Background: an optimization exercise with open tools, aiming at small area and a short achievable clock period. Do not read the settings as production practice.
Where RTL was checked, it was by simulation tests only, not by an equivalence proof against the original.
Some runs may be left out. An edit can pass the tests and still lose a function that they never use.
The RTL of runs 1 to 6 was laid out without a check of its function.

==> flow/design.v, too long to show whole: its modules and the start of the top module <==
// module mul_s1: 1544 lines
// module mul_s2: 446 lines
// module FLP_multiplier_4: 40 lines
module FLP_multiplier_4(
    input [31:0] A,
    input [31:0] B,
    input rst,
    input clk,
    output [31:0] result
);
  // ...
==> flow/flow/run.sh <==
#!/bin/bash
set -o pipefail
bash standard.sh ADDER_MAP_FILE= finish > flow_make.log 2>&1
==> flow/standard.sh <==
#!/bin/bash
# synth_recipe.tcl (not shown) runs the flow's synth.tcl, then flattens the netlist and writes it again
# the make line also repeats each setting of config.mk as NAME=value (left out here)
make -C /OpenROAD-flow-scripts/flow DESIGN_CONFIG=/design/flow/config.mk WORK_HOME=/design/flow/orfs CLKGATE_MAP_FILE= SYNTH_SCRIPT=/design/flow/synth_recipe.tcl "${@:-finish}"
==> flow/config.mk <==
export PLATFORM = sky130hd
export DESIGN_NAME = FLP_multiplier_4
export DESIGN_NICKNAME = FLP_multiplier_4
export VERILOG_FILES = /design/flow/design.v
export SDC_FILE = /design/flow/constraint.sdc
export NUM_CORES = 4
export LEC_CHECK = 0
export CAP_MARGIN = 20
export CORE_MARGIN = 2
export CORE_UTILIZATION = 40
export SETUP_SLACK_MARGIN = 3.5
export SLEW_MARGIN = 20
==> flow/constraint.sdc <==
create_clock -name core_clock -period 7.0 [get_ports {clk}]
set_input_delay 1.4000 -clock core_clock [delete_from_list [all_inputs] [get_ports {clk}]]
set_output_delay 1.4000 -clock core_clock [all_outputs]
set_load 0.01 [all_outputs]
### Final layout, run 1

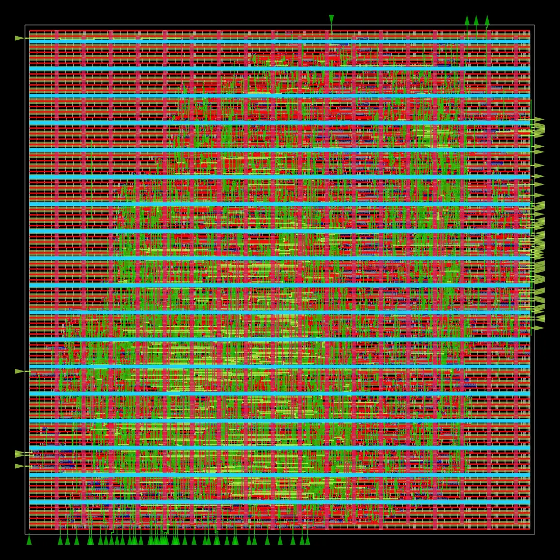
vertical die dimension: 256 um
horizontal die dimension: 256 um
cell area after layout: 30300 sq um
area of the die: 65400 sq um
final routed wirelength across all metal layers: 76.5 mm

### Zoomed window, run 1

Window x 51 to 76, y 179 to 204 um. Cells in grey, sequential cells in the stronger grey; small squares are vias.
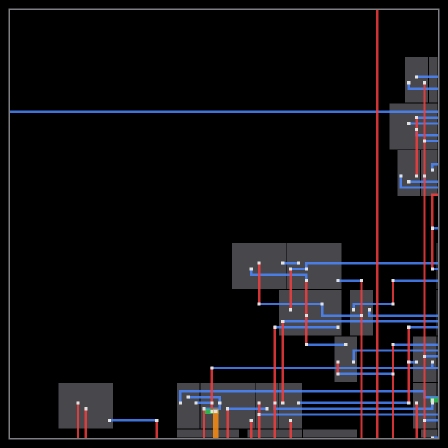
colour	layer
red	metal 2
blue	metal 1
green	metal 3
orange	metal 4
most frequent	nand2_1 (9), xor2_1 (4)
cells with their middle in the window	16
sequential cells in the window	0

### Routed metal, one colour a layer, run 1

The bar under the picture is 100 um long. Only two layers are drawn.
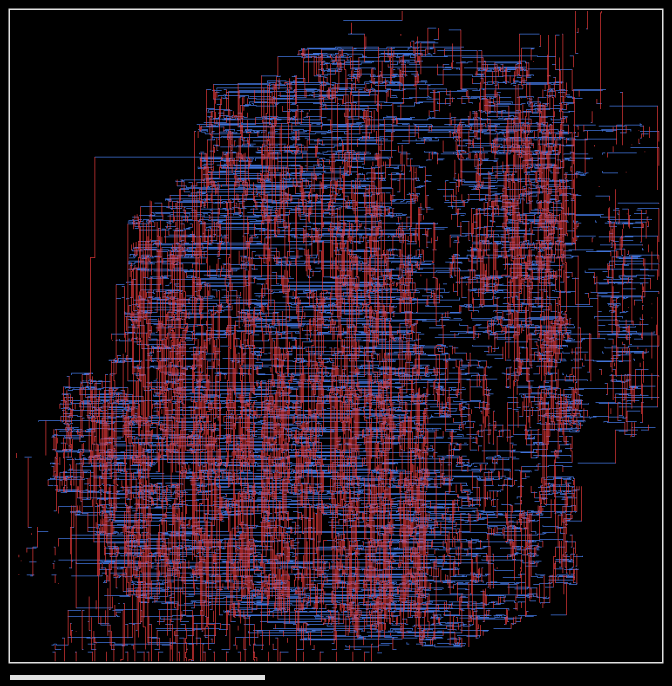
colour	layer	wire length
blue	metal 1	33.2 mm
red	metal 2	34.4 mm

==> report_table.html, run 1 <==
<table>
<tr><th>Metric</th><th>Value</th></tr>
<tr><th colspan="2">Clock tree</th></tr>
<tr><td>Deepest level of the CTS H-tree</td><td>1</td></tr>
<tr><td>Deepest clock path buffer count</td><td>3</td></tr>
<tr><td>Total setup buffers inserted after CTS</td><td>26</td></tr>
<tr><td>Hold-fix buffer count after cts</td><td>0</td></tr>
<tr><td>Cell at the root of the clock tree</td><td>clkbuf_16</td></tr>
<tr><td>Gates resized, CTS repair</td><td>138</td></tr>
<tr><td>TritonCTS Sinks</td><td>207</td></tr>
<tr><td>Clock latency at the later pin of the worst-skew pair</td><td>590 ps</td></tr>
<tr><td>Clock-pin transition on the worst setup and hold timing paths</td><td>60 ps</td></tr>
<tr><td>CTS tree</td><td>built</td></tr>
<tr><th colspan="2">Setup path</th></tr>
<tr><td>Cell Chain, Critical Path</td><td>buf_12 &gt; nand2_1 &gt; xnor2_2 &gt; xnor2_2 &gt; xor3_1 &gt; xnor2_2 &gt; buf_4 &gt; buf_4 &gt; maj3_1 &gt; o32a_1 &gt; o21ai_2 &gt; buf_4 &gt; buf_4 &gt; buf_4 &gt; o21a_1 &gt; o21ai_1 &gt; a31oi_1 &gt; o22ai_1</td></tr>
<tr><td>Maximum single-stage delay on the critical path</td><td>470 ps</td></tr>
<tr><td>Critical Path Source Type</td><td>flop</td></tr>
<tr><td>Worst endpoint data arrival time</td><td>3910 ps</td></tr>
<tr><td>CP Max Fanout</td><td>14</td></tr>
<tr><td>Most common cell on crit path</td><td>buf_4</td></tr>
<tr><td>Kind of end point of the critical path</td><td>flop</td></tr>
<tr><td>R2R Setup Slk</td><td>3550 ps</td></tr>
<tr><td>Depth of the most critical reg-to-reg path</td><td>18</td></tr>
<tr><td>Required time at the endpoint of the critical path</td><td>7460 ps</td></tr>
<tr><th colspan="2">Yosys</th></tr>
<tr><td>Synth Warn #</td><td>1</td></tr>
<tr><td>Main combinational cell family by area after synthesis</td><td>XOR/XNOR gates</td></tr>
<tr><td>Cells after synthesis</td><td>3295</td></tr>
<tr><td>Commonest cells post-synth</td><td>699 x nand2_1, 667 x xnor2_1, 373 x xor2_1</td></tr>
<tr><td>Synth top area cells</td><td>xnor2_1 23%, dfxtp_1 16%, maj3_1 15%, xor2_1 13%, nand2_1 10%</td></tr>
<tr><td>Number of flops mapped to enable cells by yosys</td><td>0</td></tr>
<tr><td>Summed instance area of the synthesized netlist</td><td>25400 sq um</td></tr>
<tr><td>Flops &amp; latches, synth</td><td>207</td></tr>
<tr><td>Most instantiated flip-flop cell in the synthesis netlist</td><td>dfxtp_1</td></tr>
<tr><td>Net Count, Synth</td><td>3361</td></tr>
<tr><td>Post-synthesis share of cell area spent on xor and xnor gates</td><td>0.385</td></tr>
<tr><td>Share of synthesized registers carrying an async set or reset</td><td>0</td></tr>
<tr><td>Most common cell in the synthesized netlist</td><td>nand2_1</td></tr>
<tr><td>Synthesized-area fraction occupied by ao, oa, aoi and oai cells</td><td>0.0896</td></tr>
<tr><td>Cell type with the largest total area after synthesis</td><td>xnor2_1</td></tr>
<tr><td>Post-synthesis cell type count</td><td>85</td></tr>
<tr><td>Simple-gate portion of the synthesized area</td><td>0.171</td></tr>
<tr><th colspan="2">Status</th></tr>
<tr><td>Status</td><td>finished clean</td></tr>
<tr><th colspan="2">Detailed routing</th></tr>
<tr><td>Post-route antenna net violation count</td><td>0</td></tr>
<tr><td>Drt first pass iters</td><td>7</td></tr>
<tr><td>Number of remaining DRC errors</td><td>0</td></tr>
<tr><td>Via density per instance</td><td>5.23</td></tr>
<tr><td>Wire length per cell after detailed routing</td><td>18.0 um</td></tr>
<tr><td>Vias after detailed routing</td><td>22236</td></tr>
<tr><th colspan="2">Global route</th></tr>
<tr><td>Antenna violations before repair</td><td>0</td></tr>
<tr><td>Number of global-route vias before repair</td><td>20325</td></tr>
<tr><td>Grt ovf</td><td>0</td></tr>
<tr><th colspan="2">Min path</th></tr>
<tr><td>Hold Path Depth</td><td>0</td></tr>
<tr><th colspan="2">Timing</th></tr>
<tr><td>Worst slew margin relative to its limit</td><td>0.490</td></tr>
<tr><td>Clock period minus worst slack</td><td>3450 ps</td></tr>
<tr><td>Slew at the pin closest to its max-slew limit</td><td>758 ps</td></tr>
<tr><td>Setup repair after global routing missed its margin</td><td>true</td></tr>
<tr><td>Max Transition Viols Final</td><td>0</td></tr>
<tr><td>Number of failing setup endpoints in the final timing report</td><td>0</td></tr>
<tr><td>Max Clock Skew</td><td>26.1 ps</td></tr>
<tr><th colspan="2">Flow run</th></tr>
<tr><td>Max-capacitance violation count</td><td>0</td></tr>
<tr><th colspan="2">Cells and area</th></tr>
<tr><td>Nets@finish</td><td>3454</td></tr>
<tr><td>Flip-flop count of the largest register, all copies and words added</td><td>102</td></tr>
<tr><td>Fraction of final layout cells with drive strength greater than 1</td><td>0.114</td></tr>
<tr><th colspan="2">Floorplanning</th></tr>
<tr><td>Initial cell density of the core</td><td>0.404</td></tr>
<tr><td>Row count</td><td>92</td></tr>
<tr><td>Number of placed I/O pins</td><td>98</td></tr>
<tr><th colspan="2">Placed design</th></tr>
<tr><td>Buffers added on ports</td><td>96</td></tr>
<tr><td>HPWL after detailed placement</td><td>49.4 mm</td></tr>
</table>
-- run 1: cell usage in the layout, fill, tap and decap left out, types with 8 or more instances in the layout --
master	count
a21o_1	11
nor2b_1	14
dfxtp_4	34
clkdlybuf4s50_1	96
inv_1	78
a211o_1	8
xnor2_2	41
a22oi_1	8
clkbuf_16	35
o21ai_0	92
o21ai_1	14
xor2_2	16
xnor2_1	626
xor2_1	355
or2_2	23
dfxtp_1	165
dfxtp_2	8
mux2i_1	15
nor2_1	155
a21oi_1	92
nor3_1	8
xor2_4	10
maj3_1	365
nand3_1	25
o211ai_1	8
nand2b_1	31
buf_4	72
o21a_1	18
buf_6	12
nor2_4	8
and2_1	12
buf_12	17
nand2_1	694
a31oi_1	15
-- run 1: per-stage QoR --
| step | instances | hold slack (ps) | worst slack [ps] |
|---|---|---|---|
| 2_1_floorplan | 3295 | 310 | 3650 |
| 3_3_place_gp | 4113 | 313 | 2750 |
| 3_5_place_dp | 4113 | 316 | 2680 |
| 4_1_cts | 4193 | 329 | 3410 |
| 5_1_grt | 4254 | 343 | 3380 |
| 6_report | 4254 | 327 | 3550 |
-- run 1: routing by layer --
layer  track usage  share of wire
met1         0.275           0.43
met3        0.0299          0.072
met2         0.366           0.45
met4        0.0791          0.044
met5             0              0
-- run 1: layout make-up --
cell class | instances | area, sq um
tap | 846 | 1060
sequential | 207 | 4280
multi-input combinational | 2853 | 21200
clock inverter | 13 | 181
clock buffer | 37 | 785
inverter | 79 | 297
timing repair buffer | 219 | 2480
fill | 5983 | 32600
-- run 1: critical path: cells and delay by family, from the launching register on --
family | cells | cell delay [ps]
AO/OA/AOI/OAI | 6 | 720
XOR/XNOR | 4 | 1000
adder cells (fa/ha/maj) | 1 | 320
buffers and inverters | 6 | 760
flip-flops | 1 | 400
AND/OR/NAND/NOR | 1 | 120
==> run 2: too many edits to list; what changed since run 1 <==
flow/design.v: 2030 -> 1276 lines; modules unchanged: 0
  mul_s1: edited, 1544 -> 852 lines
  mul_s2: edited, 446 -> 386 lines
  FLP_multiplier_4: edited, 40 -> 38 lines
==> module FLP_multiplier_4 as of run 2 <==
module FLP_multiplier_4(
    input [31:0] A,
    input [31:0] B,
    input rst,
    input clk,
    output [31:0] result
);
    reg [22:0] a1, b1;
    reg s1;
    reg [7:0] e1;
    wire [7:0] e0 = A[30:23] + B[30:23] + 8'd129;    
    always @(posedge clk) begin
        a1 <= A[22:0];
        b1 <= B[22:0];
        e1 <= e0;
        s1 <= A[31] ^ B[31];
    end
    wire [117:0] z;
    wire zc;
    mul_s1 st1(.a(a1), .b(b1), .z(z), .cout(zc));
    reg [117:0] z2;
    reg c2;
    reg [7:0] e2;
    reg sg2;
    always @(posedge clk) begin
        z2 <= z;
        c2 <= zc;
        e2 <= e1;
        sg2 <= s1;
    end
    wire hi;
    wire [22:0] m;
    mul_s2 st2(.z(z2), .cin(c2), .hi(hi), .m(m));
    wire [7:0] e = e2 + {7'd0, hi};
    reg [31:0] r3;
    always @(posedge clk) r3 <= {sg2, e, m};
    assign result = r3;
endmodule
==> flow/run.sh (new file) <==
#!/bin/bash
# synth_recipe.tcl (not shown) runs the flow's synth.tcl, then flattens the netlist and writes it again
# the make line also repeats each setting of config.mk as NAME=value (left out here)
make -C /OpenROAD-flow-scripts/flow DESIGN_CONFIG=/design/flow/config.mk WORK_HOME=/design/flow/orfs CLKGATE_MAP_FILE= SYNTH_SCRIPT=/design/flow/synth_recipe.tcl finish
removed: flow/flow/run.sh
removed: flow/standard.sh
### Nets reached from selected ports, run 2

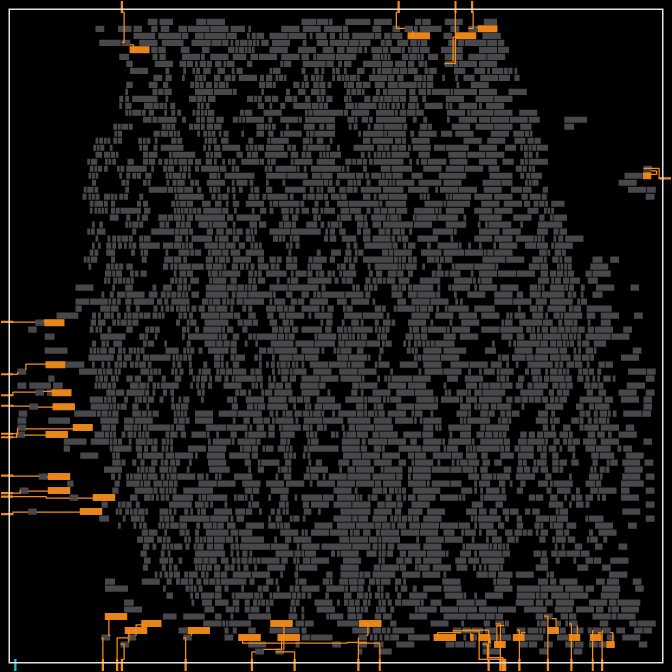
colour	port	bits	direction	edge	end cells	buffers
cyan	`rst`	1	input	south	0	0
orange	`A`	32	input	17 south, 10 west, 4 north, 1 east	32	32

### Routed metal, one colour a layer, run 2

The bar under the picture is 100 um long. Only two layers are drawn.
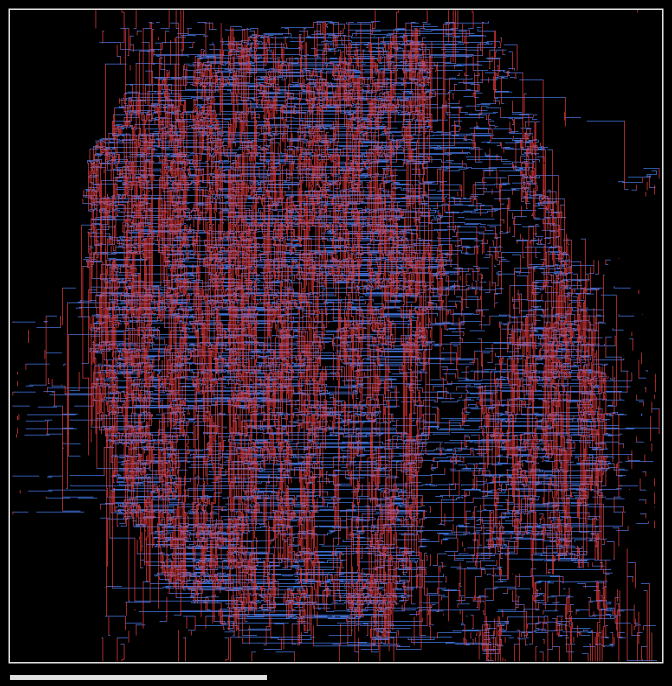
colour	layer	wire length
blue	metal 1	36.6 mm
red	metal 2	41.3 mm

==> run 2 against run 1 <==
Against the previous run:
- still clean on timing, DRC and antenna
- sequential share of layout area shrank 0.49 points
- register-to-register slack lost 290 ps
- critical path depth shrank 2
- global-route usage grew 7.0 points
- via count grew 13%
- worst hold slack lost 0.74 ps
- cell count shrank 1.6%
- first-iteration DRC count grew 120%
==> report_table.html, run 2 <==
<table>
<tr><th>Metric</th><th>Value</th></tr>
<tr><th colspan="2">Global route</th></tr>
<tr><td>Number of global-route vias before repair</td><td>23726 (+17%)</td></tr>
<tr><td>Grt ovf</td><td>0 (unchanged)</td></tr>
<tr><td>Antenna violations before repair</td><td>0 (unchanged)</td></tr>
<tr><th colspan="2">Yosys</th></tr>
<tr><td>Cells after synthesis</td><td>3206 (-2.7%)</td></tr>
<tr><td>Synth top area cells</td><td>fa_1 20%, dfxtp_1 17%, ha_1 7.0%, a21oi_1 5.5%, o21ai_0 5.3%</td></tr>
<tr><td>Synth Warn #</td><td>1 (unchanged)</td></tr>
<tr><td>Number of flops mapped to enable cells by yosys</td><td>0 (unchanged)</td></tr>
<tr><td>Post-synthesis cell type count</td><td>82 (-3.5%)</td></tr>
<tr><td>Cell type with the largest total area after synthesis</td><td>fa_1</td></tr>
<tr><td>Commonest cells post-synth</td><td>319 x nand2_1, 287 x inv_1, 284 x nor2_1</td></tr>
<tr><td>Share of synthesized registers carrying an async set or reset</td><td>0 (unchanged)</td></tr>
<tr><td>Most instantiated flip-flop cell in the synthesis netlist</td><td>dfxtp_1</td></tr>
<tr><td>Summed instance area of the synthesized netlist</td><td>24900 sq um (-1.9%)</td></tr>
<tr><td>Flops &amp; latches, synth</td><td>214 (+3.4%)</td></tr>
<tr><td>Sequential cell area fraction in the yosys report</td><td>0.172</td></tr>
<tr><td>Most common cell in the synthesized netlist</td><td>nand2_1</td></tr>
<tr><td>Net Count, Synth</td><td>3666 (+9.1%)</td></tr>
<tr><th colspan="2">Setup path</th></tr>
<tr><td>Worst endpoint data arrival time</td><td>4200 ps (+290 ps)</td></tr>
<tr><td>Critical Path Stages</td><td>16 (-2)</td></tr>
<tr><td>Required time at the endpoint of the critical path</td><td>7460 ps (about the same)</td></tr>
<tr><td>Critical Path Source Type</td><td>flop</td></tr>
<tr><td>Most common cell on crit path</td><td>fa_2</td></tr>
<tr><td>CP Max Fanout</td><td>7 (-7)</td></tr>
<tr><td>Depth of the most critical reg-to-reg path</td><td>16 (-2)</td></tr>
<tr><td>Maximum single-stage delay on the critical path</td><td>510 ps (+40 ps)</td></tr>
<tr><td>Family with the most delay on the worst path</td><td>adder cells</td></tr>
<tr><td>Kind of end point of the critical path</td><td>flop</td></tr>
<tr><td>Cell Chain, Critical Path</td><td>buf_8 &gt; buf_6 &gt; nor2_4 &gt; a211oi_2 &gt; nor2_2 &gt; a221oi_4 &gt; fa_2 &gt; inv_2 &gt; fa_2 &gt; fa_2 &gt; inv_2 &gt; ha_2 &gt; ha_1 &gt; inv_1 &gt; fa_2 &gt; inv_1</td></tr>
<tr><td>R2R Setup Slk</td><td>3260 ps (-290 ps)</td></tr>
<tr><td>WP buf/inv</td><td>6 (unchanged)</td></tr>
<tr><th colspan="2">Timing</th></tr>
<tr><td>Slew at the pin closest to its max-slew limit</td><td>815 ps (+56.9 ps)</td></tr>
<tr><td>Hold slack</td><td>327 ps (-0.739 ps)</td></tr>
<tr><td>Max Transition Viols Final</td><td>0 (unchanged)</td></tr>
<tr><td>Clock period minus worst slack</td><td>3740 ps (+293 ps)</td></tr>
<tr><td>Max Clock Skew</td><td>56.7 ps (+30.6 ps)</td></tr>
<tr><td>Setup repair after global routing missed its margin</td><td>true</td></tr>
<tr><td>Worst slew margin relative to its limit</td><td>0.452 (-0.0372)</td></tr>
<tr><td>Number of failing setup endpoints in the final timing report</td><td>0 (unchanged)</td></tr>
<tr><th colspan="2">Floorplanning</th></tr>
<tr><td>Horizontal die dimension</td><td>253 um (-0.92%)</td></tr>
<tr><td>Number of placed I/O pins</td><td>98 (unchanged)</td></tr>
<tr><td>Initial cell density of the core</td><td>0.404 (+0.000549)</td></tr>
<tr><td>Vertical die dimension</td><td>253 um (-0.92%)</td></tr>
<tr><td>Area of the die</td><td>64200 sq um (-1.8%)</td></tr>
<tr><td>Row count</td><td>91 (-1.1%)</td></tr>
<tr><th colspan="2">Cells and area</th></tr>
<tr><td>Flip-flop count of the largest register, all copies and words added</td><td>117 (+15%)</td></tr>
<tr><td>Nets@finish</td><td>3788 (+9.7%)</td></tr>
<tr><td>Highest-count cells in the layout ignoring fill and taps</td><td>311 x nand2_1, 268 x nor2_1, 257 x inv_1, 254 x a21oi_1, 225 x o21ai_0</td></tr>
<tr><td>Final cell count without fillers</td><td>4185 (-1.6%)</td></tr>
<tr><td>Most frequent standard cell in the layout excluding fill and tap cells</td><td>nand2_1</td></tr>
<tr><td>Fraction of final layout cells with drive strength greater than 1</td><td>0.223 (+0.109)</td></tr>
<tr><td>Number of diodes</td><td>0</td></tr>
<tr><td>Fill cell count</td><td>5500 (-8.1%)</td></tr>
<tr><th colspan="2">Clock tree</th></tr>
<tr><td>Clock-pin transition on the worst setup and hold timing paths</td><td>60 ps (about the same)</td></tr>
<tr><td>Clock latency at the later pin of the worst-skew pair</td><td>600 ps (about the same)</td></tr>
<tr><td>Deepest level of the CTS H-tree</td><td>1 (unchanged)</td></tr>
<tr><td>TritonCTS Sinks</td><td>214 (+3.4%)</td></tr>
<tr><td>Hold-fix buffer count after cts</td><td>0 (unchanged)</td></tr>
<tr><td>Deepest clock path buffer count</td><td>3 (unchanged)</td></tr>
<tr><td>Cell at the root of the clock tree</td><td>clkbuf_16</td></tr>
<tr><td>CTS tree</td><td>built</td></tr>
<tr><th colspan="2">Status</th></tr>
<tr><td>Status</td><td>finished clean</td></tr>
<tr><th colspan="2">Detailed routing</th></tr>
<tr><td>Drt first pass iters</td><td>6 (-1)</td></tr>
<tr><td>Final routed wirelength across all metal layers</td><td>96.1 mm (+26%)</td></tr>
<tr><td>Number of remaining DRC errors</td><td>0 (unchanged)</td></tr>
<tr><td>Wire length per cell after detailed routing</td><td>23.0 um (+28%)</td></tr>
<tr><td>Post-route antenna net violation count</td><td>0 (unchanged)</td></tr>
<tr><td>Via density per instance</td><td>6.01 (+15%)</td></tr>
<tr><th colspan="2">Placed design</th></tr>
<tr><td>HPWL after detailed placement</td><td>57.4 mm (+16%)</td></tr>
<tr><td>Cell Count Post-Placement</td><td>3863 (-6.1%)</td></tr>
<tr><td>Buffers added on ports</td><td>96 (unchanged)</td></tr>
<tr><th colspan="2">Min path</th></tr>
<tr><td>Hold Path Depth</td><td>0 (unchanged)</td></tr>
</table>
### Cell classes on the final placement, run 2

The bar under the picture is 100 um long. Fill, decap, tap and diode cells in grey.
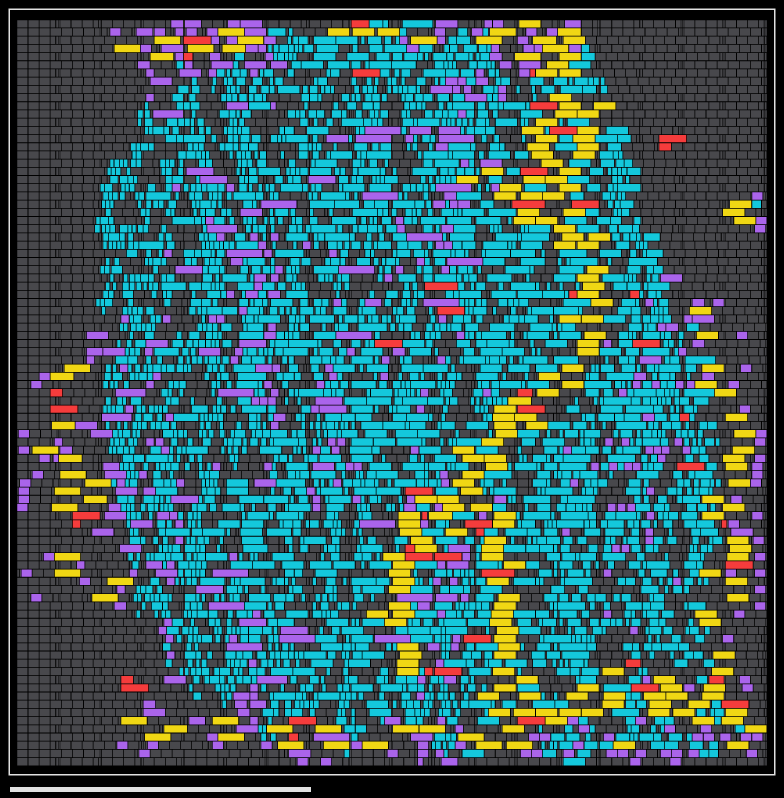
colour	class	cells
cyan	combinational and other logic	2666
red	clock drivers and dummy loads	48
yellow	sequential cells	214
purple	remaining buffers and delay cells	420

### Zoomed window, run 2

Window x 51 to 76, y 178 to 203 um. Cells in grey, sequential cells in the stronger grey; small squares are vias.
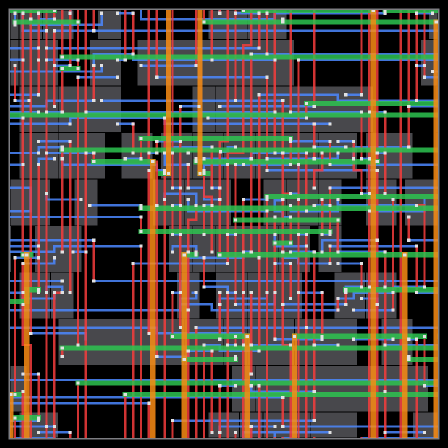
colour	layer
green	metal 3
blue	metal 1
orange	metal 4
red	metal 2
most frequent	o21ai_0 (10), nand2_1 (9), o22ai_1 (5)
cells with their middle in the window	56
sequential cells in the window	0

## run 2: layer usage
metal,vias to the layer above,share of wire,track usage,wire length [um]
li1,11227,-,-,-
met1,11883,0.38,0.372,36600
met2,1669,0.43,0.441,41300
met3,358,0.12,0.0608,11300
met4,0,0.072,0.149,6880
met5,-,0,0,0
## run 2: layout make-up
class,instances,area (sq um),area share
inverter,301,1220,0.0378
clock buffer,29,692,0.0213
timing repair inverter,2,27.5,0.000849
tap,837,1050,0.0323
multi-input combinational,2363,19800,0.610
sequential,214,4430,0.136
clock inverter,19,229,0.00706
timing repair buffer,420,5020,0.155
## run 2: worst reg2reg max path, cell delays in order, from the launching register on
cell	delay [ps]
dfxtp_4	470
buf_8	160
buf_6	100
nor2_4	40
a211oi_2	190
nor2_2	100
a221oi_4	210
fa_2	490
inv_2	80
fa_2	450
fa_2	350
inv_2	60
ha_2	160
ha_1	130
inv_1	50
fa_2	510
inv_1	40
## run 2: cells by family (layout without fill, tap and decap cells)
kind of cell,count (synthesis),count (layout),synth area share
compound gates,990,992,0.249
xor+xnor,116,116,0.0411
fa+ha+maj,466,466,0.304
buf+inv,635,771,0.0971
flops,214,214,0.172
mux,10,10,0.00457
simple gates,775,779,0.133
## run 2: through the flow
| step | cell area, sq um | setup slack [ps] |
|---|---|---|
| 2_1_floorplan | 25200 | 3130 |
| 3_3_place_gp | 26200 | 2160 |
| 3_5_place_dp | 26200 | 2070 |
| 4_1_cts | 30600 | 3250 |
| 5_1_grt | 32400 | 3160 |
| 6_report | 32400 | 3260 |
## run 2: what timing repair did
item / CTS / global route
setup endpoints to repair: 122 / 63
resized for setup: 364 / 267
pin swaps: 55 / 101
hold endpoints to repair: 0 / 0
buffers inserted: 159 / 72
cloned: 31 / 12
### Final layout, run 2

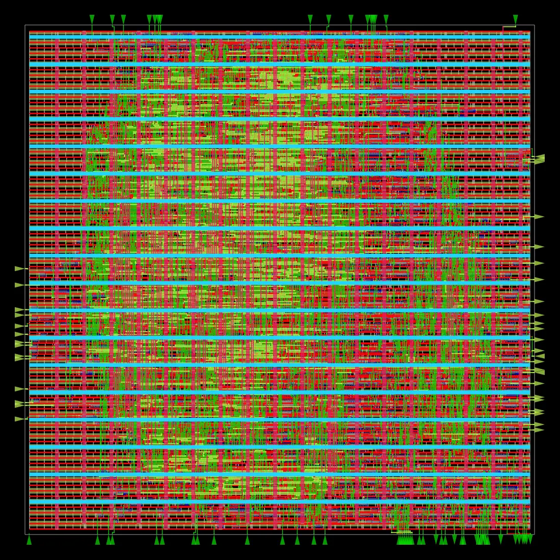

## Run 3: large edit since run 2, in outline
flow/design.v: 1276 -> 1048 lines; modules unchanged: 0
  mul_s1: edited, 852 -> 531 lines
  mul_s2: edited, 386 -> 408 lines
  booth8_enc: new, 62 lines
  FLP_multiplier_4: edited, 38 -> 47 lines
==> module FLP_multiplier_4 as of run 3 <==
module FLP_multiplier_4(
    input [31:0] A,
    input [31:0] B,
    input rst,
    input clk,
    output [31:0] result
);
    reg [22:0] a1, b1;
    reg s1;
    reg [7:0] ea1, eb1;
    always @(posedge clk) begin
        a1 <= A[22:0];
        b1 <= B[22:0];
        ea1 <= A[30:23];
        eb1 <= B[30:23];
        s1 <= A[31] ^ B[31];
    end
    wire [7:0] e1 = ea1 + eb1 + 8'd129;
    wire [25:0] a3_0 = {2'b01, A[22:0]} + {1'b1, A[22:0], 1'b0};
    reg [25:0] a3_1;
    always @(posedge clk) a3_1 <= a3_0;
    wire [39:0] dg0;
    booth8_enc enc(.b(B[22:0]), .dg(dg0));
    reg [39:0] dg1;
    always @(posedge clk) dg1 <= dg0;
    wire [110:0] z;
    wire zc;
    mul_s1 st1(.a(a1), .a3(a3_1), .dg(dg1), .z(z), .cout(zc));
    reg [110:0] z2;
    reg c2;
    reg [7:0] e2;
    reg sg2;
    always @(posedge clk) begin
        z2 <= z;
        c2 <= zc;
        e2 <= e1;
        sg2 <= s1;
    end
    wire hi;
    wire [22:0] m, ml, mh;
    mul_s2 st2(.z(z2), .cin(c2), .hi(hi), .ml(ml), .mh(mh), .m(m));
    wire [7:0] e2i = e2 + 8'd1;
    wire [7:0] e = hi ? e2i : e2;
    reg [31:0] r3;
    always @(posedge clk) r3 <= {sg2, e, m};
    assign result = r3;
endmodule
==> module booth8_enc as of run 3 <==
module booth8_enc(
    input  [22:0] b,
    output [39:0] dg
);
    wire [25:0] y = {2'b00, 1'b1, b};
    wire [2:0] t0 = {1'b0, y[1], 1'b0} + {2'b00, y[0]} + {2'b00, 1'b0};
    wire [2:0] g0 = y[2] ? 3'd4 - t0 : t0;
    assign dg[0] = g0 == 3'd1;
    assign dg[1] = g0 == 3'd2;
    assign dg[2] = g0 == 3'd3;
    assign dg[3] = g0 == 3'd4;
    assign dg[4] = y[2];
    wire [2:0] t1 = {1'b0, y[4], 1'b0} + {2'b00, y[3]} + {2'b00, y[2]};
    wire [2:0] g1 = y[5] ? 3'd4 - t1 : t1;
    assign dg[5] = g1 == 3'd1;
    assign dg[6] = g1 == 3'd2;
    assign dg[7] = g1 == 3'd3;
    assign dg[8] = g1 == 3'd4;
    assign dg[9] = y[5];
    wire [2:0] t2 = {1'b0, y[7], 1'b0} + {2'b00, y[6]} + {2'b00, y[5]};
    wire [2:0] g2 = y[8] ? 3'd4 - t2 : t2;
    assign dg[10] = g2 == 3'd1;
    assign dg[11] = g2 == 3'd2;
    assign dg[12] = g2 == 3'd3;
    assign dg[13] = g2 == 3'd4;
    assign dg[14] = y[8];
    wire [2:0] t3 = {1'b0, y[10], 1'b0} + {2'b00, y[9]} + {2'b00, y[8]};
    wire [2:0] g3 = y[11] ? 3'd4 - t3 : t3;
    assign dg[15] = g3 == 3'd1;
    assign dg[16] = g3 == 3'd2;
    assign dg[17] = g3 == 3'd3;
    assign dg[18] = g3 == 3'd4;
    assign dg[19] = y[11];
    wire [2:0] t4 = {1'b0, y[13], 1'b0} + {2'b00, y[12]} + {2'b00, y[11]};
    wire [2:0] g4 = y[14] ? 3'd4 - t4 : t4;
    assign dg[20] = g4 == 3'd1;
    assign dg[21] = g4 == 3'd2;
    assign dg[22] = g4 == 3'd3;
    assign dg[23] = g4 == 3'd4;
    assign dg[24] = y[14];
    wire [2:0] t5 = {1'b0, y[16], 1'b0} + {2'b00, y[15]} + {2'b00, y[14]};
    wire [2:0] g5 = y[17] ? 3'd4 - t5 : t5;
    assign dg[25] = g5 == 3'd1;
    assign dg[26] = g5 == 3'd2;
    assign dg[27] = g5 == 3'd3;
    assign dg[28] = g5 == 3'd4;
    assign dg[29] = y[17];
    wire [2:0] t6 = {1'b0, y[19], 1'b0} + {2'b00, y[18]} + {2'b00, y[17]};
    wire [2:0] g6 = y[20] ? 3'd4 - t6 : t6;
    assign dg[30] = g6 == 3'd1;
    assign dg[31] = g6 == 3'd2;
    assign dg[32] = g6 == 3'd3;
    assign dg[33] = g6 == 3'd4;
    assign dg[34] = y[20];
    wire [2:0] t7 = {1'b0, y[22], 1'b0} + {2'b00, y[21]} + {2'b00, y[20]};
    wire [2:0] g7 = y[23] ? 3'd4 - t7 : t7;
    assign dg[35] = g7 == 3'd1;
    assign dg[36] = g7 == 3'd2;
    assign dg[37] = g7 == 3'd3;
    assign dg[38] = g7 == 3'd4;
    assign dg[39] = y[23];
endmodule
==> flow/flow/run.sh (new file) <==
#!/bin/bash
set -o pipefail
bash standard.sh ADDER_MAP_FILE= "BUFFER_PORTS_ARGS=-buffer_cell sky130_fd_sc_hd__buf_2" finish > flow_make.log 2>&1
==> flow/standard.sh (new file) <==
#!/bin/bash
# synth_recipe.tcl (not shown) runs the flow's synth.tcl, then flattens the netlist and writes it again
# the make line also repeats each setting of config.mk as NAME=value (left out here)
make -C /OpenROAD-flow-scripts/flow DESIGN_CONFIG=/design/flow/config.mk WORK_HOME=/design/flow/orfs CLKGATE_MAP_FILE= SYNTH_SCRIPT=/design/flow/synth_recipe.tcl "${@:-finish}"
removed: flow/run.sh
### Final layout, run 3

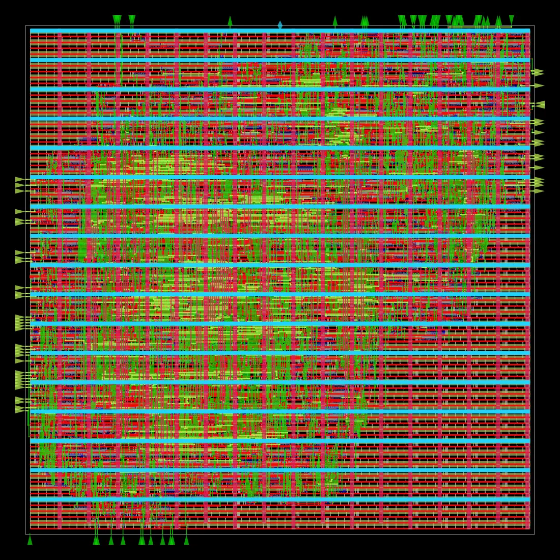
row count: 85
vertical die dimension: 236 um
horizontal die dimension: 236 um
end-of-flow core utilization: 0.472

### Routed metal, one colour a layer, run 3

The bar under the picture is 50 um long. Only two layers are drawn.
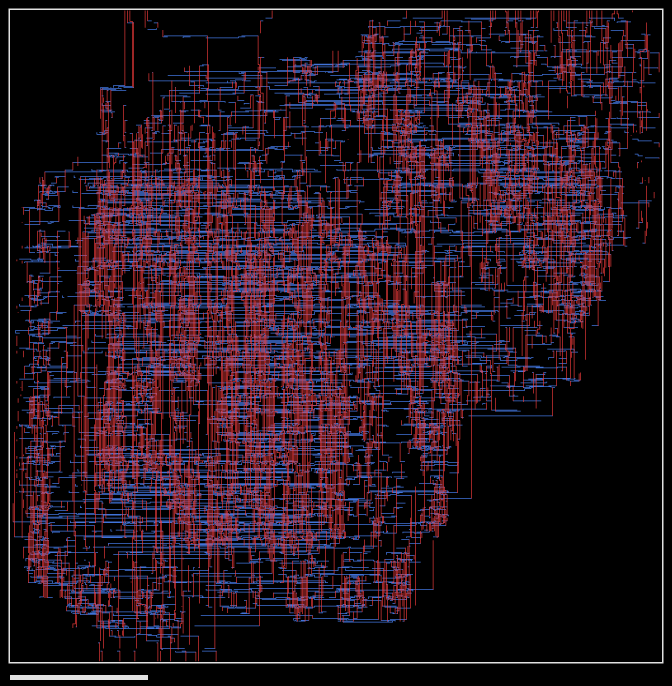
colour	layer	wire length
blue	metal 1	28.1 mm
red	metal 2	31.3 mm

### Zoomed window, run 3

Window x 47 to 72, y 165 to 190 um. Cells in grey, sequential cells in the stronger grey; small squares are vias.
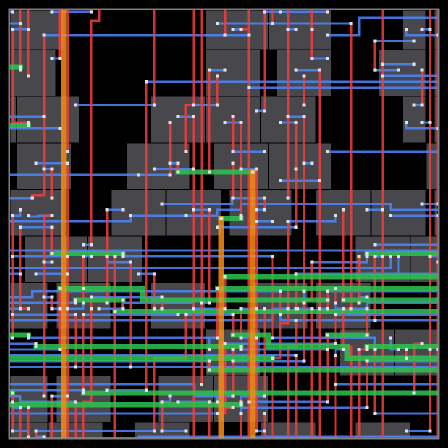
colour	layer
green	metal 3
blue	metal 1
red	metal 2
orange	metal 4
sequential cells in the window	0
cells with their middle in the window	39
most frequent	xnor2_1 (16), maj3_1 (8), a22o_1 (6)

### Nets reached from selected ports, run 3

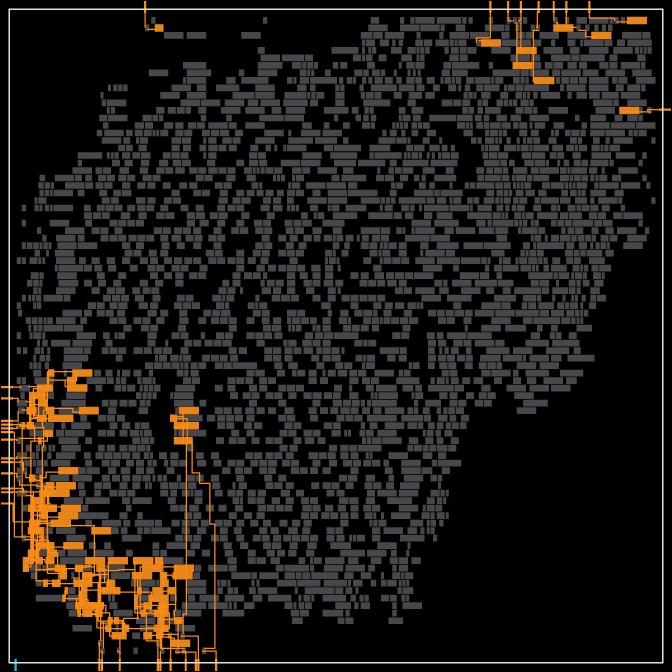
colour	port	bits	direction	edge	end cells	buffers
cyan	`rst`	1	input	south	0	0
orange	`A`	32	input	13 west, 10 south, 8 north, 1 east	131	32

==> run 3 against run 2 <==
Against the previous run:
- flip-flop and latch count is 42 higher
- global-route usage decreased by 4.3 points
- first-iteration DRC count fell by 42%
- critical endpoint is now r3[21]
- register-to-register slack improved by 90 ps
- worst hold slack improved by 1.4 ps
- cell count shrank 23%
- non-clock buffer count is 203 lower
- fmax is 2.4% higher
==> report_table.html, run 3 <==
<table>
<tr><th>Metric</th><th>Value</th></tr>
<tr><th colspan="2">Clock tree</th></tr>
<tr><td>CTS tree</td><td>built</td></tr>
<tr><td>Clock latency at the later pin of the worst-skew pair</td><td>580 ps (-20 ps)</td></tr>
<tr><td>TritonCTS Sinks</td><td>256 (+20%)</td></tr>
<tr><td>Deepest level of the CTS H-tree</td><td>1 (unchanged)</td></tr>
<tr><td>Deepest clock path buffer count</td><td>3 (unchanged)</td></tr>
<tr><td>Cell at the root of the clock tree</td><td>clkbuf_16</td></tr>
<tr><td>Clock buffer count from CTS</td><td>29</td></tr>
<tr><td>Clock-pin transition on the worst setup and hold timing paths</td><td>60 ps (about the same)</td></tr>
<tr><th colspan="2">Floorplanning</th></tr>
<tr><td>Area of the die</td><td>55900 sq um (-13%)</td></tr>
<tr><td>Number of placed I/O pins</td><td>98 (unchanged)</td></tr>
<tr><td>Initial cell density of the core</td><td>0.403 (-0.00131)</td></tr>
<tr><td>Core ar.</td><td>53600 sq um</td></tr>
<tr><th colspan="2">Yosys</th></tr>
<tr><td>Syn avg cell area</td><td>8.69 sq um</td></tr>
<tr><td>Post-synthesis share of cell area spent on xor and xnor gates</td><td>0.292 (+0.251)</td></tr>
<tr><td>Post-synthesis cell type count</td><td>84 (+2.4%)</td></tr>
<tr><td>Simple-gate portion of the synthesized area</td><td>0.0973 (-0.0353)</td></tr>
<tr><td>Adder and majority cell fraction of the synthesized area</td><td>0.0776 (-0.226)</td></tr>
<tr><td>Sequential cell area fraction in the yosys report</td><td>0.237 (+0.0653)</td></tr>
<tr><td>Share of synthesized registers carrying an async set or reset</td><td>0 (unchanged)</td></tr>
<tr><td>Number of flops mapped to enable cells by yosys</td><td>0 (unchanged)</td></tr>
<tr><td>Cell type with the largest total area after synthesis</td><td>dfxtp_1</td></tr>
<tr><td>Commonest cells post-synth</td><td>499 x xnor2_1, 256 x dfxtp_1, 179 x clkbuf_1</td></tr>
<tr><td>Cells after synthesis</td><td>2486 (-22%)</td></tr>
<tr><td>Summed instance area of the synthesized netlist</td><td>21600 sq um (-13%)</td></tr>
<tr><td>Synth top area cells</td><td>dfxtp_1 24%, xnor2_1 20%, maj3_1 7.6%, a221oi_1 6.8%, a22o_1 6.4%</td></tr>
<tr><td>Flops &amp; latches, synth</td><td>256 (+20%)</td></tr>
<tr><td>Most common cell in the synthesized netlist</td><td>xnor2_1</td></tr>
<tr><td>Synthesized-area fraction occupied by ao, oa, aoi and oai cells</td><td>0.239 (-0.0103)</td></tr>
<tr><td>Net Count, Synth</td><td>2552 (-30%)</td></tr>
<tr><td>Synth Warn #</td><td>1 (unchanged)</td></tr>
<tr><td>Multiplexer fraction of the synthesized cell area</td><td>0.0103 (+0.00568)</td></tr>
<tr><td>Most instantiated flip-flop cell in the synthesis netlist</td><td>dfxtp_1</td></tr>
<tr><td>Main combinational cell family by area after synthesis</td><td>XOR/XNOR gates</td></tr>
<tr><td>Portion of synthesized cell area occupied by the leading cell type</td><td>0.237</td></tr>
<tr><th colspan="2">Timing</th></tr>
<tr><td>Number of failing setup endpoints in the final timing report</td><td>0 (unchanged)</td></tr>
<tr><td>Setup TNS</td><td>0 ps</td></tr>
<tr><td>Clock period minus worst slack</td><td>3660 ps (-86.1 ps)</td></tr>
<tr><td>Final worst slack</td><td>3340 ps (+86.1 ps)</td></tr>
<tr><td>Worst slew margin relative to its limit</td><td>0.201 (-0.251)</td></tr>
<tr><td>Ratio of final minimum period to clock period</td><td>0.522</td></tr>
<tr><td>Setup repair after global routing missed its margin</td><td>true</td></tr>
<tr><td>Max Transition Viols Final</td><td>0 (unchanged)</td></tr>
<tr><td>Fmax achieved</td><td>273 MHz</td></tr>
<tr><td>Max Clock Skew</td><td>13.7 ps (-43.0 ps)</td></tr>
<tr><td>Endpoints failing hold</td><td>0</td></tr>
<tr><td>Slew at the pin closest to its max-slew limit</td><td>1200 ps (+382 ps)</td></tr>
<tr><th colspan="2">Cells and area</th></tr>
<tr><td>Number of diodes</td><td>0 (unchanged)</td></tr>
<tr><td>Highest-count cells in the layout ignoring fill and taps</td><td>479 x xnor2_1, 248 x dfxtp_1, 165 x a221oi_1, 158 x a22o_1, 152 x maj3_1</td></tr>
<tr><td>Nets@finish</td><td>2583 (-32%)</td></tr>
<tr><td>Cell area after layout</td><td>25300 sq um (-22%)</td></tr>
<tr><td>Fill cell count</td><td>5084 (-7.6%)</td></tr>
<tr><td>Flip-flop count of the largest register, all copies and words added</td><td>110 (-6.0%)</td></tr>
<tr><td>Fraction of final layout cells with drive strength greater than 1</td><td>0.177 (-0.0461)</td></tr>
<tr><td>Most frequent standard cell in the layout excluding fill and tap cells</td><td>xnor2_1</td></tr>
<tr><td>Area growth syn-to-layout</td><td>17.1%</td></tr>
<tr><th colspan="2">Setup path</th></tr>
<tr><td>Critical Path Source Type</td><td>flop</td></tr>
<tr><td>Worst Path Class, Setup</td><td>flop to flop</td></tr>
<tr><td>Slowest-stage cell, CP</td><td>or4b_4</td></tr>
<tr><td>Cell Chain, Critical Path</td><td>xnor3_1 &gt; or3_1 &gt; a21oi_2 &gt; o211a_1 &gt; or4b_4 &gt; a31oi_2 &gt; a2111oi_4 &gt; or2_4 &gt; buf_6 &gt; buf_4 &gt; a211oi_1 &gt; xor2_1 &gt; mux2i_1</td></tr>
<tr><td>WP buf/inv</td><td>2 (-4)</td></tr>
<tr><td>Worst endpoint data arrival time</td><td>4120 ps (-80 ps)</td></tr>
<tr><td>R2R Setup Slk</td><td>3340 ps (+90 ps)</td></tr>
<tr><td>Depth of the most critical reg-to-reg path</td><td>13 (-3)</td></tr>
<tr><td>Family with the most delay on the worst path</td><td>simple AND/OR/NAND/NOR gates</td></tr>
<tr><td>Maximum single-stage delay on the critical path</td><td>570 ps (+60 ps)</td></tr>
<tr><td>Kind of end point of the critical path</td><td>flop</td></tr>
<tr><td>CP Max Fanout</td><td>5 (-2)</td></tr>
<tr><td>Required time at the endpoint of the critical path</td><td>7460 ps (about the same)</td></tr>
<tr><td>Critical Path Stages</td><td>13 (-3)</td></tr>
<tr><th colspan="2">Detailed routing</th></tr>
<tr><td>Number of remaining DRC errors</td><td>0 (unchanged)</td></tr>
<tr><td>Final routed wirelength across all metal layers</td><td>69.9 mm (-27%)</td></tr>
<tr><td>Met1 routed wirelength after detailed routing</td><td>28.1 mm (-23%)</td></tr>
<tr><td>Via density per instance</td><td>6.08 (+1.2%)</td></tr>
<tr><td>Drt first pass iters</td><td>7 (+1)</td></tr>
<tr><td>Vias after detailed routing</td><td>19665</td></tr>
<tr><td>Post-route antenna net violation count</td><td>0 (unchanged)</td></tr>
<tr><td>Initial DRC Count</td><td>1977</td></tr>
<tr><td>Met3 WL</td><td>5.81 mm (-49%)</td></tr>
<tr><td>Wire length per cell after detailed routing</td><td>21.6 um (-5.9%)</td></tr>
<tr><td>Uppermost layer routed</td><td>met4</td></tr>
<tr><td>Length of routed met2 wiring</td><td>31.3 mm (-24%)</td></tr>
<tr><th colspan="2">Global route</th></tr>
<tr><td>Total global-route track usage</td><td>0.241</td></tr>
<tr><td>Largest net degree at the start of global routing</td><td>31</td></tr>
<tr><td>Wire length of the first global-routing pass</td><td>107 mm</td></tr>
<tr><td>Number of global-route vias before repair</td><td>18901 (-20%)</td></tr>
<tr><td>Antenna violations before repair</td><td>0 (unchanged)</td></tr>
<tr><td>Grt ovf</td><td>0 (unchanged)</td></tr>
<tr><th colspan="2">Placed design</th></tr>
<tr><td>Final weighted congestion in routability-driven placement</td><td>0.935</td></tr>
<tr><td>HPWL after detailed placement</td><td>46.9 mm (-18%)</td></tr>
<tr><td>Placed Area</td><td>22500 sq um (-14%)</td></tr>
<tr><td>Buffers added on ports</td><td>96 (unchanged)</td></tr>
<tr><td>Worst-case setup slack after placement</td><td>2070 ps (+0.840 ps)</td></tr>
<tr><th colspan="2">Flow run</th></tr>
<tr><td>Max-capacitance violation count</td><td>0</td></tr>
<tr><th colspan="2">Min path</th></tr>
<tr><td>Hold Path Depth</td><td>0 (unchanged)</td></tr>
<tr><td>Class of the worst hold path</td><td>flop to flop</td></tr>
<tr><th colspan="2">Status</th></tr>
<tr><td>Status</td><td>finished clean</td></tr>
</table>
run 3: worst register-to-register path, delay by kind of cell, from the launching register on:
family          cells  cell delay (ps)
compound gates      5             1030
xor+xnor            2              640
buf+inv             2              250
flops               1              330
mux                 1              100
simple gates        3             1220
run 3: cell type report:
| class | instances | area, sq um | area share |
|---|---|---|---|
| Tap cell | 696 | 871 | 0.0345 |
| Sequential cell | 256 | 5140 | 0.203 |
| Clock buffer | 39 | 803 | 0.0318 |
| Timing Repair Buffer | 217 | 1530 | 0.0607 |
| Multi-Input combinational cell | 1966 | 16600 | 0.655 |
| Inverter | 47 | 176 | 0.00698 |
| Clock inverter | 13 | 184 | 0.00728 |
run 3: timing repair:
action / CTS / global route
pin swaps: 44 / 65
buffers inserted: 43 / 26
gates cloned: 2 / 0
hold buffers: 0 / 0
gates resized for setup: 144 / 111
endpoints found under the setup margin: 31 / 34
run 3: logic make-up after synthesis:
| group | Yosys count |
|---|---|
| AO/OA/AOI/OAI | 683 |
| XOR/XNOR | 657 |
| AND/OR/NAND/NOR | 436 |
| buffers and inverters | 265 |
| flip-flops | 256 |
| adder cells (fa/ha/maj) | 167 |
| multiplexers | 22 |
run 3: layer usage:
layer | GRT usage | vias up
met3 | 0.0406 | 251
met1 | 0.300 | 9405
met5 | 0 | -
met2 | 0.391 | 969
li1 | - | 9040
met4 | 0.145 | 0
run 3: metrics by stage:
step | hold slack (ps) | std cells
after global placement | 316 | 3111
after global routing | 337 | 3234
after CTS | 328 | 3208
after floorplan | 310 | 2486
after detailed placement | 313 | 3111
final | 328 | 3234
## Run 4: what changed since run 3
--- a/flow/design.v
+++ b/flow/design.v
@@ -1041,8 +1041,16 @@
     wire [22:0] m, ml, mh;
     mul_s2 st2(.z(z2), .cin(c2), .hi(hi), .ml(ml), .mh(mh), .m(m));
     wire [7:0] e2i = e2 + 8'd1;
-    wire [7:0] e = hi ? e2i : e2;
-    reg [31:0] r3;
-    always @(posedge clk) r3 <= {sg2, e, m};
-    assign result = r3;
+    reg [22:0] ml3, mh3;
+    reg [7:0] e3, e3i;
+    reg hi3, sg3;
+    always @(posedge clk) begin
+        ml3 <= ml;
+        mh3 <= mh;
+        e3 <= e2;
+        e3i <= e2i;
+        hi3 <= hi;
+        sg3 <= sg2;
+    end
+    assign result = {sg3, hi3 ? e3i : e3, hi3 ? mh3 : ml3};
 endmodule
### Nets reached from selected ports, run 4

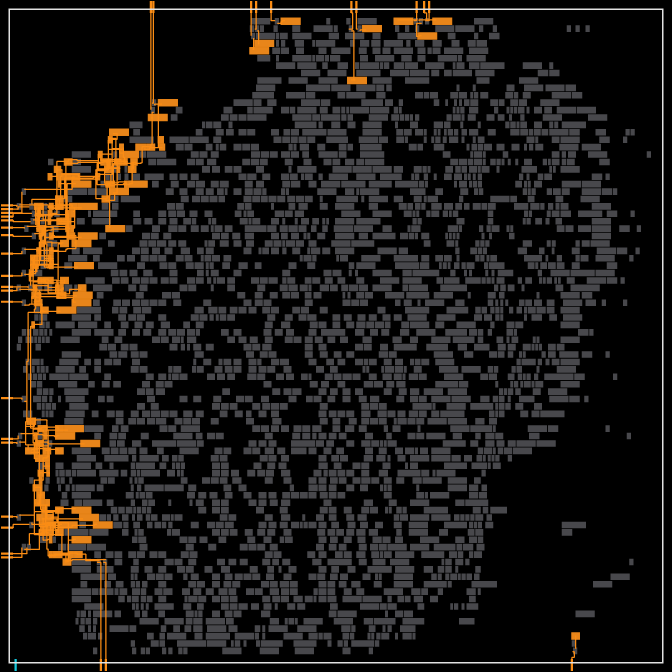
colour	port	bits	direction	edge	end cells	buffers
orange	`A`	32	input	19 west, 10 north, 3 south	143	32
cyan	`rst`	1	input	south	0	0

### Final layout, run 4

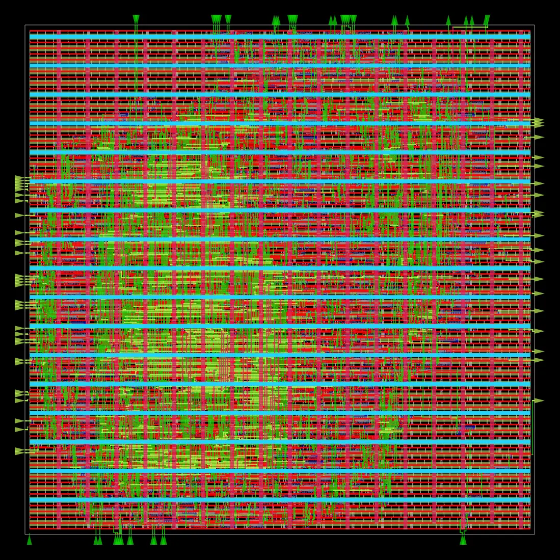
row count: 86
horizontal die dimension: 239 um
cell area after layout: 24300 sq um
final routed wirelength across all metal layers: 65.4 mm

### Zoomed window, run 4

Window x 47 to 72, y 167 to 192 um. Cells in grey, sequential cells in the stronger grey; small squares are vias.
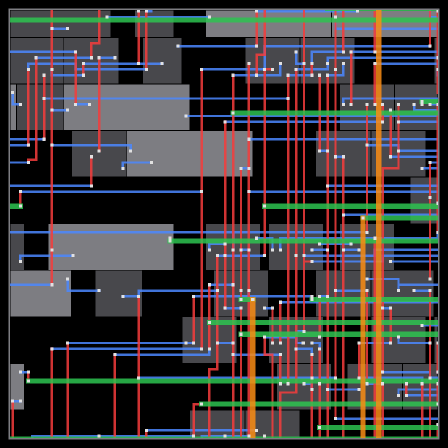
colour	layer
blue	metal 1
orange	metal 4
red	metal 2
green	metal 3
sequential cells in the window	5
most frequent	xnor2_1 (8), a22o_1 (7)
cells with their middle in the window	34

### Routed metal, one colour a layer, run 4

The bar under the picture is 50 um long. Only two layers are drawn.
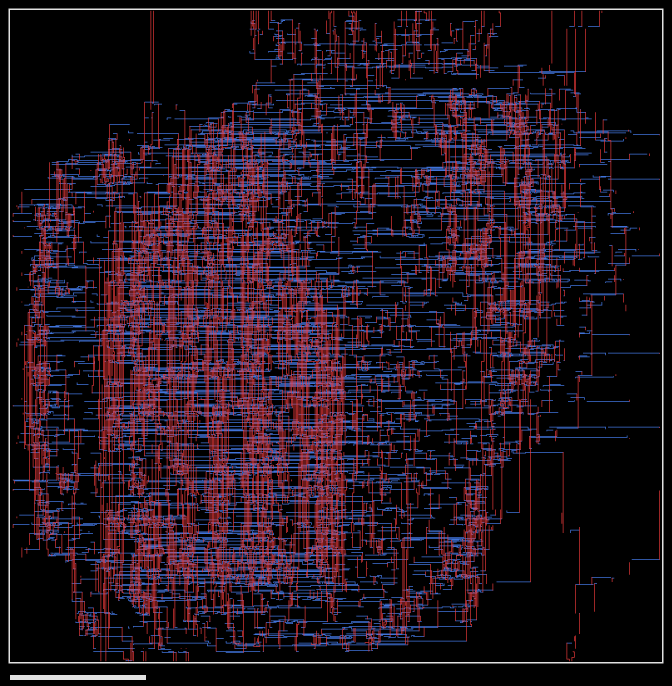
colour	layer	wire length
red	metal 2	28.1 mm
blue	metal 1	28.3 mm

==> run 4 against run 3 <==
Against the previous run:
- core utilization shrank 2.9 points
- area after synthesis rose by 2.6%
- global-route usage fell by 1.8 points
- register-to-register slack better by 320 ps
- clock skew is essentially flat
- first-iteration DRC count is 6.8% lower
- cell count is 0.12% higher
- critical endpoint is now a3_1[23]
- synthesized cell count grew 0.48%
- sequential share of layout area increased by 3.4 points
==> report_table.html, run 4 <==
<table>
<tr><th>Metric</th><th>Value</th></tr>
<tr><th colspan="2">Setup path</th></tr>
<tr><td>CP Max Fanout</td><td>10 (+5)</td></tr>
<tr><td>Critical Path Stages</td><td>11 (-2)</td></tr>
<tr><td>Worst Path Class, Setup</td><td>input pin to flop</td></tr>
<tr><td>WP buf/inv</td><td>1 (-1)</td></tr>
<tr><td>R2R Setup Slk</td><td>3660 ps (+320 ps)</td></tr>
<tr><td>Kind of end point of the critical path</td><td>flop</td></tr>
<tr><td>Cell Chain, Critical Path</td><td>buf_2 &gt; a21o_1 &gt; a221o_1 &gt; a21oi_2 &gt; nor3_1 &gt; a311oi_1 &gt; a21oi_1 &gt; nor2_2 &gt; o21ai_0 &gt; a21o_1 &gt; mux2_2</td></tr>
<tr><td>Most common cell on crit path</td><td>a21o_1</td></tr>
<tr><td>Slowest-stage cell, CP</td><td>a311oi_1</td></tr>
<tr><td>Worst endpoint data arrival time</td><td>3880 ps (-240 ps)</td></tr>
<tr><td>Maximum single-stage delay on the critical path</td><td>410 ps (-160 ps)</td></tr>
<tr><td>Depth of the most critical reg-to-reg path</td><td>10 (-3)</td></tr>
<tr><td>Required time at the endpoint of the critical path</td><td>7470 ps (about the same)</td></tr>
<tr><td>Family with the most delay on the worst path</td><td>compound AO/OA/AOI/OAI gates</td></tr>
<tr><td>Critical Path Source Type</td><td>input pin</td></tr>
<tr><th colspan="2">Yosys</th></tr>
<tr><td>Sequential cell area fraction in the yosys report</td><td>0.260 (+0.0228)</td></tr>
<tr><td>Synth Warn #</td><td>1 (unchanged)</td></tr>
<tr><td>Net Count, Synth</td><td>2564 (+0.47%)</td></tr>
<tr><td>Commonest cells post-synth</td><td>486 x xnor2_1, 288 x dfxtp_1, 166 x a221oi_1</td></tr>
<tr><td>Summed instance area of the synthesized netlist</td><td>22200 sq um (+2.6%)</td></tr>
<tr><td>Synth top area cells</td><td>dfxtp_1 26%, xnor2_1 19%, maj3_1 6.8%, a221oi_1 6.6%, a22o_1 6.2%</td></tr>
<tr><td>Most common cell in the synthesized netlist</td><td>xnor2_1</td></tr>
<tr><td>Post-synthesis cell type count</td><td>82 (-2.4%)</td></tr>
<tr><td>Flops &amp; latches, synth</td><td>288 (+13%)</td></tr>
<tr><td>Syn avg cell area</td><td>8.87 sq um (+2.1%)</td></tr>
<tr><td>Number of flops mapped to enable cells by yosys</td><td>0 (unchanged)</td></tr>
<tr><td>Portion of synthesized cell area occupied by the leading cell type</td><td>0.260 (+0.0228)</td></tr>
<tr><td>Cell type with the largest total area after synthesis</td><td>dfxtp_1</td></tr>
<tr><td>Most instantiated flip-flop cell in the synthesis netlist</td><td>dfxtp_1</td></tr>
<tr><td>Share of synthesized registers carrying an async set or reset</td><td>0 (unchanged)</td></tr>
<tr><td>Cells after synthesis</td><td>2498 (+0.48%)</td></tr>
<tr><th colspan="2">Cells and area</th></tr>
<tr><td>Most frequent standard cell in the layout excluding fill and tap cells</td><td>xnor2_1</td></tr>
<tr><td>Highest-count cells in the layout ignoring fill and taps</td><td>485 x xnor2_1, 288 x dfxtp_1, 165 x a221oi_1, 157 x a22o_1, 150 x maj3_1</td></tr>
<tr><td>Fraction of final layout cells with drive strength greater than 1</td><td>0.119 (-0.0584)</td></tr>
<tr><td>Area growth syn-to-layout</td><td>9.70%</td></tr>
<tr><td>Final cell count without fillers</td><td>3238 (+0.12%)</td></tr>
<tr><td>Nets@finish</td><td>2536 (-1.8%)</td></tr>
<tr><td>Flip-flop count of the largest register, all copies and words added</td><td>110 (unchanged)</td></tr>
<tr><td>Number of diodes</td><td>0 (unchanged)</td></tr>
<tr><th colspan="2">Placed design</th></tr>
<tr><td>Buffers added on ports</td><td>96 (unchanged)</td></tr>
<tr><td>HPWL after detailed placement</td><td>45.7 mm (-2.6%)</td></tr>
<tr><td>Final weighted congestion in routability-driven placement</td><td>0.940 (+0.47%)</td></tr>
<tr><td>Placed Area</td><td>23200 sq um (+2.9%)</td></tr>
<tr><td>Cell Count Post-Placement</td><td>3183 (+2.3%)</td></tr>
<tr><th colspan="2">Clock tree</th></tr>
<tr><td>TritonCTS Sinks</td><td>288 (+13%)</td></tr>
<tr><td>Clock latency at the later pin of the worst-skew pair</td><td>580 ps (about the same)</td></tr>
<tr><td>CTS tree</td><td>built</td></tr>
<tr><td>Deepest level of the CTS H-tree</td><td>1 (unchanged)</td></tr>
<tr><td>Clock-pin transition on the worst setup and hold timing paths</td><td>60 ps (about the same)</td></tr>
<tr><td>Cell at the root of the clock tree</td><td>clkbuf_16</td></tr>
<tr><td>Clock buffer count from CTS</td><td>30 (+3.4%)</td></tr>
<tr><td>Deepest clock path buffer count</td><td>3 (unchanged)</td></tr>
<tr><th colspan="2">Timing</th></tr>
<tr><td>Setup TNS</td><td>0 ps (unchanged)</td></tr>
<tr><td>Number of failing setup endpoints in the final timing report</td><td>0 (unchanged)</td></tr>
<tr><td>Slew at the pin closest to its max-slew limit</td><td>1180 ps (-18.9 ps)</td></tr>
<tr><td>Fmax achieved</td><td>293 MHz (+7.2%)</td></tr>
<tr><td>Setup repair after global routing missed its margin</td><td>true</td></tr>
<tr><td>Max Transition Viols Final</td><td>0 (unchanged)</td></tr>
<tr><td>Max Clock Skew</td><td>13.7 ps (+0.0136 ps)</td></tr>
<tr><td>Ratio of final minimum period to clock period</td><td>0.487 (-0.0351)</td></tr>
<tr><td>Clock period minus worst slack</td><td>3410 ps (-246 ps)</td></tr>
<tr><td>Worst slew margin relative to its limit</td><td>0.214 (+0.0126)</td></tr>
<tr><td>Endpoints failing hold</td><td>0 (unchanged)</td></tr>
<tr><th colspan="2">Min path</th></tr>
<tr><td>Class of the worst hold path</td><td>flop to flop</td></tr>
<tr><td>Hold Path Depth</td><td>0 (unchanged)</td></tr>
<tr><th colspan="2">Detailed routing</th></tr>
<tr><td>Vias after detailed routing</td><td>18919 (-3.8%)</td></tr>
<tr><td>Drt first pass iters</td><td>7 (unchanged)</td></tr>
<tr><td>Number of remaining DRC errors</td><td>0 (unchanged)</td></tr>
<tr><td>Wire length per cell after detailed routing</td><td>20.2 um (-6.6%)</td></tr>
<tr><td>Initial DRC Count</td><td>1842 (-6.8%)</td></tr>
<tr><td>Post-route antenna net violation count</td><td>0 (unchanged)</td></tr>
<tr><td>Via density per instance</td><td>5.84 (-3.9%)</td></tr>
<tr><th colspan="2">Status</th></tr>
<tr><td>Status</td><td>finished clean</td></tr>
<tr><th colspan="2">Global route</th></tr>
<tr><td>Grt ovf</td><td>0 (unchanged)</td></tr>
<tr><td>Antenna violations before repair</td><td>0 (unchanged)</td></tr>
<tr><td>Number of global-route vias before repair</td><td>17982 (-4.9%)</td></tr>
<tr><td>Wire length of the first global-routing pass</td><td>101 mm (-5.5%)</td></tr>
<tr><td>Largest net degree at the start of global routing</td><td>32 (+3.2%)</td></tr>
<tr><td>Total global-route track usage</td><td>0.223 (-0.0180)</td></tr>
<tr><th colspan="2">Flow run</th></tr>
<tr><td>Max-capacitance violation count</td><td>0 (unchanged)</td></tr>
<tr><th colspan="2">Floorplanning</th></tr>
<tr><td>Number of placed I/O pins</td><td>98 (unchanged)</td></tr>
<tr><td>Core ar.</td><td>55000 sq um (+2.6%)</td></tr>
<tr><td>Area of the die</td><td>57300 sq um (+2.6%)</td></tr>
<tr><td>Initial cell density of the core</td><td>0.403 (about the same)</td></tr>
</table>
## run 4: cell types whose count changed after synthesis, moves of 13 or more
cell      previous run  this run
inv_1               47        33
a21oi_1            105        83
dfxtp_1            256       288
nand3_1             25        48
xnor2_1            499       486
mux2i_1             21         4
mux2_2               1        33
nand2_1            121       142
clkbuf_1           179       163
maj3_1             164       151
## run 4: metrics by stage
step	util	hold slack, ps	worst slack, ps
after floorplan	-	310	3450
after global placement	0.422	316	3040
after detailed placement	0.422	314	2980
after CTS	0.441	330	3470
after global routing	0.442	339	3460
final	0.442	326	3590
## run 4: cell type report
| cell class | instances | area (sq um) |
|---|---|---|
| fill | 5377 | 30700 |
| multi-input combinational | 1961 | 15500 |
| sequential | 288 | 5770 |
| tap | 748 | 936 |
| timing repair buffer | 156 | 931 |
| clock buffer | 40 | 848 |
| clock inverter | 12 | 171 |
| inverter | 33 | 124 |
## run 4: cells by family (layout without fill, tap and decap cells)
| group | count (synthesis) | count (layout) | synth area share |
|---|---|---|---|
| buf+inv | 249 | 241 | 0.0432 |
| xor+xnor | 644 | 644 | 0.282 |
| simple gates | 479 | 479 | 0.103 |
| mux | 37 | 37 | 0.0186 |
| compound gates | 646 | 646 | 0.223 |
| fa+ha+maj | 155 | 155 | 0.0702 |
| flops | 288 | 288 | 0.260 |
## run 4: worst register-to-register path: stages, from the launching register on
cell and delay, ps:
dfxtp_1 380, xnor3_1 460, xnor2_1 230, nand2_1 150, a21oi_1 400, o32ai_2 180, a311oi_4 520, nand2_1 170
o21a_1 270, maj3_2 330, xnor2_1 130
## run 4: routing by layer
layer,global-route usage,share of wire,up-vias
met2,0.347,0.43,982
met1,0.300,0.43,8796
met5,0,0,-
met4,0.0930,0.039,0
met3,0.0455,0.097,174
li1,-,-,8967
## run 4: timing repair
| action | 4_1_cts | 5_1_grt |
|---|---|---|
| setup endpoints to repair | 28 | 24 |
| setup buffers | 0 | 3 |
| gates resized for setup | 7 | 8 |
| pin swaps | 0 | 2 |
| hold buffers | 0 | 0 |
--- run 5: outline of the changes from run 4 ---
flow/design.v: 1056 -> 1070 lines; modules unchanged: 1
  mul_s1: edited, 531 -> 605 lines
  mul_s2: edited, 408 -> 356 lines
  FLP_multiplier_4: edited, 55 -> 47 lines
==> module FLP_multiplier_4 as of run 5 <==
module FLP_multiplier_4(
    input [31:0] A,
    input [31:0] B,
    input rst,
    input clk,
    output [31:0] result
);
    reg [22:0] a1, b1;
    reg s1;
    reg [7:0] ea1, eb1;
    always @(posedge clk) begin
        a1 <= A[22:0];
        b1 <= B[22:0];
        ea1 <= A[30:23];
        eb1 <= B[30:23];
        s1 <= A[31] ^ B[31];
    end
    wire [7:0] e1 = ea1 + eb1 + 8'd129;
    wire [25:0] a3_0 = {2'b01, A[22:0]} + {1'b1, A[22:0], 1'b0};
    reg [25:0] a3_1;
    always @(posedge clk) a3_1 <= a3_0;
    wire [39:0] dg0;
    booth8_enc enc(.b(B[22:0]), .dg(dg0));
    reg [39:0] dg1;
    always @(posedge clk) dg1 <= dg0;
    wire [71:0] z;
    wire zc;
    mul_s1 st1(.a(a1), .a3(a3_1), .dg(dg1), .z(z), .cout(zc));
    reg [71:0] z2;
    reg c2;
    reg [7:0] e2;
    reg sg2;
    always @(posedge clk) begin
        z2 <= z;
        c2 <= zc;
        e2 <= e1;
        sg2 <= s1;
    end
    wire hi;
    wire [22:0] m, ml, mh;
    mul_s2 st2(.z(z2), .cin(c2), .hi(hi), .ml(ml), .mh(mh), .m(m));
    wire [7:0] e2i = e2 + 8'd1;
    wire [7:0] e = hi ? e2i : e2;
    reg [31:0] r3;
    always @(posedge clk) r3 <= {sg2, e, m};
    assign result = r3;
endmodule
### Nets reached from selected ports, run 5

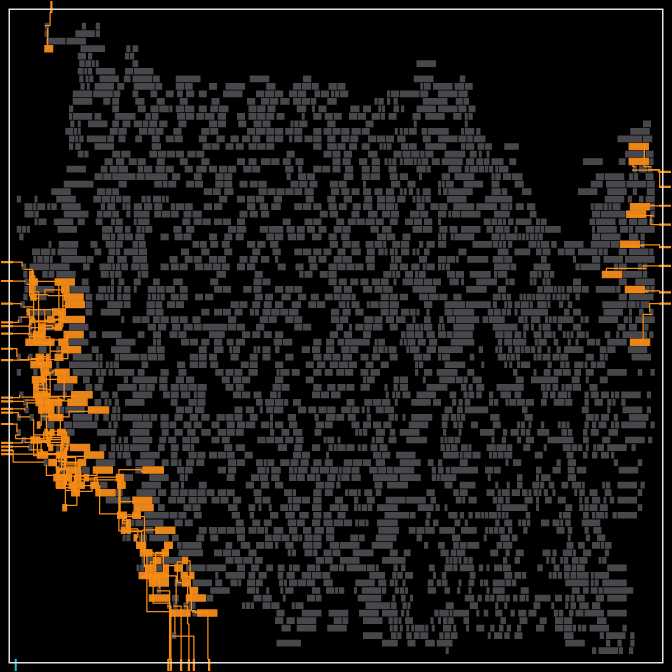
colour	port	bits	direction	edge	end cells	buffers
orange	`A`	32	input	17 west, 8 east, 6 south, 1 north	130	32
cyan	`rst`	1	input	south	0	0

### Cell classes on the final placement, run 5

The bar under the picture is 50 um long. Fill, decap, tap and diode cells in grey.
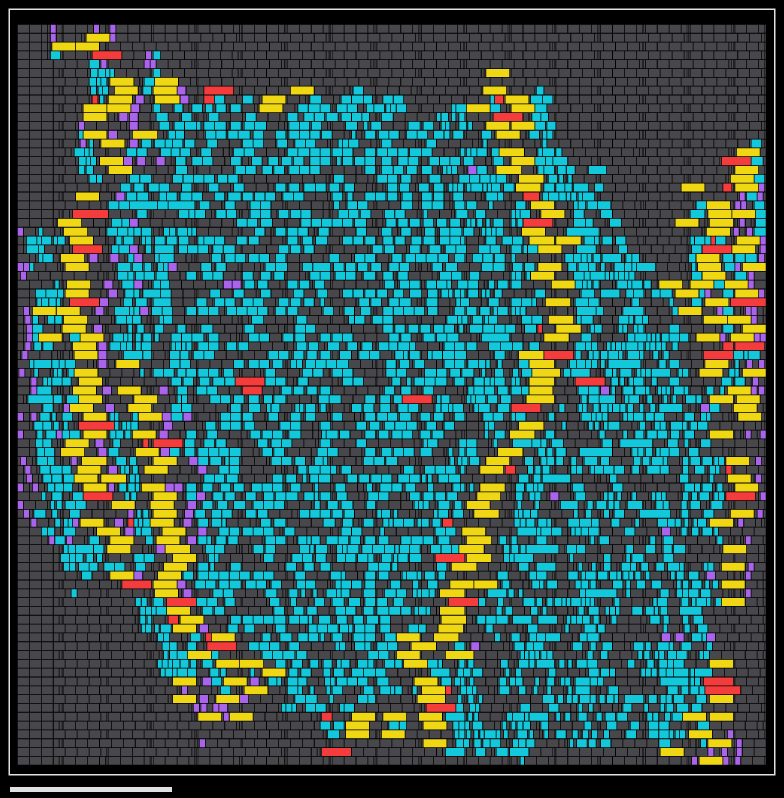
colour	class	cells
yellow	sequential cells	217
purple	remaining buffers and delay cells	170
red	clock drivers and dummy loads	48
cyan	combinational and other logic	2217

### Zoomed window, run 5

Window x 46 to 71, y 164 to 189 um. Cells in grey, sequential cells in the stronger grey; small squares are vias.
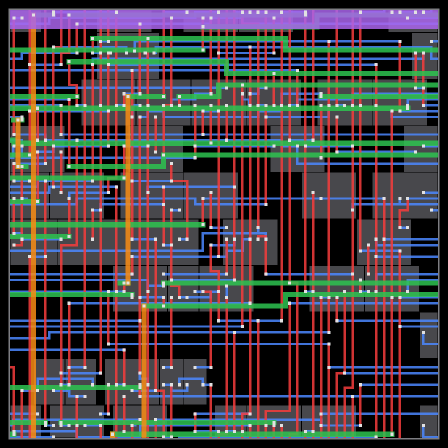
colour	layer
blue	metal 1
green	metal 3
orange	metal 4
red	metal 2
purple	metal 5
cells with their middle in the window	37
sequential cells in the window	0
most frequent	xnor2_1 (11), a22o_1 (8), a221oi_1 (7)

### Routed metal, one colour a layer, run 5

The bar under the picture is 50 um long. Only two layers are drawn.
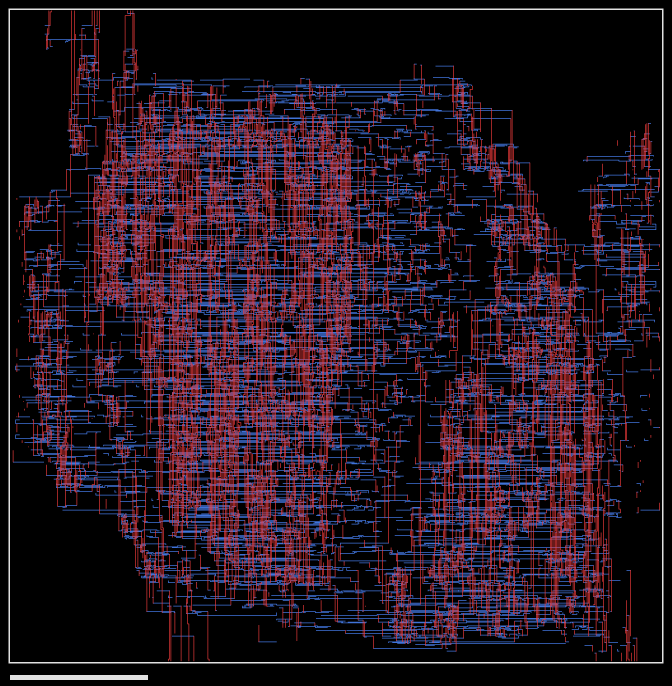
colour	layer	wire length
red	metal 2	29.2 mm
blue	metal 1	29.9 mm

==> run 5 against run 4 <==
Against the previous run:
- sequential share of layout area shrank 5.2 points
- die area shrank 3.1%
- largest cell class unchanged
- register-to-register slack lost 110 ps
- critical path depth grew 2
- setup slack lost 43 ps
- critical endpoint is now r3[20]
- worst hold slack is essentially flat
- flip-flop and latch count shrank 71
- fmax shrank 1.2%
- critical path type is now flop to flop
- synthesized cell count grew 7.6%
- area after synthesis shrank 3.1%
- via count grew 6.7%
==> report_table.html, run 5 <==
<table>
<tr><th>Metric</th><th>Value</th></tr>
<tr><th colspan="2">Timing</th></tr>
<tr><td>Hold slack</td><td>326 ps (+0.00100 ps)</td></tr>
<tr><td>Slew at the pin closest to its max-slew limit</td><td>803 ps (-374 ps)</td></tr>
<tr><td>Max Transition Viols Final</td><td>0 (unchanged)</td></tr>
<tr><td>Clock period minus worst slack</td><td>3450 ps (+43.2 ps)</td></tr>
<tr><td>Max Clock Skew</td><td>17.7 ps (+3.96 ps)</td></tr>
<tr><td>Endpoints failing hold</td><td>0 (unchanged)</td></tr>
<tr><td>Worst slew margin relative to its limit</td><td>0.464 (+0.250)</td></tr>
<tr><td>Setup TNS</td><td>0 ps (unchanged)</td></tr>
<tr><td>Fmax achieved</td><td>290 MHz (-1.2%)</td></tr>
<tr><td>Number of failing setup endpoints in the final timing report</td><td>0 (unchanged)</td></tr>
<tr><td>Ratio of final minimum period to clock period</td><td>0.493 (+0.00617)</td></tr>
<tr><td>Setup repair after global routing missed its margin</td><td>true</td></tr>
<tr><th colspan="2">Yosys</th></tr>
<tr><td>Summed instance area of the synthesized netlist</td><td>21500 sq um (-3.1%)</td></tr>
<tr><td>Portion of synthesized cell area occupied by the leading cell type</td><td>0.212 (-0.0480)</td></tr>
<tr><td>Synth Warn #</td><td>1 (unchanged)</td></tr>
<tr><td>Most common cell in the synthesized netlist</td><td>xnor2_1</td></tr>
<tr><td>Share of synthesized registers carrying an async set or reset</td><td>0 (unchanged)</td></tr>
<tr><td>Flops &amp; latches, synth</td><td>217 (-25%)</td></tr>
<tr><td>Net Count, Synth</td><td>2754 (+7.4%)</td></tr>
<tr><td>Syn avg cell area</td><td>7.99 sq um (-10%)</td></tr>
<tr><td>Sequential cell area fraction in the yosys report</td><td>0.202 (-0.0578)</td></tr>
<tr><td>Post-synthesis cell type count</td><td>85 (+3.7%)</td></tr>
<tr><td>Cells after synthesis</td><td>2688 (+7.6%)</td></tr>
<tr><td>Synth top area cells</td><td>xnor2_1 21%, dfxtp_1 20%, a22o_1 6.9%, a221oi_1 6.6%, maj3_1 6.1%</td></tr>
<tr><td>Number of flops mapped to enable cells by yosys</td><td>0 (unchanged)</td></tr>
<tr><td>Most instantiated flip-flop cell in the synthesis netlist</td><td>dfxtp_1</td></tr>
<tr><td>Cell type with the largest total area after synthesis</td><td>xnor2_1</td></tr>
<tr><th colspan="2">Cells and area</th></tr>
<tr><td>End-of-flow core utilization</td><td>0.451 (+0.00887)</td></tr>
<tr><td>Number of diodes</td><td>0 (unchanged)</td></tr>
<tr><td>Fraction of final layout cells with drive strength greater than 1</td><td>0.138 (+0.0188)</td></tr>
<tr><td>Highest-count cells in the layout ignoring fill and taps</td><td>508 x xnor2_1, 180 x dfxtp_1, 178 x nand2_1, 167 x a22o_1, 161 x a221oi_1</td></tr>
<tr><td>Most frequent standard cell in the layout excluding fill and tap cells</td><td>xnor2_1</td></tr>
<tr><td>Fill cell count</td><td>5230 (-2.7%)</td></tr>
<tr><td>Cell area after layout</td><td>23800 sq um (-2.1%)</td></tr>
<tr><td>Flip-flop count of the largest register, all copies and words added</td><td>71 (-35%)</td></tr>
<tr><td>Nets@finish</td><td>2698 (+6.4%)</td></tr>
<tr><th colspan="2">Min path</th></tr>
<tr><td>Hold Path Depth</td><td>0 (unchanged)</td></tr>
<tr><td>Class of the worst hold path</td><td>flop to flop</td></tr>
<tr><th colspan="2">Setup path</th></tr>
<tr><td>Worst Path Class, Setup</td><td>flop to flop</td></tr>
<tr><td>Maximum single-stage delay on the critical path</td><td>560 ps (+150 ps)</td></tr>
<tr><td>Most common cell on crit path</td><td>buf_4</td></tr>
<tr><td>Slowest-stage cell, CP</td><td>or4_1</td></tr>
<tr><td>CP Max Fanout</td><td>17 (+7)</td></tr>
<tr><td>Critical Path Stages</td><td>13 (+2)</td></tr>
<tr><td>Critical Path Source Type</td><td>flop</td></tr>
<tr><td>Depth of the most critical reg-to-reg path</td><td>13 (+3)</td></tr>
<tr><td>Required time at the endpoint of the critical path</td><td>7420 ps (-50 ps)</td></tr>
<tr><td>Cell Chain, Critical Path</td><td>xor2_4 &gt; and3_1 &gt; a311oi_2 &gt; or4_1 &gt; o311a_2 &gt; o311ai_4 &gt; and4b_1 &gt; nor4b_4 &gt; buf_4 &gt; buf_4 &gt; nor3b_2 &gt; a211oi_1 &gt; o221ai_1</td></tr>
<tr><td>Worst endpoint data arrival time</td><td>3880 ps (about the same)</td></tr>
<tr><td>Kind of end point of the critical path</td><td>flop</td></tr>
<tr><td>Family with the most delay on the worst path</td><td>simple AND/OR/NAND/NOR gates</td></tr>
<tr><td>WP buf/inv</td><td>2 (+1)</td></tr>
<tr><th colspan="2">Floorplanning</th></tr>
<tr><td>Initial cell density of the core</td><td>0.407 (+0.00379)</td></tr>
<tr><td>Number of placed I/O pins</td><td>98 (unchanged)</td></tr>
<tr><td>Area of the die</td><td>55500 sq um (-3.1%)</td></tr>
<tr><td>Row count</td><td>84 (-2.3%)</td></tr>
<tr><td>Core ar.</td><td>52800 sq um (-4.0%)</td></tr>
<tr><td>Horizontal die dimension</td><td>236 um (-1.6%)</td></tr>
<tr><th colspan="2">Clock tree</th></tr>
<tr><td>Deepest level of the CTS H-tree</td><td>1 (unchanged)</td></tr>
<tr><td>Clock latency at the later pin of the worst-skew pair</td><td>560 ps (-20 ps)</td></tr>
<tr><td>TritonCTS Sinks</td><td>217 (-25%)</td></tr>
<tr><td>Total setup buffers inserted after CTS</td><td>6 (+6)</td></tr>
<tr><td>Cell at the root of the clock tree</td><td>clkbuf_16</td></tr>
<tr><td>CTS tree</td><td>built</td></tr>
<tr><td>Clock buffer count from CTS</td><td>26 (-13%)</td></tr>
<tr><td>Deepest clock path buffer count</td><td>3 (unchanged)</td></tr>
<tr><td>Clock-pin transition on the worst setup and hold timing paths</td><td>60 ps (about the same)</td></tr>
<tr><td>Gates resized, CTS repair</td><td>32 (+25)</td></tr>
<tr><td>Hold-fix buffer count after cts</td><td>0 (unchanged)</td></tr>
<tr><th colspan="2">Global route</th></tr>
<tr><td>Antenna violations before repair</td><td>0 (unchanged)</td></tr>
<tr><td>Wire length of the first global-routing pass</td><td>107 mm (+5.8%)</td></tr>
<tr><td>Total global-route track usage</td><td>0.237 (+0.0143)</td></tr>
<tr><td>Largest net degree at the start of global routing</td><td>30 (-6.3%)</td></tr>
<tr><td>Number of global-route vias before repair</td><td>19114 (+6.3%)</td></tr>
<tr><td>Grt ovf</td><td>0 (unchanged)</td></tr>
<tr><th colspan="2">Detailed routing</th></tr>
<tr><td>Post-route antenna net violation count</td><td>0 (unchanged)</td></tr>
<tr><td>Drt first pass iters</td><td>9 (+2)</td></tr>
<tr><td>Wire length per cell after detailed routing</td><td>20.6 um (+2.0%)</td></tr>
<tr><td>Number of remaining DRC errors</td><td>0 (unchanged)</td></tr>
<tr><td>Final routed wirelength across all metal layers</td><td>68.8 mm (+5.3%)</td></tr>
<tr><td>Vias after detailed routing</td><td>20194 (+6.7%)</td></tr>
<tr><td>Initial DRC Count</td><td>1905 (+3.4%)</td></tr>
<tr><td>Via density per instance</td><td>6.05 (+3.5%)</td></tr>
<tr><th colspan="2">Status</th></tr>
<tr><td>Status</td><td>finished clean</td></tr>
<tr><th colspan="2">Flow run</th></tr>
<tr><td>Max-capacitance violation count</td><td>0 (unchanged)</td></tr>
<tr><th colspan="2">Placed design</th></tr>
<tr><td>HPWL after detailed placement</td><td>48.3 mm (+5.7%)</td></tr>
<tr><td>Buffers added on ports</td><td>96 (unchanged)</td></tr>
<tr><td>Final weighted congestion in routability-driven placement</td><td>0.951 (+1.2%)</td></tr>
</table>
[run 5: cell types whose count changed after synthesis, moves of 18 or more]
cell / change
xor2_1: +29
mux2_2: -30
a21oi_1: +52
dfxtp_1: -71
nand3_1: -19
nand2_1: +38
a31oi_1: +18
o21ai_0: +26
maj3_1: -21
buf_2: +34
nor2_1: +41
xnor2_1: +34
[run 5: worst register-to-register path, cell delays in order, from the launching register on]
cell      delay [ps]
dfxtp_2          430
xor2_4           220
and3_1           220
a311oi_2          80
or4_1            560
o311a_2          240
o311ai_4         310
and4b_1          300
nor4b_4           60
buf_4            160
buf_4            190
nor3b_2          170
a211oi_1         250
o221ai_1         140
[run 5: final cells by class]
type	instances	area, sq um	share of cell area
clock buffers	29	672	0.0282
clock inverters	19	234	0.00983
inverters	50	191	0.00804
multi-input cells	2167	16400	0.689
flip-flops and latches	217	4400	0.185
well taps	688	861	0.0362
repair buffers	170	1040	0.0435
[run 5: cells by family (layout without fill, tap and decap cells)]
| family | after synthesis | after routing | synth area share |
|---|---|---|---|
| buffers and inverters | 304 | 268 | 0.0567 |
| AOI/OAI and AO/OA | 794 | 794 | 0.274 |
| adders and majority gates | 131 | 131 | 0.0611 |
| muxes | 18 | 18 | 0.00857 |
| and+or+nand+nor | 557 | 557 | 0.123 |
| xor gates and xnor gates | 667 | 667 | 0.275 |
| DFF | 217 | 217 | 0.202 |
[run 5: per-stage QoR]
| stage | worst slack, ps | std cells |
|---|---|---|
| after floorplan | 3490 | 2688 |
| after global placement | 2620 | 3282 |
| after detailed placement | 2450 | 3282 |
| after CTS | 3490 | 3336 |
| after global routing | 3410 | 3340 |
| final | 3550 | 3340 |
[run 5: per-layer routing]
| layer | up-vias | global-route usage | share of wire |
|---|---|---|---|
| met5 | - | 0.00693 | 0.00081 |
| met4 | 2 | 0.107 | 0.048 |
| met3 | 234 | 0.0561 | 0.093 |
| met2 | 1006 | 0.367 | 0.42 |
| met1 | 9391 | 0.313 | 0.43 |
| li1 | 9561 | - | - |
## Run 6: what changed since run 5
--- a/flow/config.mk
+++ b/flow/config.mk
@@ -8,5 +8,5 @@
 export CAP_MARGIN = 20
 export CORE_MARGIN = 2
 export CORE_UTILIZATION = 40
-export SETUP_SLACK_MARGIN = 3.5
+export SETUP_SLACK_MARGIN = 4.0
 export SLEW_MARGIN = 20
### Cell classes on the final placement, run 6

The bar under the picture is 50 um long. Fill, decap, tap and diode cells in grey.
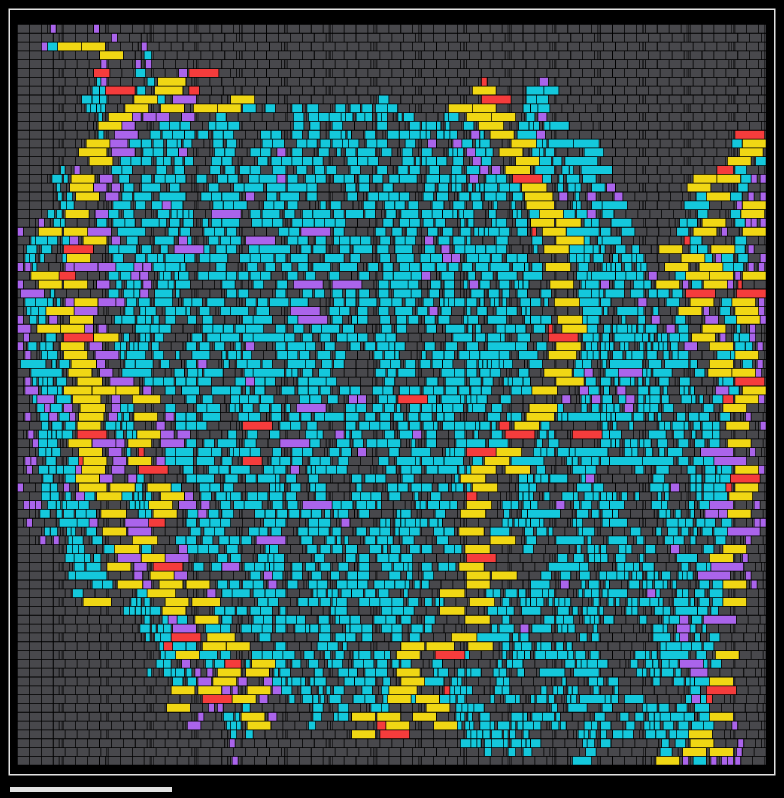
colour	class	cells
purple	remaining buffers and delay cells	274
red	clock drivers and dummy loads	48
yellow	sequential cells	217
cyan	combinational and other logic	2217

### Zoomed window, run 6

Window x 46 to 71, y 164 to 189 um. Cells in grey, sequential cells in the stronger grey; small squares are vias.
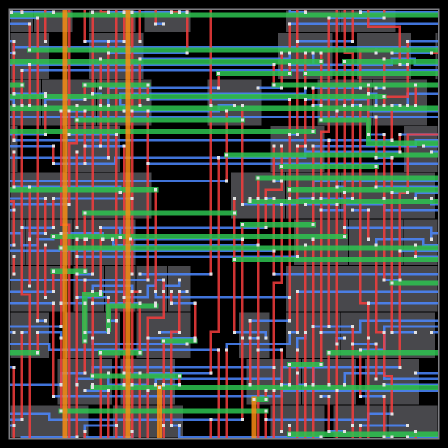
colour	layer
blue	metal 1
orange	metal 4
red	metal 2
green	metal 3
most frequent	xnor2_1 (12), a22o_1 (8), a221oi_1 (7)
sequential cells in the window	0
cells with their middle in the window	44

==> run 6 against run 5 <==
Against the previous run:
- still clean on timing, DRC and antenna
- final area grew 11%
- fmax rose by 7.0%
- global-route usage increased by 0.71 points
- routed wire length is 6.6% higher
==> report_table.html, run 6 <==
<table>
<tr><th>Metric</th><th>Value</th></tr>
<tr><th colspan="2">Cells and area</th></tr>
<tr><td>Highest-count cells in the layout ignoring fill and taps</td><td>475 x xnor2_1, 170 x nand2_1, 167 x a22o_1, 150 x dfxtp_1, 143 x nor2_1</td></tr>
<tr><td>Most frequent standard cell in the layout excluding fill and tap cells</td><td>xnor2_1</td></tr>
<tr><td>Fraction of final layout cells with drive strength greater than 1</td><td>0.253 (+0.116)</td></tr>
<tr><td>Final cell count without fillers</td><td>3445 (+3.1%)</td></tr>
<tr><td>Nets@finish</td><td>2802 (+3.9%)</td></tr>
<tr><td>End-of-flow core utilization</td><td>0.503 (+0.0515)</td></tr>
<tr><th colspan="2">Floorplanning</th></tr>
<tr><td>Number of placed I/O pins</td><td>98 (unchanged)</td></tr>
<tr><th colspan="2">Setup path</th></tr>
<tr><td>Slowest-stage cell, CP</td><td>or4_4</td></tr>
<tr><td>Maximum single-stage delay on the critical path</td><td>530 ps (-30 ps)</td></tr>
<tr><td>Depth of the most critical reg-to-reg path</td><td>12 (-1)</td></tr>
<tr><td>Cell Chain, Critical Path</td><td>xor2_4 &gt; and3_4 &gt; a311oi_4 &gt; or4_4 &gt; o311a_4 &gt; o311ai_4 &gt; nor2_2 &gt; nor4b_4 &gt; buf_12 &gt; and3_4 &gt; nand3_2 &gt; xnor2_1</td></tr>
<tr><td>Worst Path Class, Setup</td><td>flop to flop</td></tr>
<tr><td>Worst endpoint data arrival time</td><td>3680 ps (-200 ps)</td></tr>
<tr><td>Critical Path Stages</td><td>12 (-1)</td></tr>
<tr><td>CP Max Fanout</td><td>7 (-10)</td></tr>
<tr><td>Family with the most delay on the worst path</td><td>simple AND/OR/NAND/NOR gates</td></tr>
<tr><td>Required time at the endpoint of the critical path</td><td>7450 ps (+30 ps)</td></tr>
<tr><td>Most common cell on crit path</td><td>and3_4</td></tr>
<tr><td>WP buf/inv</td><td>1 (-1)</td></tr>
<tr><td>Critical Path Source Type</td><td>flop</td></tr>
<tr><th colspan="2">Yosys</th></tr>
<tr><td>Synth top area cells</td><td>xnor2_1 21%, dfxtp_1 20%, a22o_1 6.9%, a221oi_1 6.6%, maj3_1 6.1%</td></tr>
<tr><td>Syn avg cell area</td><td>7.99 sq um (unchanged)</td></tr>
<tr><td>Flops &amp; latches, synth</td><td>217 (unchanged)</td></tr>
<tr><td>Cell type with the largest total area after synthesis</td><td>xnor2_1</td></tr>
<tr><td>Most instantiated flip-flop cell in the synthesis netlist</td><td>dfxtp_1</td></tr>
<tr><td>Share of synthesized registers carrying an async set or reset</td><td>0 (unchanged)</td></tr>
<tr><td>Number of flops mapped to enable cells by yosys</td><td>0 (unchanged)</td></tr>
<tr><td>Net Count, Synth</td><td>2754 (unchanged)</td></tr>
<tr><td>Cells after synthesis</td><td>2688 (unchanged)</td></tr>
<tr><td>Summed instance area of the synthesized netlist</td><td>21500 sq um (unchanged)</td></tr>
<tr><td>Synth Warn #</td><td>1 (unchanged)</td></tr>
<tr><td>Post-synthesis cell type count</td><td>85 (unchanged)</td></tr>
<tr><th colspan="2">Timing</th></tr>
<tr><td>Setup repair after global routing missed its margin</td><td>true</td></tr>
<tr><td>Max Clock Skew</td><td>21.1 ps (+3.37 ps)</td></tr>
<tr><td>Slew at the pin closest to its max-slew limit</td><td>695 ps (-107 ps)</td></tr>
<tr><td>Worst slew margin relative to its limit</td><td>0.533 (+0.0690)</td></tr>
<tr><td>Final worst slack</td><td>3770 ps (+226 ps)</td></tr>
<tr><td>Fmax achieved</td><td>310 MHz (+7.0%)</td></tr>
<tr><td>Max Transition Viols Final</td><td>0 (unchanged)</td></tr>
<tr><td>Clock period minus worst slack</td><td>3230 ps (-226 ps)</td></tr>
<tr><td>Endpoints failing hold</td><td>0 (unchanged)</td></tr>
<tr><td>Number of failing setup endpoints in the final timing report</td><td>0 (unchanged)</td></tr>
<tr><th colspan="2">Detailed routing</th></tr>
<tr><td>Wire length per cell after detailed routing</td><td>21.3 um (+3.4%)</td></tr>
<tr><td>Vias after detailed routing</td><td>20887 (+3.4%)</td></tr>
<tr><td>Number of remaining DRC errors</td><td>0 (unchanged)</td></tr>
<tr><td>Initial DRC Count</td><td>2111 (+11%)</td></tr>
<tr><td>Via density per instance</td><td>6.06 (+0.28%)</td></tr>
<tr><td>Drt first pass iters</td><td>6 (-3)</td></tr>
<tr><th colspan="2">Placed design</th></tr>
<tr><td>Buffers added on ports</td><td>96 (unchanged)</td></tr>
<tr><td>Final weighted congestion in routability-driven placement</td><td>0.945 (-0.58%)</td></tr>
<tr><td>Worst-case setup slack after placement</td><td>2850 ps (+406 ps)</td></tr>
<tr><td>HPWL after detailed placement</td><td>48.2 mm (about the same)</td></tr>
<tr><td>Cell Count Post-Placement</td><td>3282 (unchanged)</td></tr>
<tr><th colspan="2">Min path</th></tr>
<tr><td>Hold Path Depth</td><td>0 (unchanged)</td></tr>
<tr><th colspan="2">Clock tree</th></tr>
<tr><td>TritonCTS Sinks</td><td>217 (unchanged)</td></tr>
<tr><td>Deepest level of the CTS H-tree</td><td>1 (unchanged)</td></tr>
<tr><td>Clock buffer count from CTS</td><td>26 (unchanged)</td></tr>
<tr><td>CTS tree</td><td>built</td></tr>
<tr><td>Clock-pin transition on the worst setup and hold timing paths</td><td>60 ps (about the same)</td></tr>
<tr><th colspan="2">Global route</th></tr>
<tr><td>Grt ovf</td><td>0 (unchanged)</td></tr>
<tr><td>Wire length of the first global-routing pass</td><td>110 mm (+2.9%)</td></tr>
<tr><td>Number of global-route vias before repair</td><td>19570 (+2.4%)</td></tr>
<tr><td>Antenna violations before repair</td><td>0 (unchanged)</td></tr>
<tr><td>Total global-route track usage</td><td>0.244 (+0.00707)</td></tr>
<tr><th colspan="2">Status</th></tr>
<tr><td>Status</td><td>finished clean</td></tr>
</table>
### Final layout, run 6

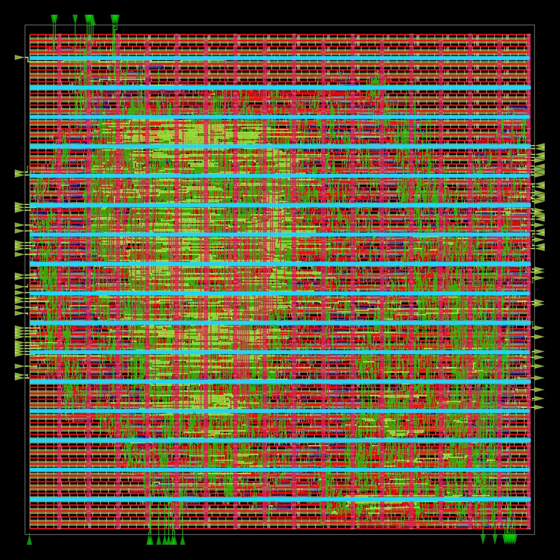
row count: 84
cell area after layout: 26500 sq um
horizontal die dimension: 236 um
area of the die: 55500 sq um

### Nets reached from selected ports, run 6

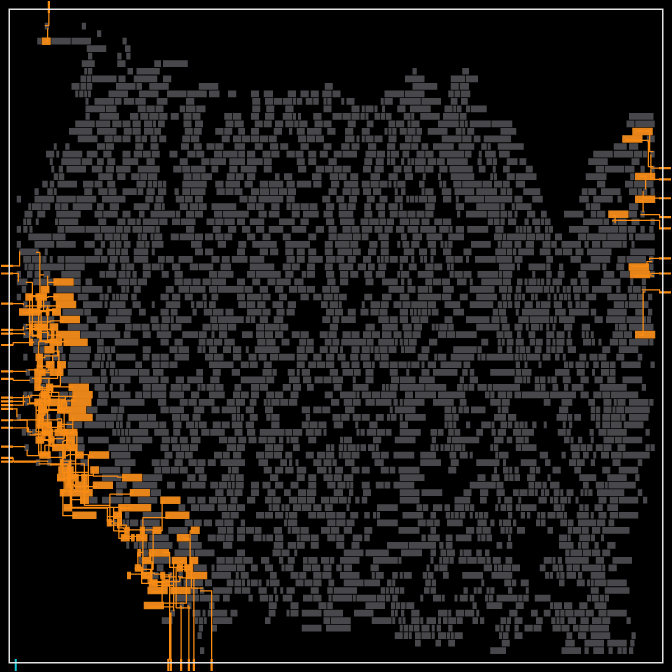
colour	port	bits	direction	edge	end cells	buffers
cyan	`rst`	1	input	south	0	0
orange	`A`	32	input	17 west, 8 east, 6 south, 1 north	130	33

## run 6: cell counts after synthesis
Identical to the previous run, type by type.
## run 6: area by class of cell
cell class,instances,area (sq um)
diodes,1,2.50
clock buffers,35,734
clock inverters,13,96.3
fillers,5014,26200
inverters,50,189
multi-input cells,2167,17600
flip-flops and latches,217,4490
well taps,688,861
repair buffers,274,2550
## run 6: what timing repair did
item	4_1_cts	5_1_grt
endpoints found under the setup margin	67	72
gates resized for setup	278	239
setup buffers	59	37
hold buffers	0	0
gates cloned	6	12
pin swaps	81	106
## run 6: routing by layer
| metal | global-route usage | vias to the layer above | wire length (um) |
|---|---|---|---|
| li1 | - | 9794 | - |
| met1 | 0.323 | 9733 | 30300 |
| met2 | 0.376 | 1069 | 31400 |
| met3 | 0.0480 | 291 | 7360 |
| met4 | 0.129 | 0 | 4370 |
| met5 | 0 | - | 0 |
## run 6: cells by family (layout without fill, tap and decap cells)
group / count (synthesis) / count (layout) / share of synthesized area
buffers and inverters: 304 / 372 / 0.0567
and+or+nand+nor: 557 / 557 / 0.123
adders and majority gates: 131 / 131 / 0.0611
muxes: 18 / 18 / 0.00857
DFF: 217 / 217 / 0.202
other: 0 / 1 / 0
xor gates and xnor gates: 667 / 667 / 0.275
AOI/OAI and AO/OA: 794 / 794 / 0.274
## Run 7: what changed since run 6
--- a/flow/design.v
+++ b/flow/design.v
@@ -1063,8 +1063,16 @@
     wire [22:0] m, ml, mh;
     mul_s2 st2(.z(z2), .cin(c2), .hi(hi), .ml(ml), .mh(mh), .m(m));
     wire [7:0] e2i = e2 + 8'd1;
-    wire [7:0] e = hi ? e2i : e2;
-    reg [31:0] r3;
-    always @(posedge clk) r3 <= {sg2, e, m};
-    assign result = r3;
+    reg [22:0] ml3, mh3;
+    reg [7:0] e3, e3i;
+    reg hi3, sg3;
+    always @(posedge clk) begin
+        ml3 <= ml;
+        mh3 <= mh;
+        e3 <= e2;
+        e3i <= e2i;
+        hi3 <= hi;
+        sg3 <= sg2;
+    end
+    assign result = {sg3, hi3 ? e3i : e3, hi3 ? mh3 : ml3};
 endmodule
--- a/flow/config.mk
+++ b/flow/config.mk
@@ -7,6 +7,6 @@
 export LEC_CHECK = 0
 export CAP_MARGIN = 20
 export CORE_MARGIN = 2
-export CORE_UTILIZATION = 40
-export SETUP_SLACK_MARGIN = 4.0
+export CORE_UTILIZATION = 60
+export SETUP_SLACK_MARGIN = 3.5
 export SLEW_MARGIN = 20
### Cell classes on the final placement, run 7

The bar under the picture is 50 um long. Fill, decap, tap and diode cells in grey.
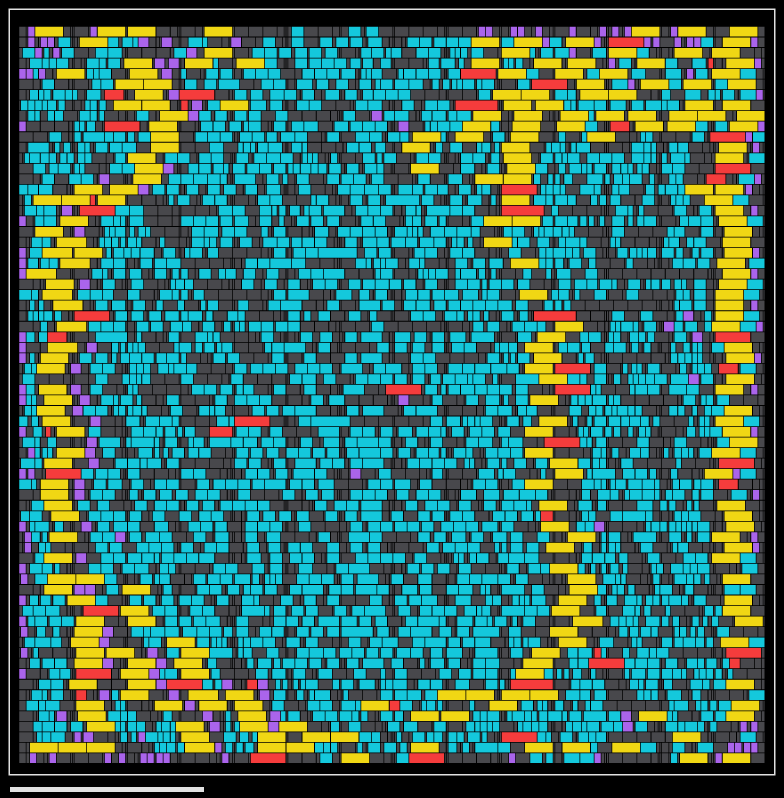
colour	class	cells
yellow	sequential cells	249
cyan	combinational and other logic	2148
purple	remaining buffers and delay cells	158
red	clock drivers and dummy loads	47

### Routed metal, one colour a layer, run 7

The bar under the picture is 50 um long. Only two layers are drawn.
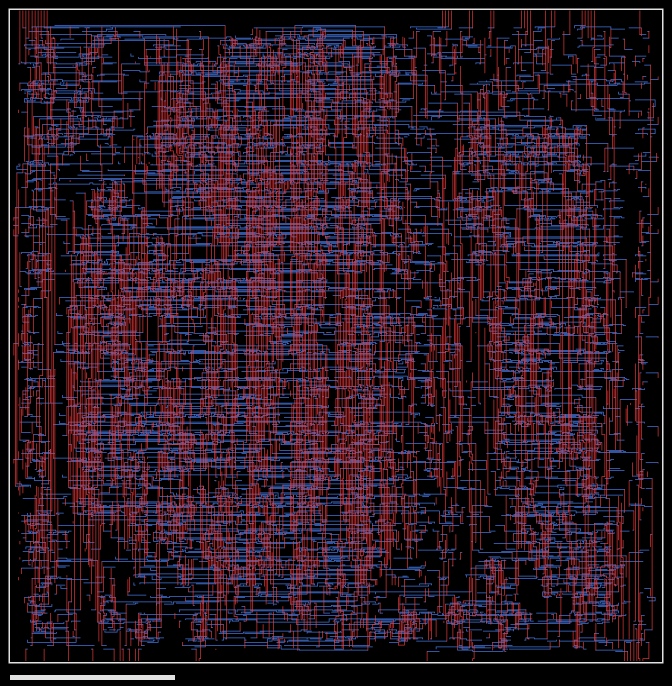
colour	layer	wire length
red	metal 2	30.6 mm
blue	metal 1	26.3 mm

### Zoomed window, run 7

Window x 37 to 62, y 136 to 161 um. Cells in grey, sequential cells in the stronger grey; small squares are vias.
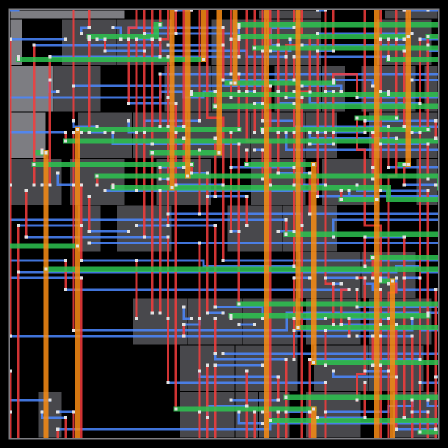
colour	layer
orange	metal 4
red	metal 2
blue	metal 1
green	metal 3
sequential cells in the window	0
most frequent	xnor2_1 (14), a221oi_1 (7), a22o_1 (6)
cells with their middle in the window	43

### Final layout, run 7

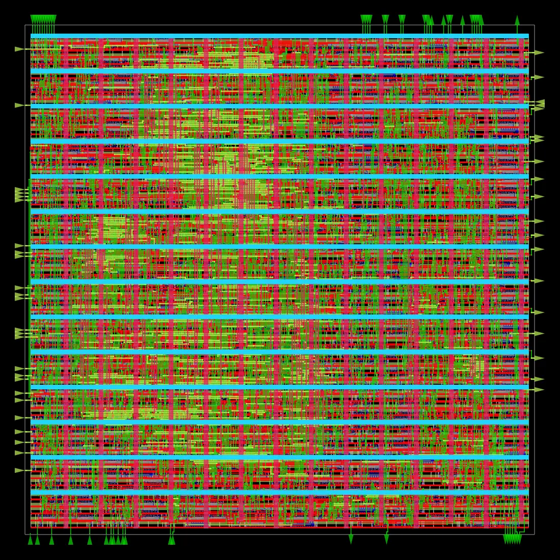
cell area after layout: 23700 sq um
number of placed I/O pins: 98
final routed wirelength across all metal layers: 66.3 mm
end-of-flow core utilization: 0.645

==> run 7 against run 6 <==
Against the previous run:
- largest cell class unchanged
- critical endpoint is now c2
- register-to-register slack worse by 160 ps
- setup slack worse by 160 ps
- fmax is 4.9% lower
- die area is 30% lower
- synthesized cell count is 1.6% lower
==> report_table.html, run 7 <==
<table>
<tr><th>Metric</th><th>Value</th></tr>
<tr><th colspan="2">Yosys</th></tr>
<tr><td>Cell type with the largest total area after synthesis</td><td>dfxtp_1</td></tr>
<tr><td>Number of flops mapped to enable cells by yosys</td><td>0 (unchanged)</td></tr>
<tr><td>Syn avg cell area</td><td>8.49 sq um (+6.3%)</td></tr>
<tr><td>Synth Warn #</td><td>1 (unchanged)</td></tr>
<tr><td>Synth top area cells</td><td>dfxtp_1 22%, xnor2_1 21%, a22o_1 5.9%, xor2_1 5.4%, a221oi_1 5.0%</td></tr>
<tr><td>Most common cell in the synthesized netlist</td><td>xnor2_1</td></tr>
<tr><td>Share of synthesized registers carrying an async set or reset</td><td>0 (unchanged)</td></tr>
<tr><td>Portion of synthesized cell area occupied by the leading cell type</td><td>0.222</td></tr>
<tr><td>Summed instance area of the synthesized netlist</td><td>22400 sq um (+4.5%)</td></tr>
<tr><td>Post-synthesis cell type count</td><td>90 (+5.9%)</td></tr>
<tr><td>Net Count, Synth</td><td>2710 (-1.6%)</td></tr>
<tr><td>Flops &amp; latches, synth</td><td>249 (+15%)</td></tr>
<tr><td>Most instantiated flip-flop cell in the synthesis netlist</td><td>dfxtp_1</td></tr>
<tr><th colspan="2">Setup path</th></tr>
<tr><td>Worst Path Class, Setup</td><td>flop to flop</td></tr>
<tr><td>Critical Path Source Type</td><td>flop</td></tr>
<tr><td>Maximum single-stage delay on the critical path</td><td>800 ps (+270 ps)</td></tr>
<tr><td>CP Max Fanout</td><td>8 (+1)</td></tr>
<tr><td>Slowest-stage cell, CP</td><td>dfxtp_1</td></tr>
<tr><th colspan="2">Cells and area</th></tr>
<tr><td>Fraction of final layout cells with drive strength greater than 1</td><td>0.140 (-0.114)</td></tr>
<tr><td>Highest-count cells in the layout ignoring fill and taps</td><td>530 x xnor2_1, 237 x dfxtp_1, 176 x nand2_1, 152 x a22o_1, 139 x nor2_1</td></tr>
<tr><td>Nets@finish</td><td>2649 (-5.5%)</td></tr>
<tr><td>Most frequent standard cell in the layout excluding fill and tap cells</td><td>xnor2_1</td></tr>
<tr><td>Area taken by flip-flops and latches</td><td>5000 sq um (+11%)</td></tr>
<tr><th colspan="2">Timing</th></tr>
<tr><td>Fmax achieved</td><td>295 MHz (-4.9%)</td></tr>
<tr><td>Slew at the pin closest to its max-slew limit</td><td>794 ps (+98.8 ps)</td></tr>
<tr><td>Max Clock Skew</td><td>14.1 ps (-6.98 ps)</td></tr>
<tr><td>Final worst slack</td><td>3610 ps (-165 ps)</td></tr>
<tr><td>Clock period minus worst slack</td><td>3390 ps (+165 ps)</td></tr>
<tr><td>Number of failing setup endpoints in the final timing report</td><td>0 (unchanged)</td></tr>
<tr><td>Endpoints failing hold</td><td>0 (unchanged)</td></tr>
<tr><th colspan="2">Global route</th></tr>
<tr><td>Number of global-route vias before repair</td><td>18446 (-5.7%)</td></tr>
<tr><td>Antenna violations before repair</td><td>0 (unchanged)</td></tr>
<tr><td>Wire length of the first global-routing pass</td><td>103 mm (-7.0%)</td></tr>
<tr><td>Total global-route track usage</td><td>0.333 (+0.0883)</td></tr>
<tr><th colspan="2">Floorplanning</th></tr>
<tr><td>Horizontal die dimension</td><td>197 um (-16%)</td></tr>
<tr><td>Row count</td><td>70 (-17%)</td></tr>
<tr><th colspan="2">Placed design</th></tr>
<tr><td>HPWL after detailed placement</td><td>45.8 mm (-5.0%)</td></tr>
<tr><td>Buffers added on ports</td><td>96 (unchanged)</td></tr>
<tr><td>Final weighted congestion in routability-driven placement</td><td>0.963 (+1.9%)</td></tr>
<tr><td>Worst-case setup slack after placement</td><td>2920 ps (+70.2 ps)</td></tr>
<tr><th colspan="2">Detailed routing</th></tr>
<tr><td>Via density per instance</td><td>6.47 (+6.6%)</td></tr>
<tr><td>Number of remaining DRC errors</td><td>0 (unchanged)</td></tr>
<tr><td>Met3 WL</td><td>5.75 mm (-22%)</td></tr>
<tr><td>Vias after detailed routing</td><td>19848 (-5.0%)</td></tr>
<tr><td>Drt first pass iters</td><td>9 (+3)</td></tr>
<tr><td>Initial DRC Count</td><td>1859 (-12%)</td></tr>
<tr><td>Wire length per cell after detailed routing</td><td>21.6 um (+1.4%)</td></tr>
<tr><td>Met1 routed wirelength after detailed routing</td><td>26.3 mm (-13%)</td></tr>
<tr><td>Uppermost layer routed</td><td>met4</td></tr>
<tr><th colspan="2">Clock tree</th></tr>
<tr><td>Clock buffer count from CTS</td><td>26 (unchanged)</td></tr>
<tr><td>CTS tree</td><td>built</td></tr>
<tr><td>TritonCTS Sinks</td><td>249 (+15%)</td></tr>
<tr><td>Hold-fix buffer count after cts</td><td>0 (unchanged)</td></tr>
<tr><td>Clock-pin transition on the worst setup and hold timing paths</td><td>60 ps (about the same)</td></tr>
<tr><th colspan="2">Status</th></tr>
<tr><td>Status</td><td>finished clean</td></tr>
<tr><th colspan="2">Min path</th></tr>
<tr><td>Hold Path Depth</td><td>0 (unchanged)</td></tr>
</table>
==> run 7: changes by cell type after synthesis, sizes merged, moves of 8 or more <==
cell and change:
buf +76, or2 -11, clkbuf -83, a22o -15, dfxtp +32, o21bai -8
mux2 +28, nor2 -20, xnor2 +20, or4 -8
==> run 7: metal layers <==
layer | GRT usage | up-vias
met1 | 0.407 | 9285
met5 | 0 | -
li1 | - | 9343
met4 | 0.162 | 0
met2 | 0.558 | 943
met3 | 0.0685 | 277
==> run 7: final cells by class <==
cell class,count,share of cell area
clock buffer,35,0.0315
inverter,50,0.00841
tap,468,0.0247
timing repair buffer,158,0.0400
clock inverter,12,0.00782
sequential,249,0.211
multi-input combinational,2098,0.676
==> run 7: what timing repair did <==
action                                  4_1_cts  5_1_grt
resized for setup                             1       17
endpoints found under the setup margin        2       20
pin swaps                                     1        1
setup buffers                                 2        5
hold endpoints to repair                      0        0
==> run 7: per-stage QoR <==
stage	std cells	util
after floorplan	2644	-
after global placement	3016	0.617
after detailed placement	3016	0.617
after CTS	3065	0.643
after global routing	3070	0.645
final	3070	0.645
==> run 7: cell families (layout without fill, tap and decap cells) <==
| family | after synthesis | count (layout) | share of synthesized area |
|---|---|---|---|
| buffers and inverters | 297 | 255 | 0.0654 |
| XOR/XNOR | 684 | 684 | 0.274 |
| AO/OA/AOI/OAI | 742 | 742 | 0.254 |
| adder cells (fa/ha/maj) | 132 | 132 | 0.0608 |
| multiplexers | 44 | 44 | 0.0214 |
| flip-flops | 249 | 249 | 0.222 |
| AND/OR/NAND/NOR | 496 | 496 | 0.102 |
==> run 7: critical path: cells and delay by family, from the launching register on <==
| family | cells | cell delay (ps) |
|---|---|---|
| compound gates | 5 | 1040 |
| xor+xnor | 2 | 830 |
| flops | 1 | 800 |
| simple gates | 3 | 550 |
## Run 8: what changed since run 7
--- a/flow/config.mk
+++ b/flow/config.mk
@@ -7,6 +7,7 @@
 export LEC_CHECK = 0
 export CAP_MARGIN = 20
 export CORE_MARGIN = 2
-export CORE_UTILIZATION = 60
+export CORE_UTILIZATION = 40
 export SETUP_SLACK_MARGIN = 3.5
 export SLEW_MARGIN = 20
+export SYNTH_HIERARCHICAL = 1
### Nets reached from selected ports, run 8

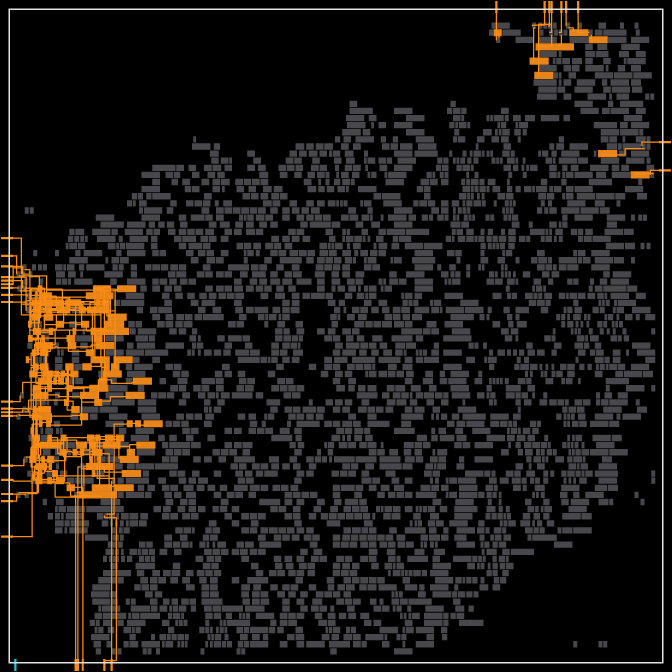
colour	port	bits	direction	edge	end cells	buffers
orange	`A`	32	input	18 west, 7 north, 5 south, 2 east	161	32
cyan	`rst`	1	input	south	0	0

### Cell classes on the final placement, run 8

The bar under the picture is 50 um long. Fill, decap, tap and diode cells in grey.
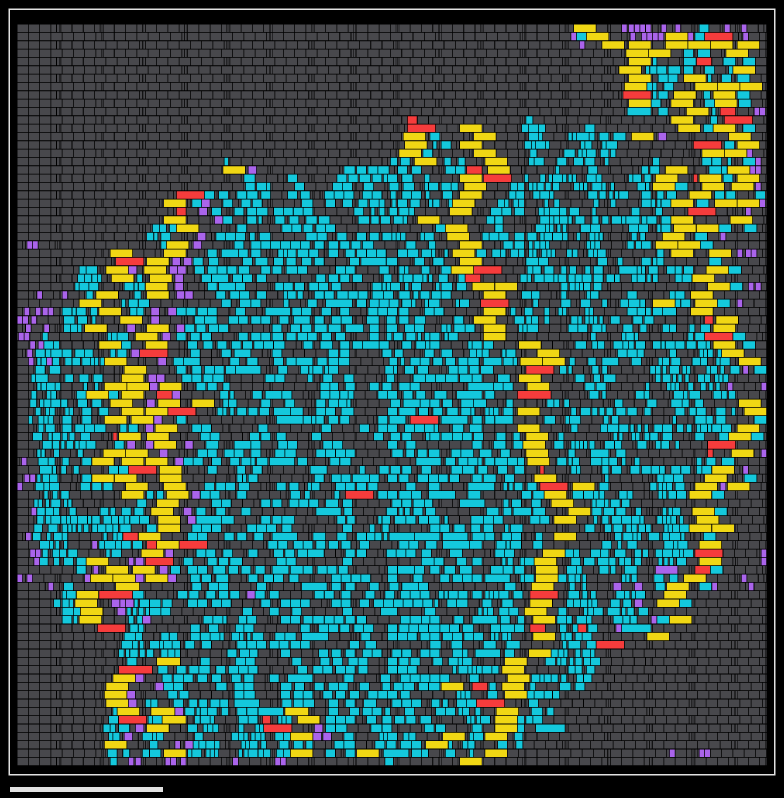
colour	class	cells
purple	remaining buffers and delay cells	160
cyan	combinational and other logic	2209
red	clock drivers and dummy loads	51
yellow	sequential cells	251

### Final layout, run 8

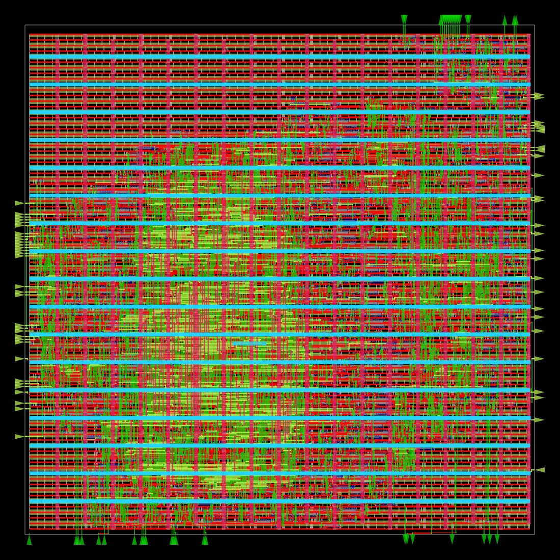
cell area after layout: 25200 sq um
horizontal die dimension: 249 um

### Routed metal, one colour a layer, run 8

The bar under the picture is 50 um long. Only two layers are drawn.
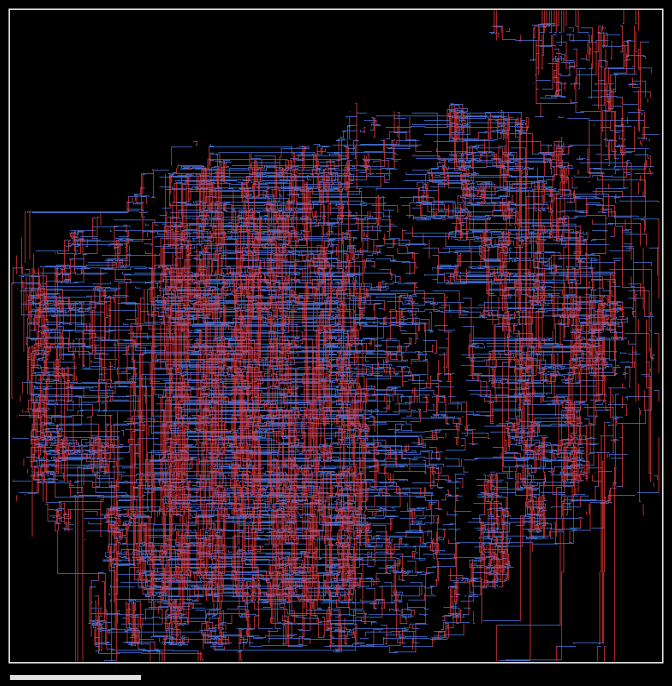
colour	layer	wire length
blue	metal 1	31.7 mm
red	metal 2	32.1 mm

==> run 8 against run 7 <==
Against the previous run:
- count of clock-buffer cells in the layout grew 6
- global-route usage shrank 10 points
- critical path depth shrank 2
- flip-flop and latch count grew 2
- still clean
- fmax grew 0.61%
- first-iteration DRC count grew 5.5%
- largest cell class unchanged
- final area grew 6.3%
- cell count grew 12%
- core utilization shrank 22 points
- register-to-register slack gained 20 ps
- area after synthesis grew 7.4%
==> report_table.html, run 8 <==
<table>
<tr><th>Metric</th><th>Value</th></tr>
<tr><th colspan="2">Clock tree</th></tr>
<tr><td>Hold-fix buffer count after cts</td><td>0 (unchanged)</td></tr>
<tr><td>TritonCTS Sinks</td><td>251 (+0.80%)</td></tr>
<tr><td>Deepest clock path buffer count</td><td>3</td></tr>
<tr><td>Cell at the root of the clock tree</td><td>clkbuf_16</td></tr>
<tr><td>CTS tree</td><td>built</td></tr>
<tr><td>Clock latency at the later pin of the worst-skew pair</td><td>580 ps</td></tr>
<tr><td>Clock-pin transition on the worst setup and hold timing paths</td><td>60 ps (about the same)</td></tr>
<tr><td>Clock buffer count from CTS</td><td>29 (+12%)</td></tr>
<tr><td>Deepest level of the CTS H-tree</td><td>1</td></tr>
<tr><th colspan="2">Timing</th></tr>
<tr><td>Clock period minus worst slack</td><td>3370 ps (-20.6 ps)</td></tr>
<tr><td>Worst slew margin relative to its limit</td><td>0.354</td></tr>
<tr><td>Number of failing setup endpoints in the final timing report</td><td>0 (unchanged)</td></tr>
<tr><td>Setup TNS</td><td>0 ps</td></tr>
<tr><td>Max Transition Viols Final</td><td>0</td></tr>
<tr><td>Max Clock Skew</td><td>19.7 ps (+5.58 ps)</td></tr>
<tr><td>Setup repair after global routing missed its margin</td><td>false</td></tr>
<tr><td>Ratio of final minimum period to clock period</td><td>0.482</td></tr>
<tr><td>Endpoints failing hold</td><td>0 (unchanged)</td></tr>
<tr><td>Slew at the pin closest to its max-slew limit</td><td>962 ps (+168 ps)</td></tr>
<tr><td>Hold slack</td><td>326 ps</td></tr>
<tr><td>Final worst slack</td><td>3630 ps (+20.6 ps)</td></tr>
<tr><td>Fmax achieved</td><td>297 MHz (+0.61%)</td></tr>
<tr><th colspan="2">Min path</th></tr>
<tr><td>Class of the worst hold path</td><td>flop to flop</td></tr>
<tr><td>Hold Path Depth</td><td>0 (unchanged)</td></tr>
<tr><th colspan="2">Global route</th></tr>
<tr><td>Antenna violations before repair</td><td>1 (+1)</td></tr>
<tr><td>Wire length of the first global-routing pass</td><td>116 mm (+12%)</td></tr>
<tr><td>Number of global-route vias before repair</td><td>19841 (+7.6%)</td></tr>
<tr><td>Largest net degree at the start of global routing</td><td>37</td></tr>
<tr><td>Total global-route track usage</td><td>0.231 (-0.102)</td></tr>
<tr><td>Grt ovf</td><td>0</td></tr>
<tr><th colspan="2">Yosys</th></tr>
<tr><td>Synth Warn #</td><td>7 (+6)</td></tr>
<tr><td>Cells after synthesis</td><td>2809</td></tr>
<tr><td>Syn avg cell area</td><td>8.58 sq um (+1.1%)</td></tr>
<tr><td>Net Count, Synth</td><td>2875 (+6.1%)</td></tr>
<tr><td>Summed instance area of the synthesized netlist</td><td>24100 sq um (+7.4%)</td></tr>
<tr><th colspan="2">Status</th></tr>
<tr><td>Status</td><td>finished clean</td></tr>
<tr><th colspan="2">Cells and area</th></tr>
<tr><td>Highest-count cells in the layout ignoring fill and taps</td><td>511 x xnor2_1, 246 x dfxtp_1, 168 x nand2_1, 168 x a22o_1, 148 x a221oi_1</td></tr>
<tr><td>Flip-flop count of the largest register, all copies and words added</td><td>72</td></tr>
<tr><td>Nets@finish</td><td>2717 (+2.6%)</td></tr>
<tr><td>Number of diodes</td><td>0</td></tr>
<tr><td>End-of-flow core utilization</td><td>0.425 (-0.220)</td></tr>
<tr><td>Fraction of final layout cells with drive strength greater than 1</td><td>0.136 (-0.00360)</td></tr>
<tr><td>Final cell count without fillers</td><td>3444 (+12%)</td></tr>
<tr><td>Most frequent standard cell in the layout excluding fill and tap cells</td><td>xnor2_1</td></tr>
<tr><td>Area growth syn-to-layout</td><td>4.49%</td></tr>
<tr><th colspan="2">Floorplanning</th></tr>
<tr><td>Area of the die</td><td>62200 sq um</td></tr>
<tr><td>Number of placed I/O pins</td><td>98 (unchanged)</td></tr>
<tr><td>Row count</td><td>89 (+27%)</td></tr>
<tr><td>Core ar.</td><td>59200 sq um</td></tr>
<tr><td>Initial cell density of the core</td><td>0.407</td></tr>
<tr><th colspan="2">Detailed routing</th></tr>
<tr><td>Vias after detailed routing</td><td>20814 (+4.9%)</td></tr>
<tr><td>Number of remaining DRC errors</td><td>0 (unchanged)</td></tr>
<tr><td>Initial DRC Count</td><td>1962 (+5.5%)</td></tr>
<tr><td>Via density per instance</td><td>6.04 (-6.5%)</td></tr>
<tr><td>Drt first pass iters</td><td>8 (-1)</td></tr>
<tr><td>Final routed wirelength across all metal layers</td><td>74.9 mm (+13%)</td></tr>
<tr><td>Post-route antenna net violation count</td><td>0</td></tr>
<tr><td>Wire length per cell after detailed routing</td><td>21.8 um (+0.76%)</td></tr>
<tr><th colspan="2">Setup path</th></tr>
<tr><td>Slowest-stage cell, CP</td><td>xnor3_1</td></tr>
<tr><td>R2R Setup Slk</td><td>3630 ps</td></tr>
<tr><td>Critical Path Stages</td><td>8 (-2)</td></tr>
<tr><td>Family with the most delay on the worst path</td><td>XOR/XNOR gates</td></tr>
<tr><td>Worst endpoint data arrival time</td><td>3820 ps</td></tr>
<tr><td>Required time at the endpoint of the critical path</td><td>7450 ps</td></tr>
<tr><td>Kind of end point of the critical path</td><td>flop</td></tr>
<tr><td>Maximum single-stage delay on the critical path</td><td>540 ps (-260 ps)</td></tr>
<tr><td>Cell Chain, Critical Path</td><td>buf_4 &gt; clkinvlp_4 &gt; xnor2_1 &gt; xnor3_1 &gt; maj3_2 &gt; maj3_2 &gt; xnor2_2 &gt; maj3_2</td></tr>
<tr><td>Depth of the most critical reg-to-reg path</td><td>8</td></tr>
<tr><td>Most common cell on crit path</td><td>maj3_2</td></tr>
<tr><td>CP Max Fanout</td><td>26 (+18)</td></tr>
<tr><td>Worst Path Class, Setup</td><td>flop to flop</td></tr>
<tr><td>WP buf/inv</td><td>2 (+2)</td></tr>
<tr><td>Critical Path Source Type</td><td>flop</td></tr>
<tr><th colspan="2">Placed design</th></tr>
<tr><td>Final weighted congestion in routability-driven placement</td><td>0.924 (-4.1%)</td></tr>
<tr><td>Buffers added on ports</td><td>96 (unchanged)</td></tr>
<tr><td>HPWL after detailed placement</td><td>51.2 mm (+12%)</td></tr>
<tr><td>Placed Area</td><td>24100 sq um</td></tr>
<tr><td>Worst-case setup slack after placement</td><td>3240 ps (+317 ps)</td></tr>
<tr><td>Cell Count Post-Placement</td><td>3389 (+12%)</td></tr>
<tr><th colspan="2">Flow run</th></tr>
<tr><td>Max-capacitance violation count</td><td>0</td></tr>
</table>
## run 8: worst register-to-register path: stages, from the launching register on
cell	delay (ps)
dfxtp_1	310
buf_4	460
clkinvlp_4	440
xnor2_1	330
xnor3_1	540
maj3_2	380
maj3_2	350
xnor2_2	160
maj3_2	290
## run 8: area by class of cell
type                    count  area, sq um
inverters                  42          165
fillers                  5859        34100
flip-flops and latches    251         5030
repair buffers            160          973
clock buffers              41          861
multi-input cells        2167        17000
clock inverters            10          144
well taps                 773          967
## run 8: routing by layer
layer / routed length, um / vias to the layer above / track usage
li1: - / 9734 / -
met1: 31700 / 9714 / 0.302
met2: 32100 / 1068 / 0.360
met3: 7680 / 296 / 0.0608
met4: 3360 / 2 / 0.0955
met5: 14 / - / 0
## run 8: timing repair
action	in CTS	in global routing
pin swaps	1	2
setup endpoints to repair	9	31
resized for setup	4	6
setup buffers	0	4

[separate check: timing with driven ports]
The flow's constraints put no driver on any port. The routed layouts listed below were extracted and timed again, unchanged, in two steps.
Step 1, drivers: a clkbuf_16 drives clk and a buf_2 each remaining input, both assumed.
Step 2 times the ports against the registers' clock, not the clock port: input delays grow and output delays shrink by t, the midpoint of the rising clock arrivals with the driver on.
a / b / c = no drivers / after step 1 / after step 2; a / b = the first two.
| run | t (ns) | setup slack, ns | worst setup path after step 2 | clock arrival spread, ns |
|---|---|---|---|---|
| run 1 | 0.637 | 3.550 / 3.550 / 3.550 | register to register | 0.026 / 0.026 |
| run 2 | 0.633 | 3.257 / 3.257 / 3.257 | register to register | 0.056 / 0.057 |
| run 3 | 0.639 | 3.343 / 3.343 / 2.995 | input to register | 0.014 / 0.014 |
| run 4 | 0.633 | 3.589 / 3.612 / 2.979 | input to register | 0.016 / 0.015 |
| run 5 | 0.613 | 3.546 / 3.546 / 3.115 | input to register | 0.019 / 0.019 |
| run 6 | 0.615 | 3.772 / 3.772 / 3.236 | input to register | 0.021 / 0.021 |
| run 7 | 0.603 | 3.607 / 3.607 / 3.118 | input to register | 0.014 / 0.015 |
| run 8 | 0.621 | 3.628 / 3.628 / 3.249 | input to register | 0.022 / 0.022 |
After both steps every run listed still meets setup and hold. The setup slack of run 4, which loses most, moves by +0.023 ns with the drivers and by -0.610 ns with both steps.
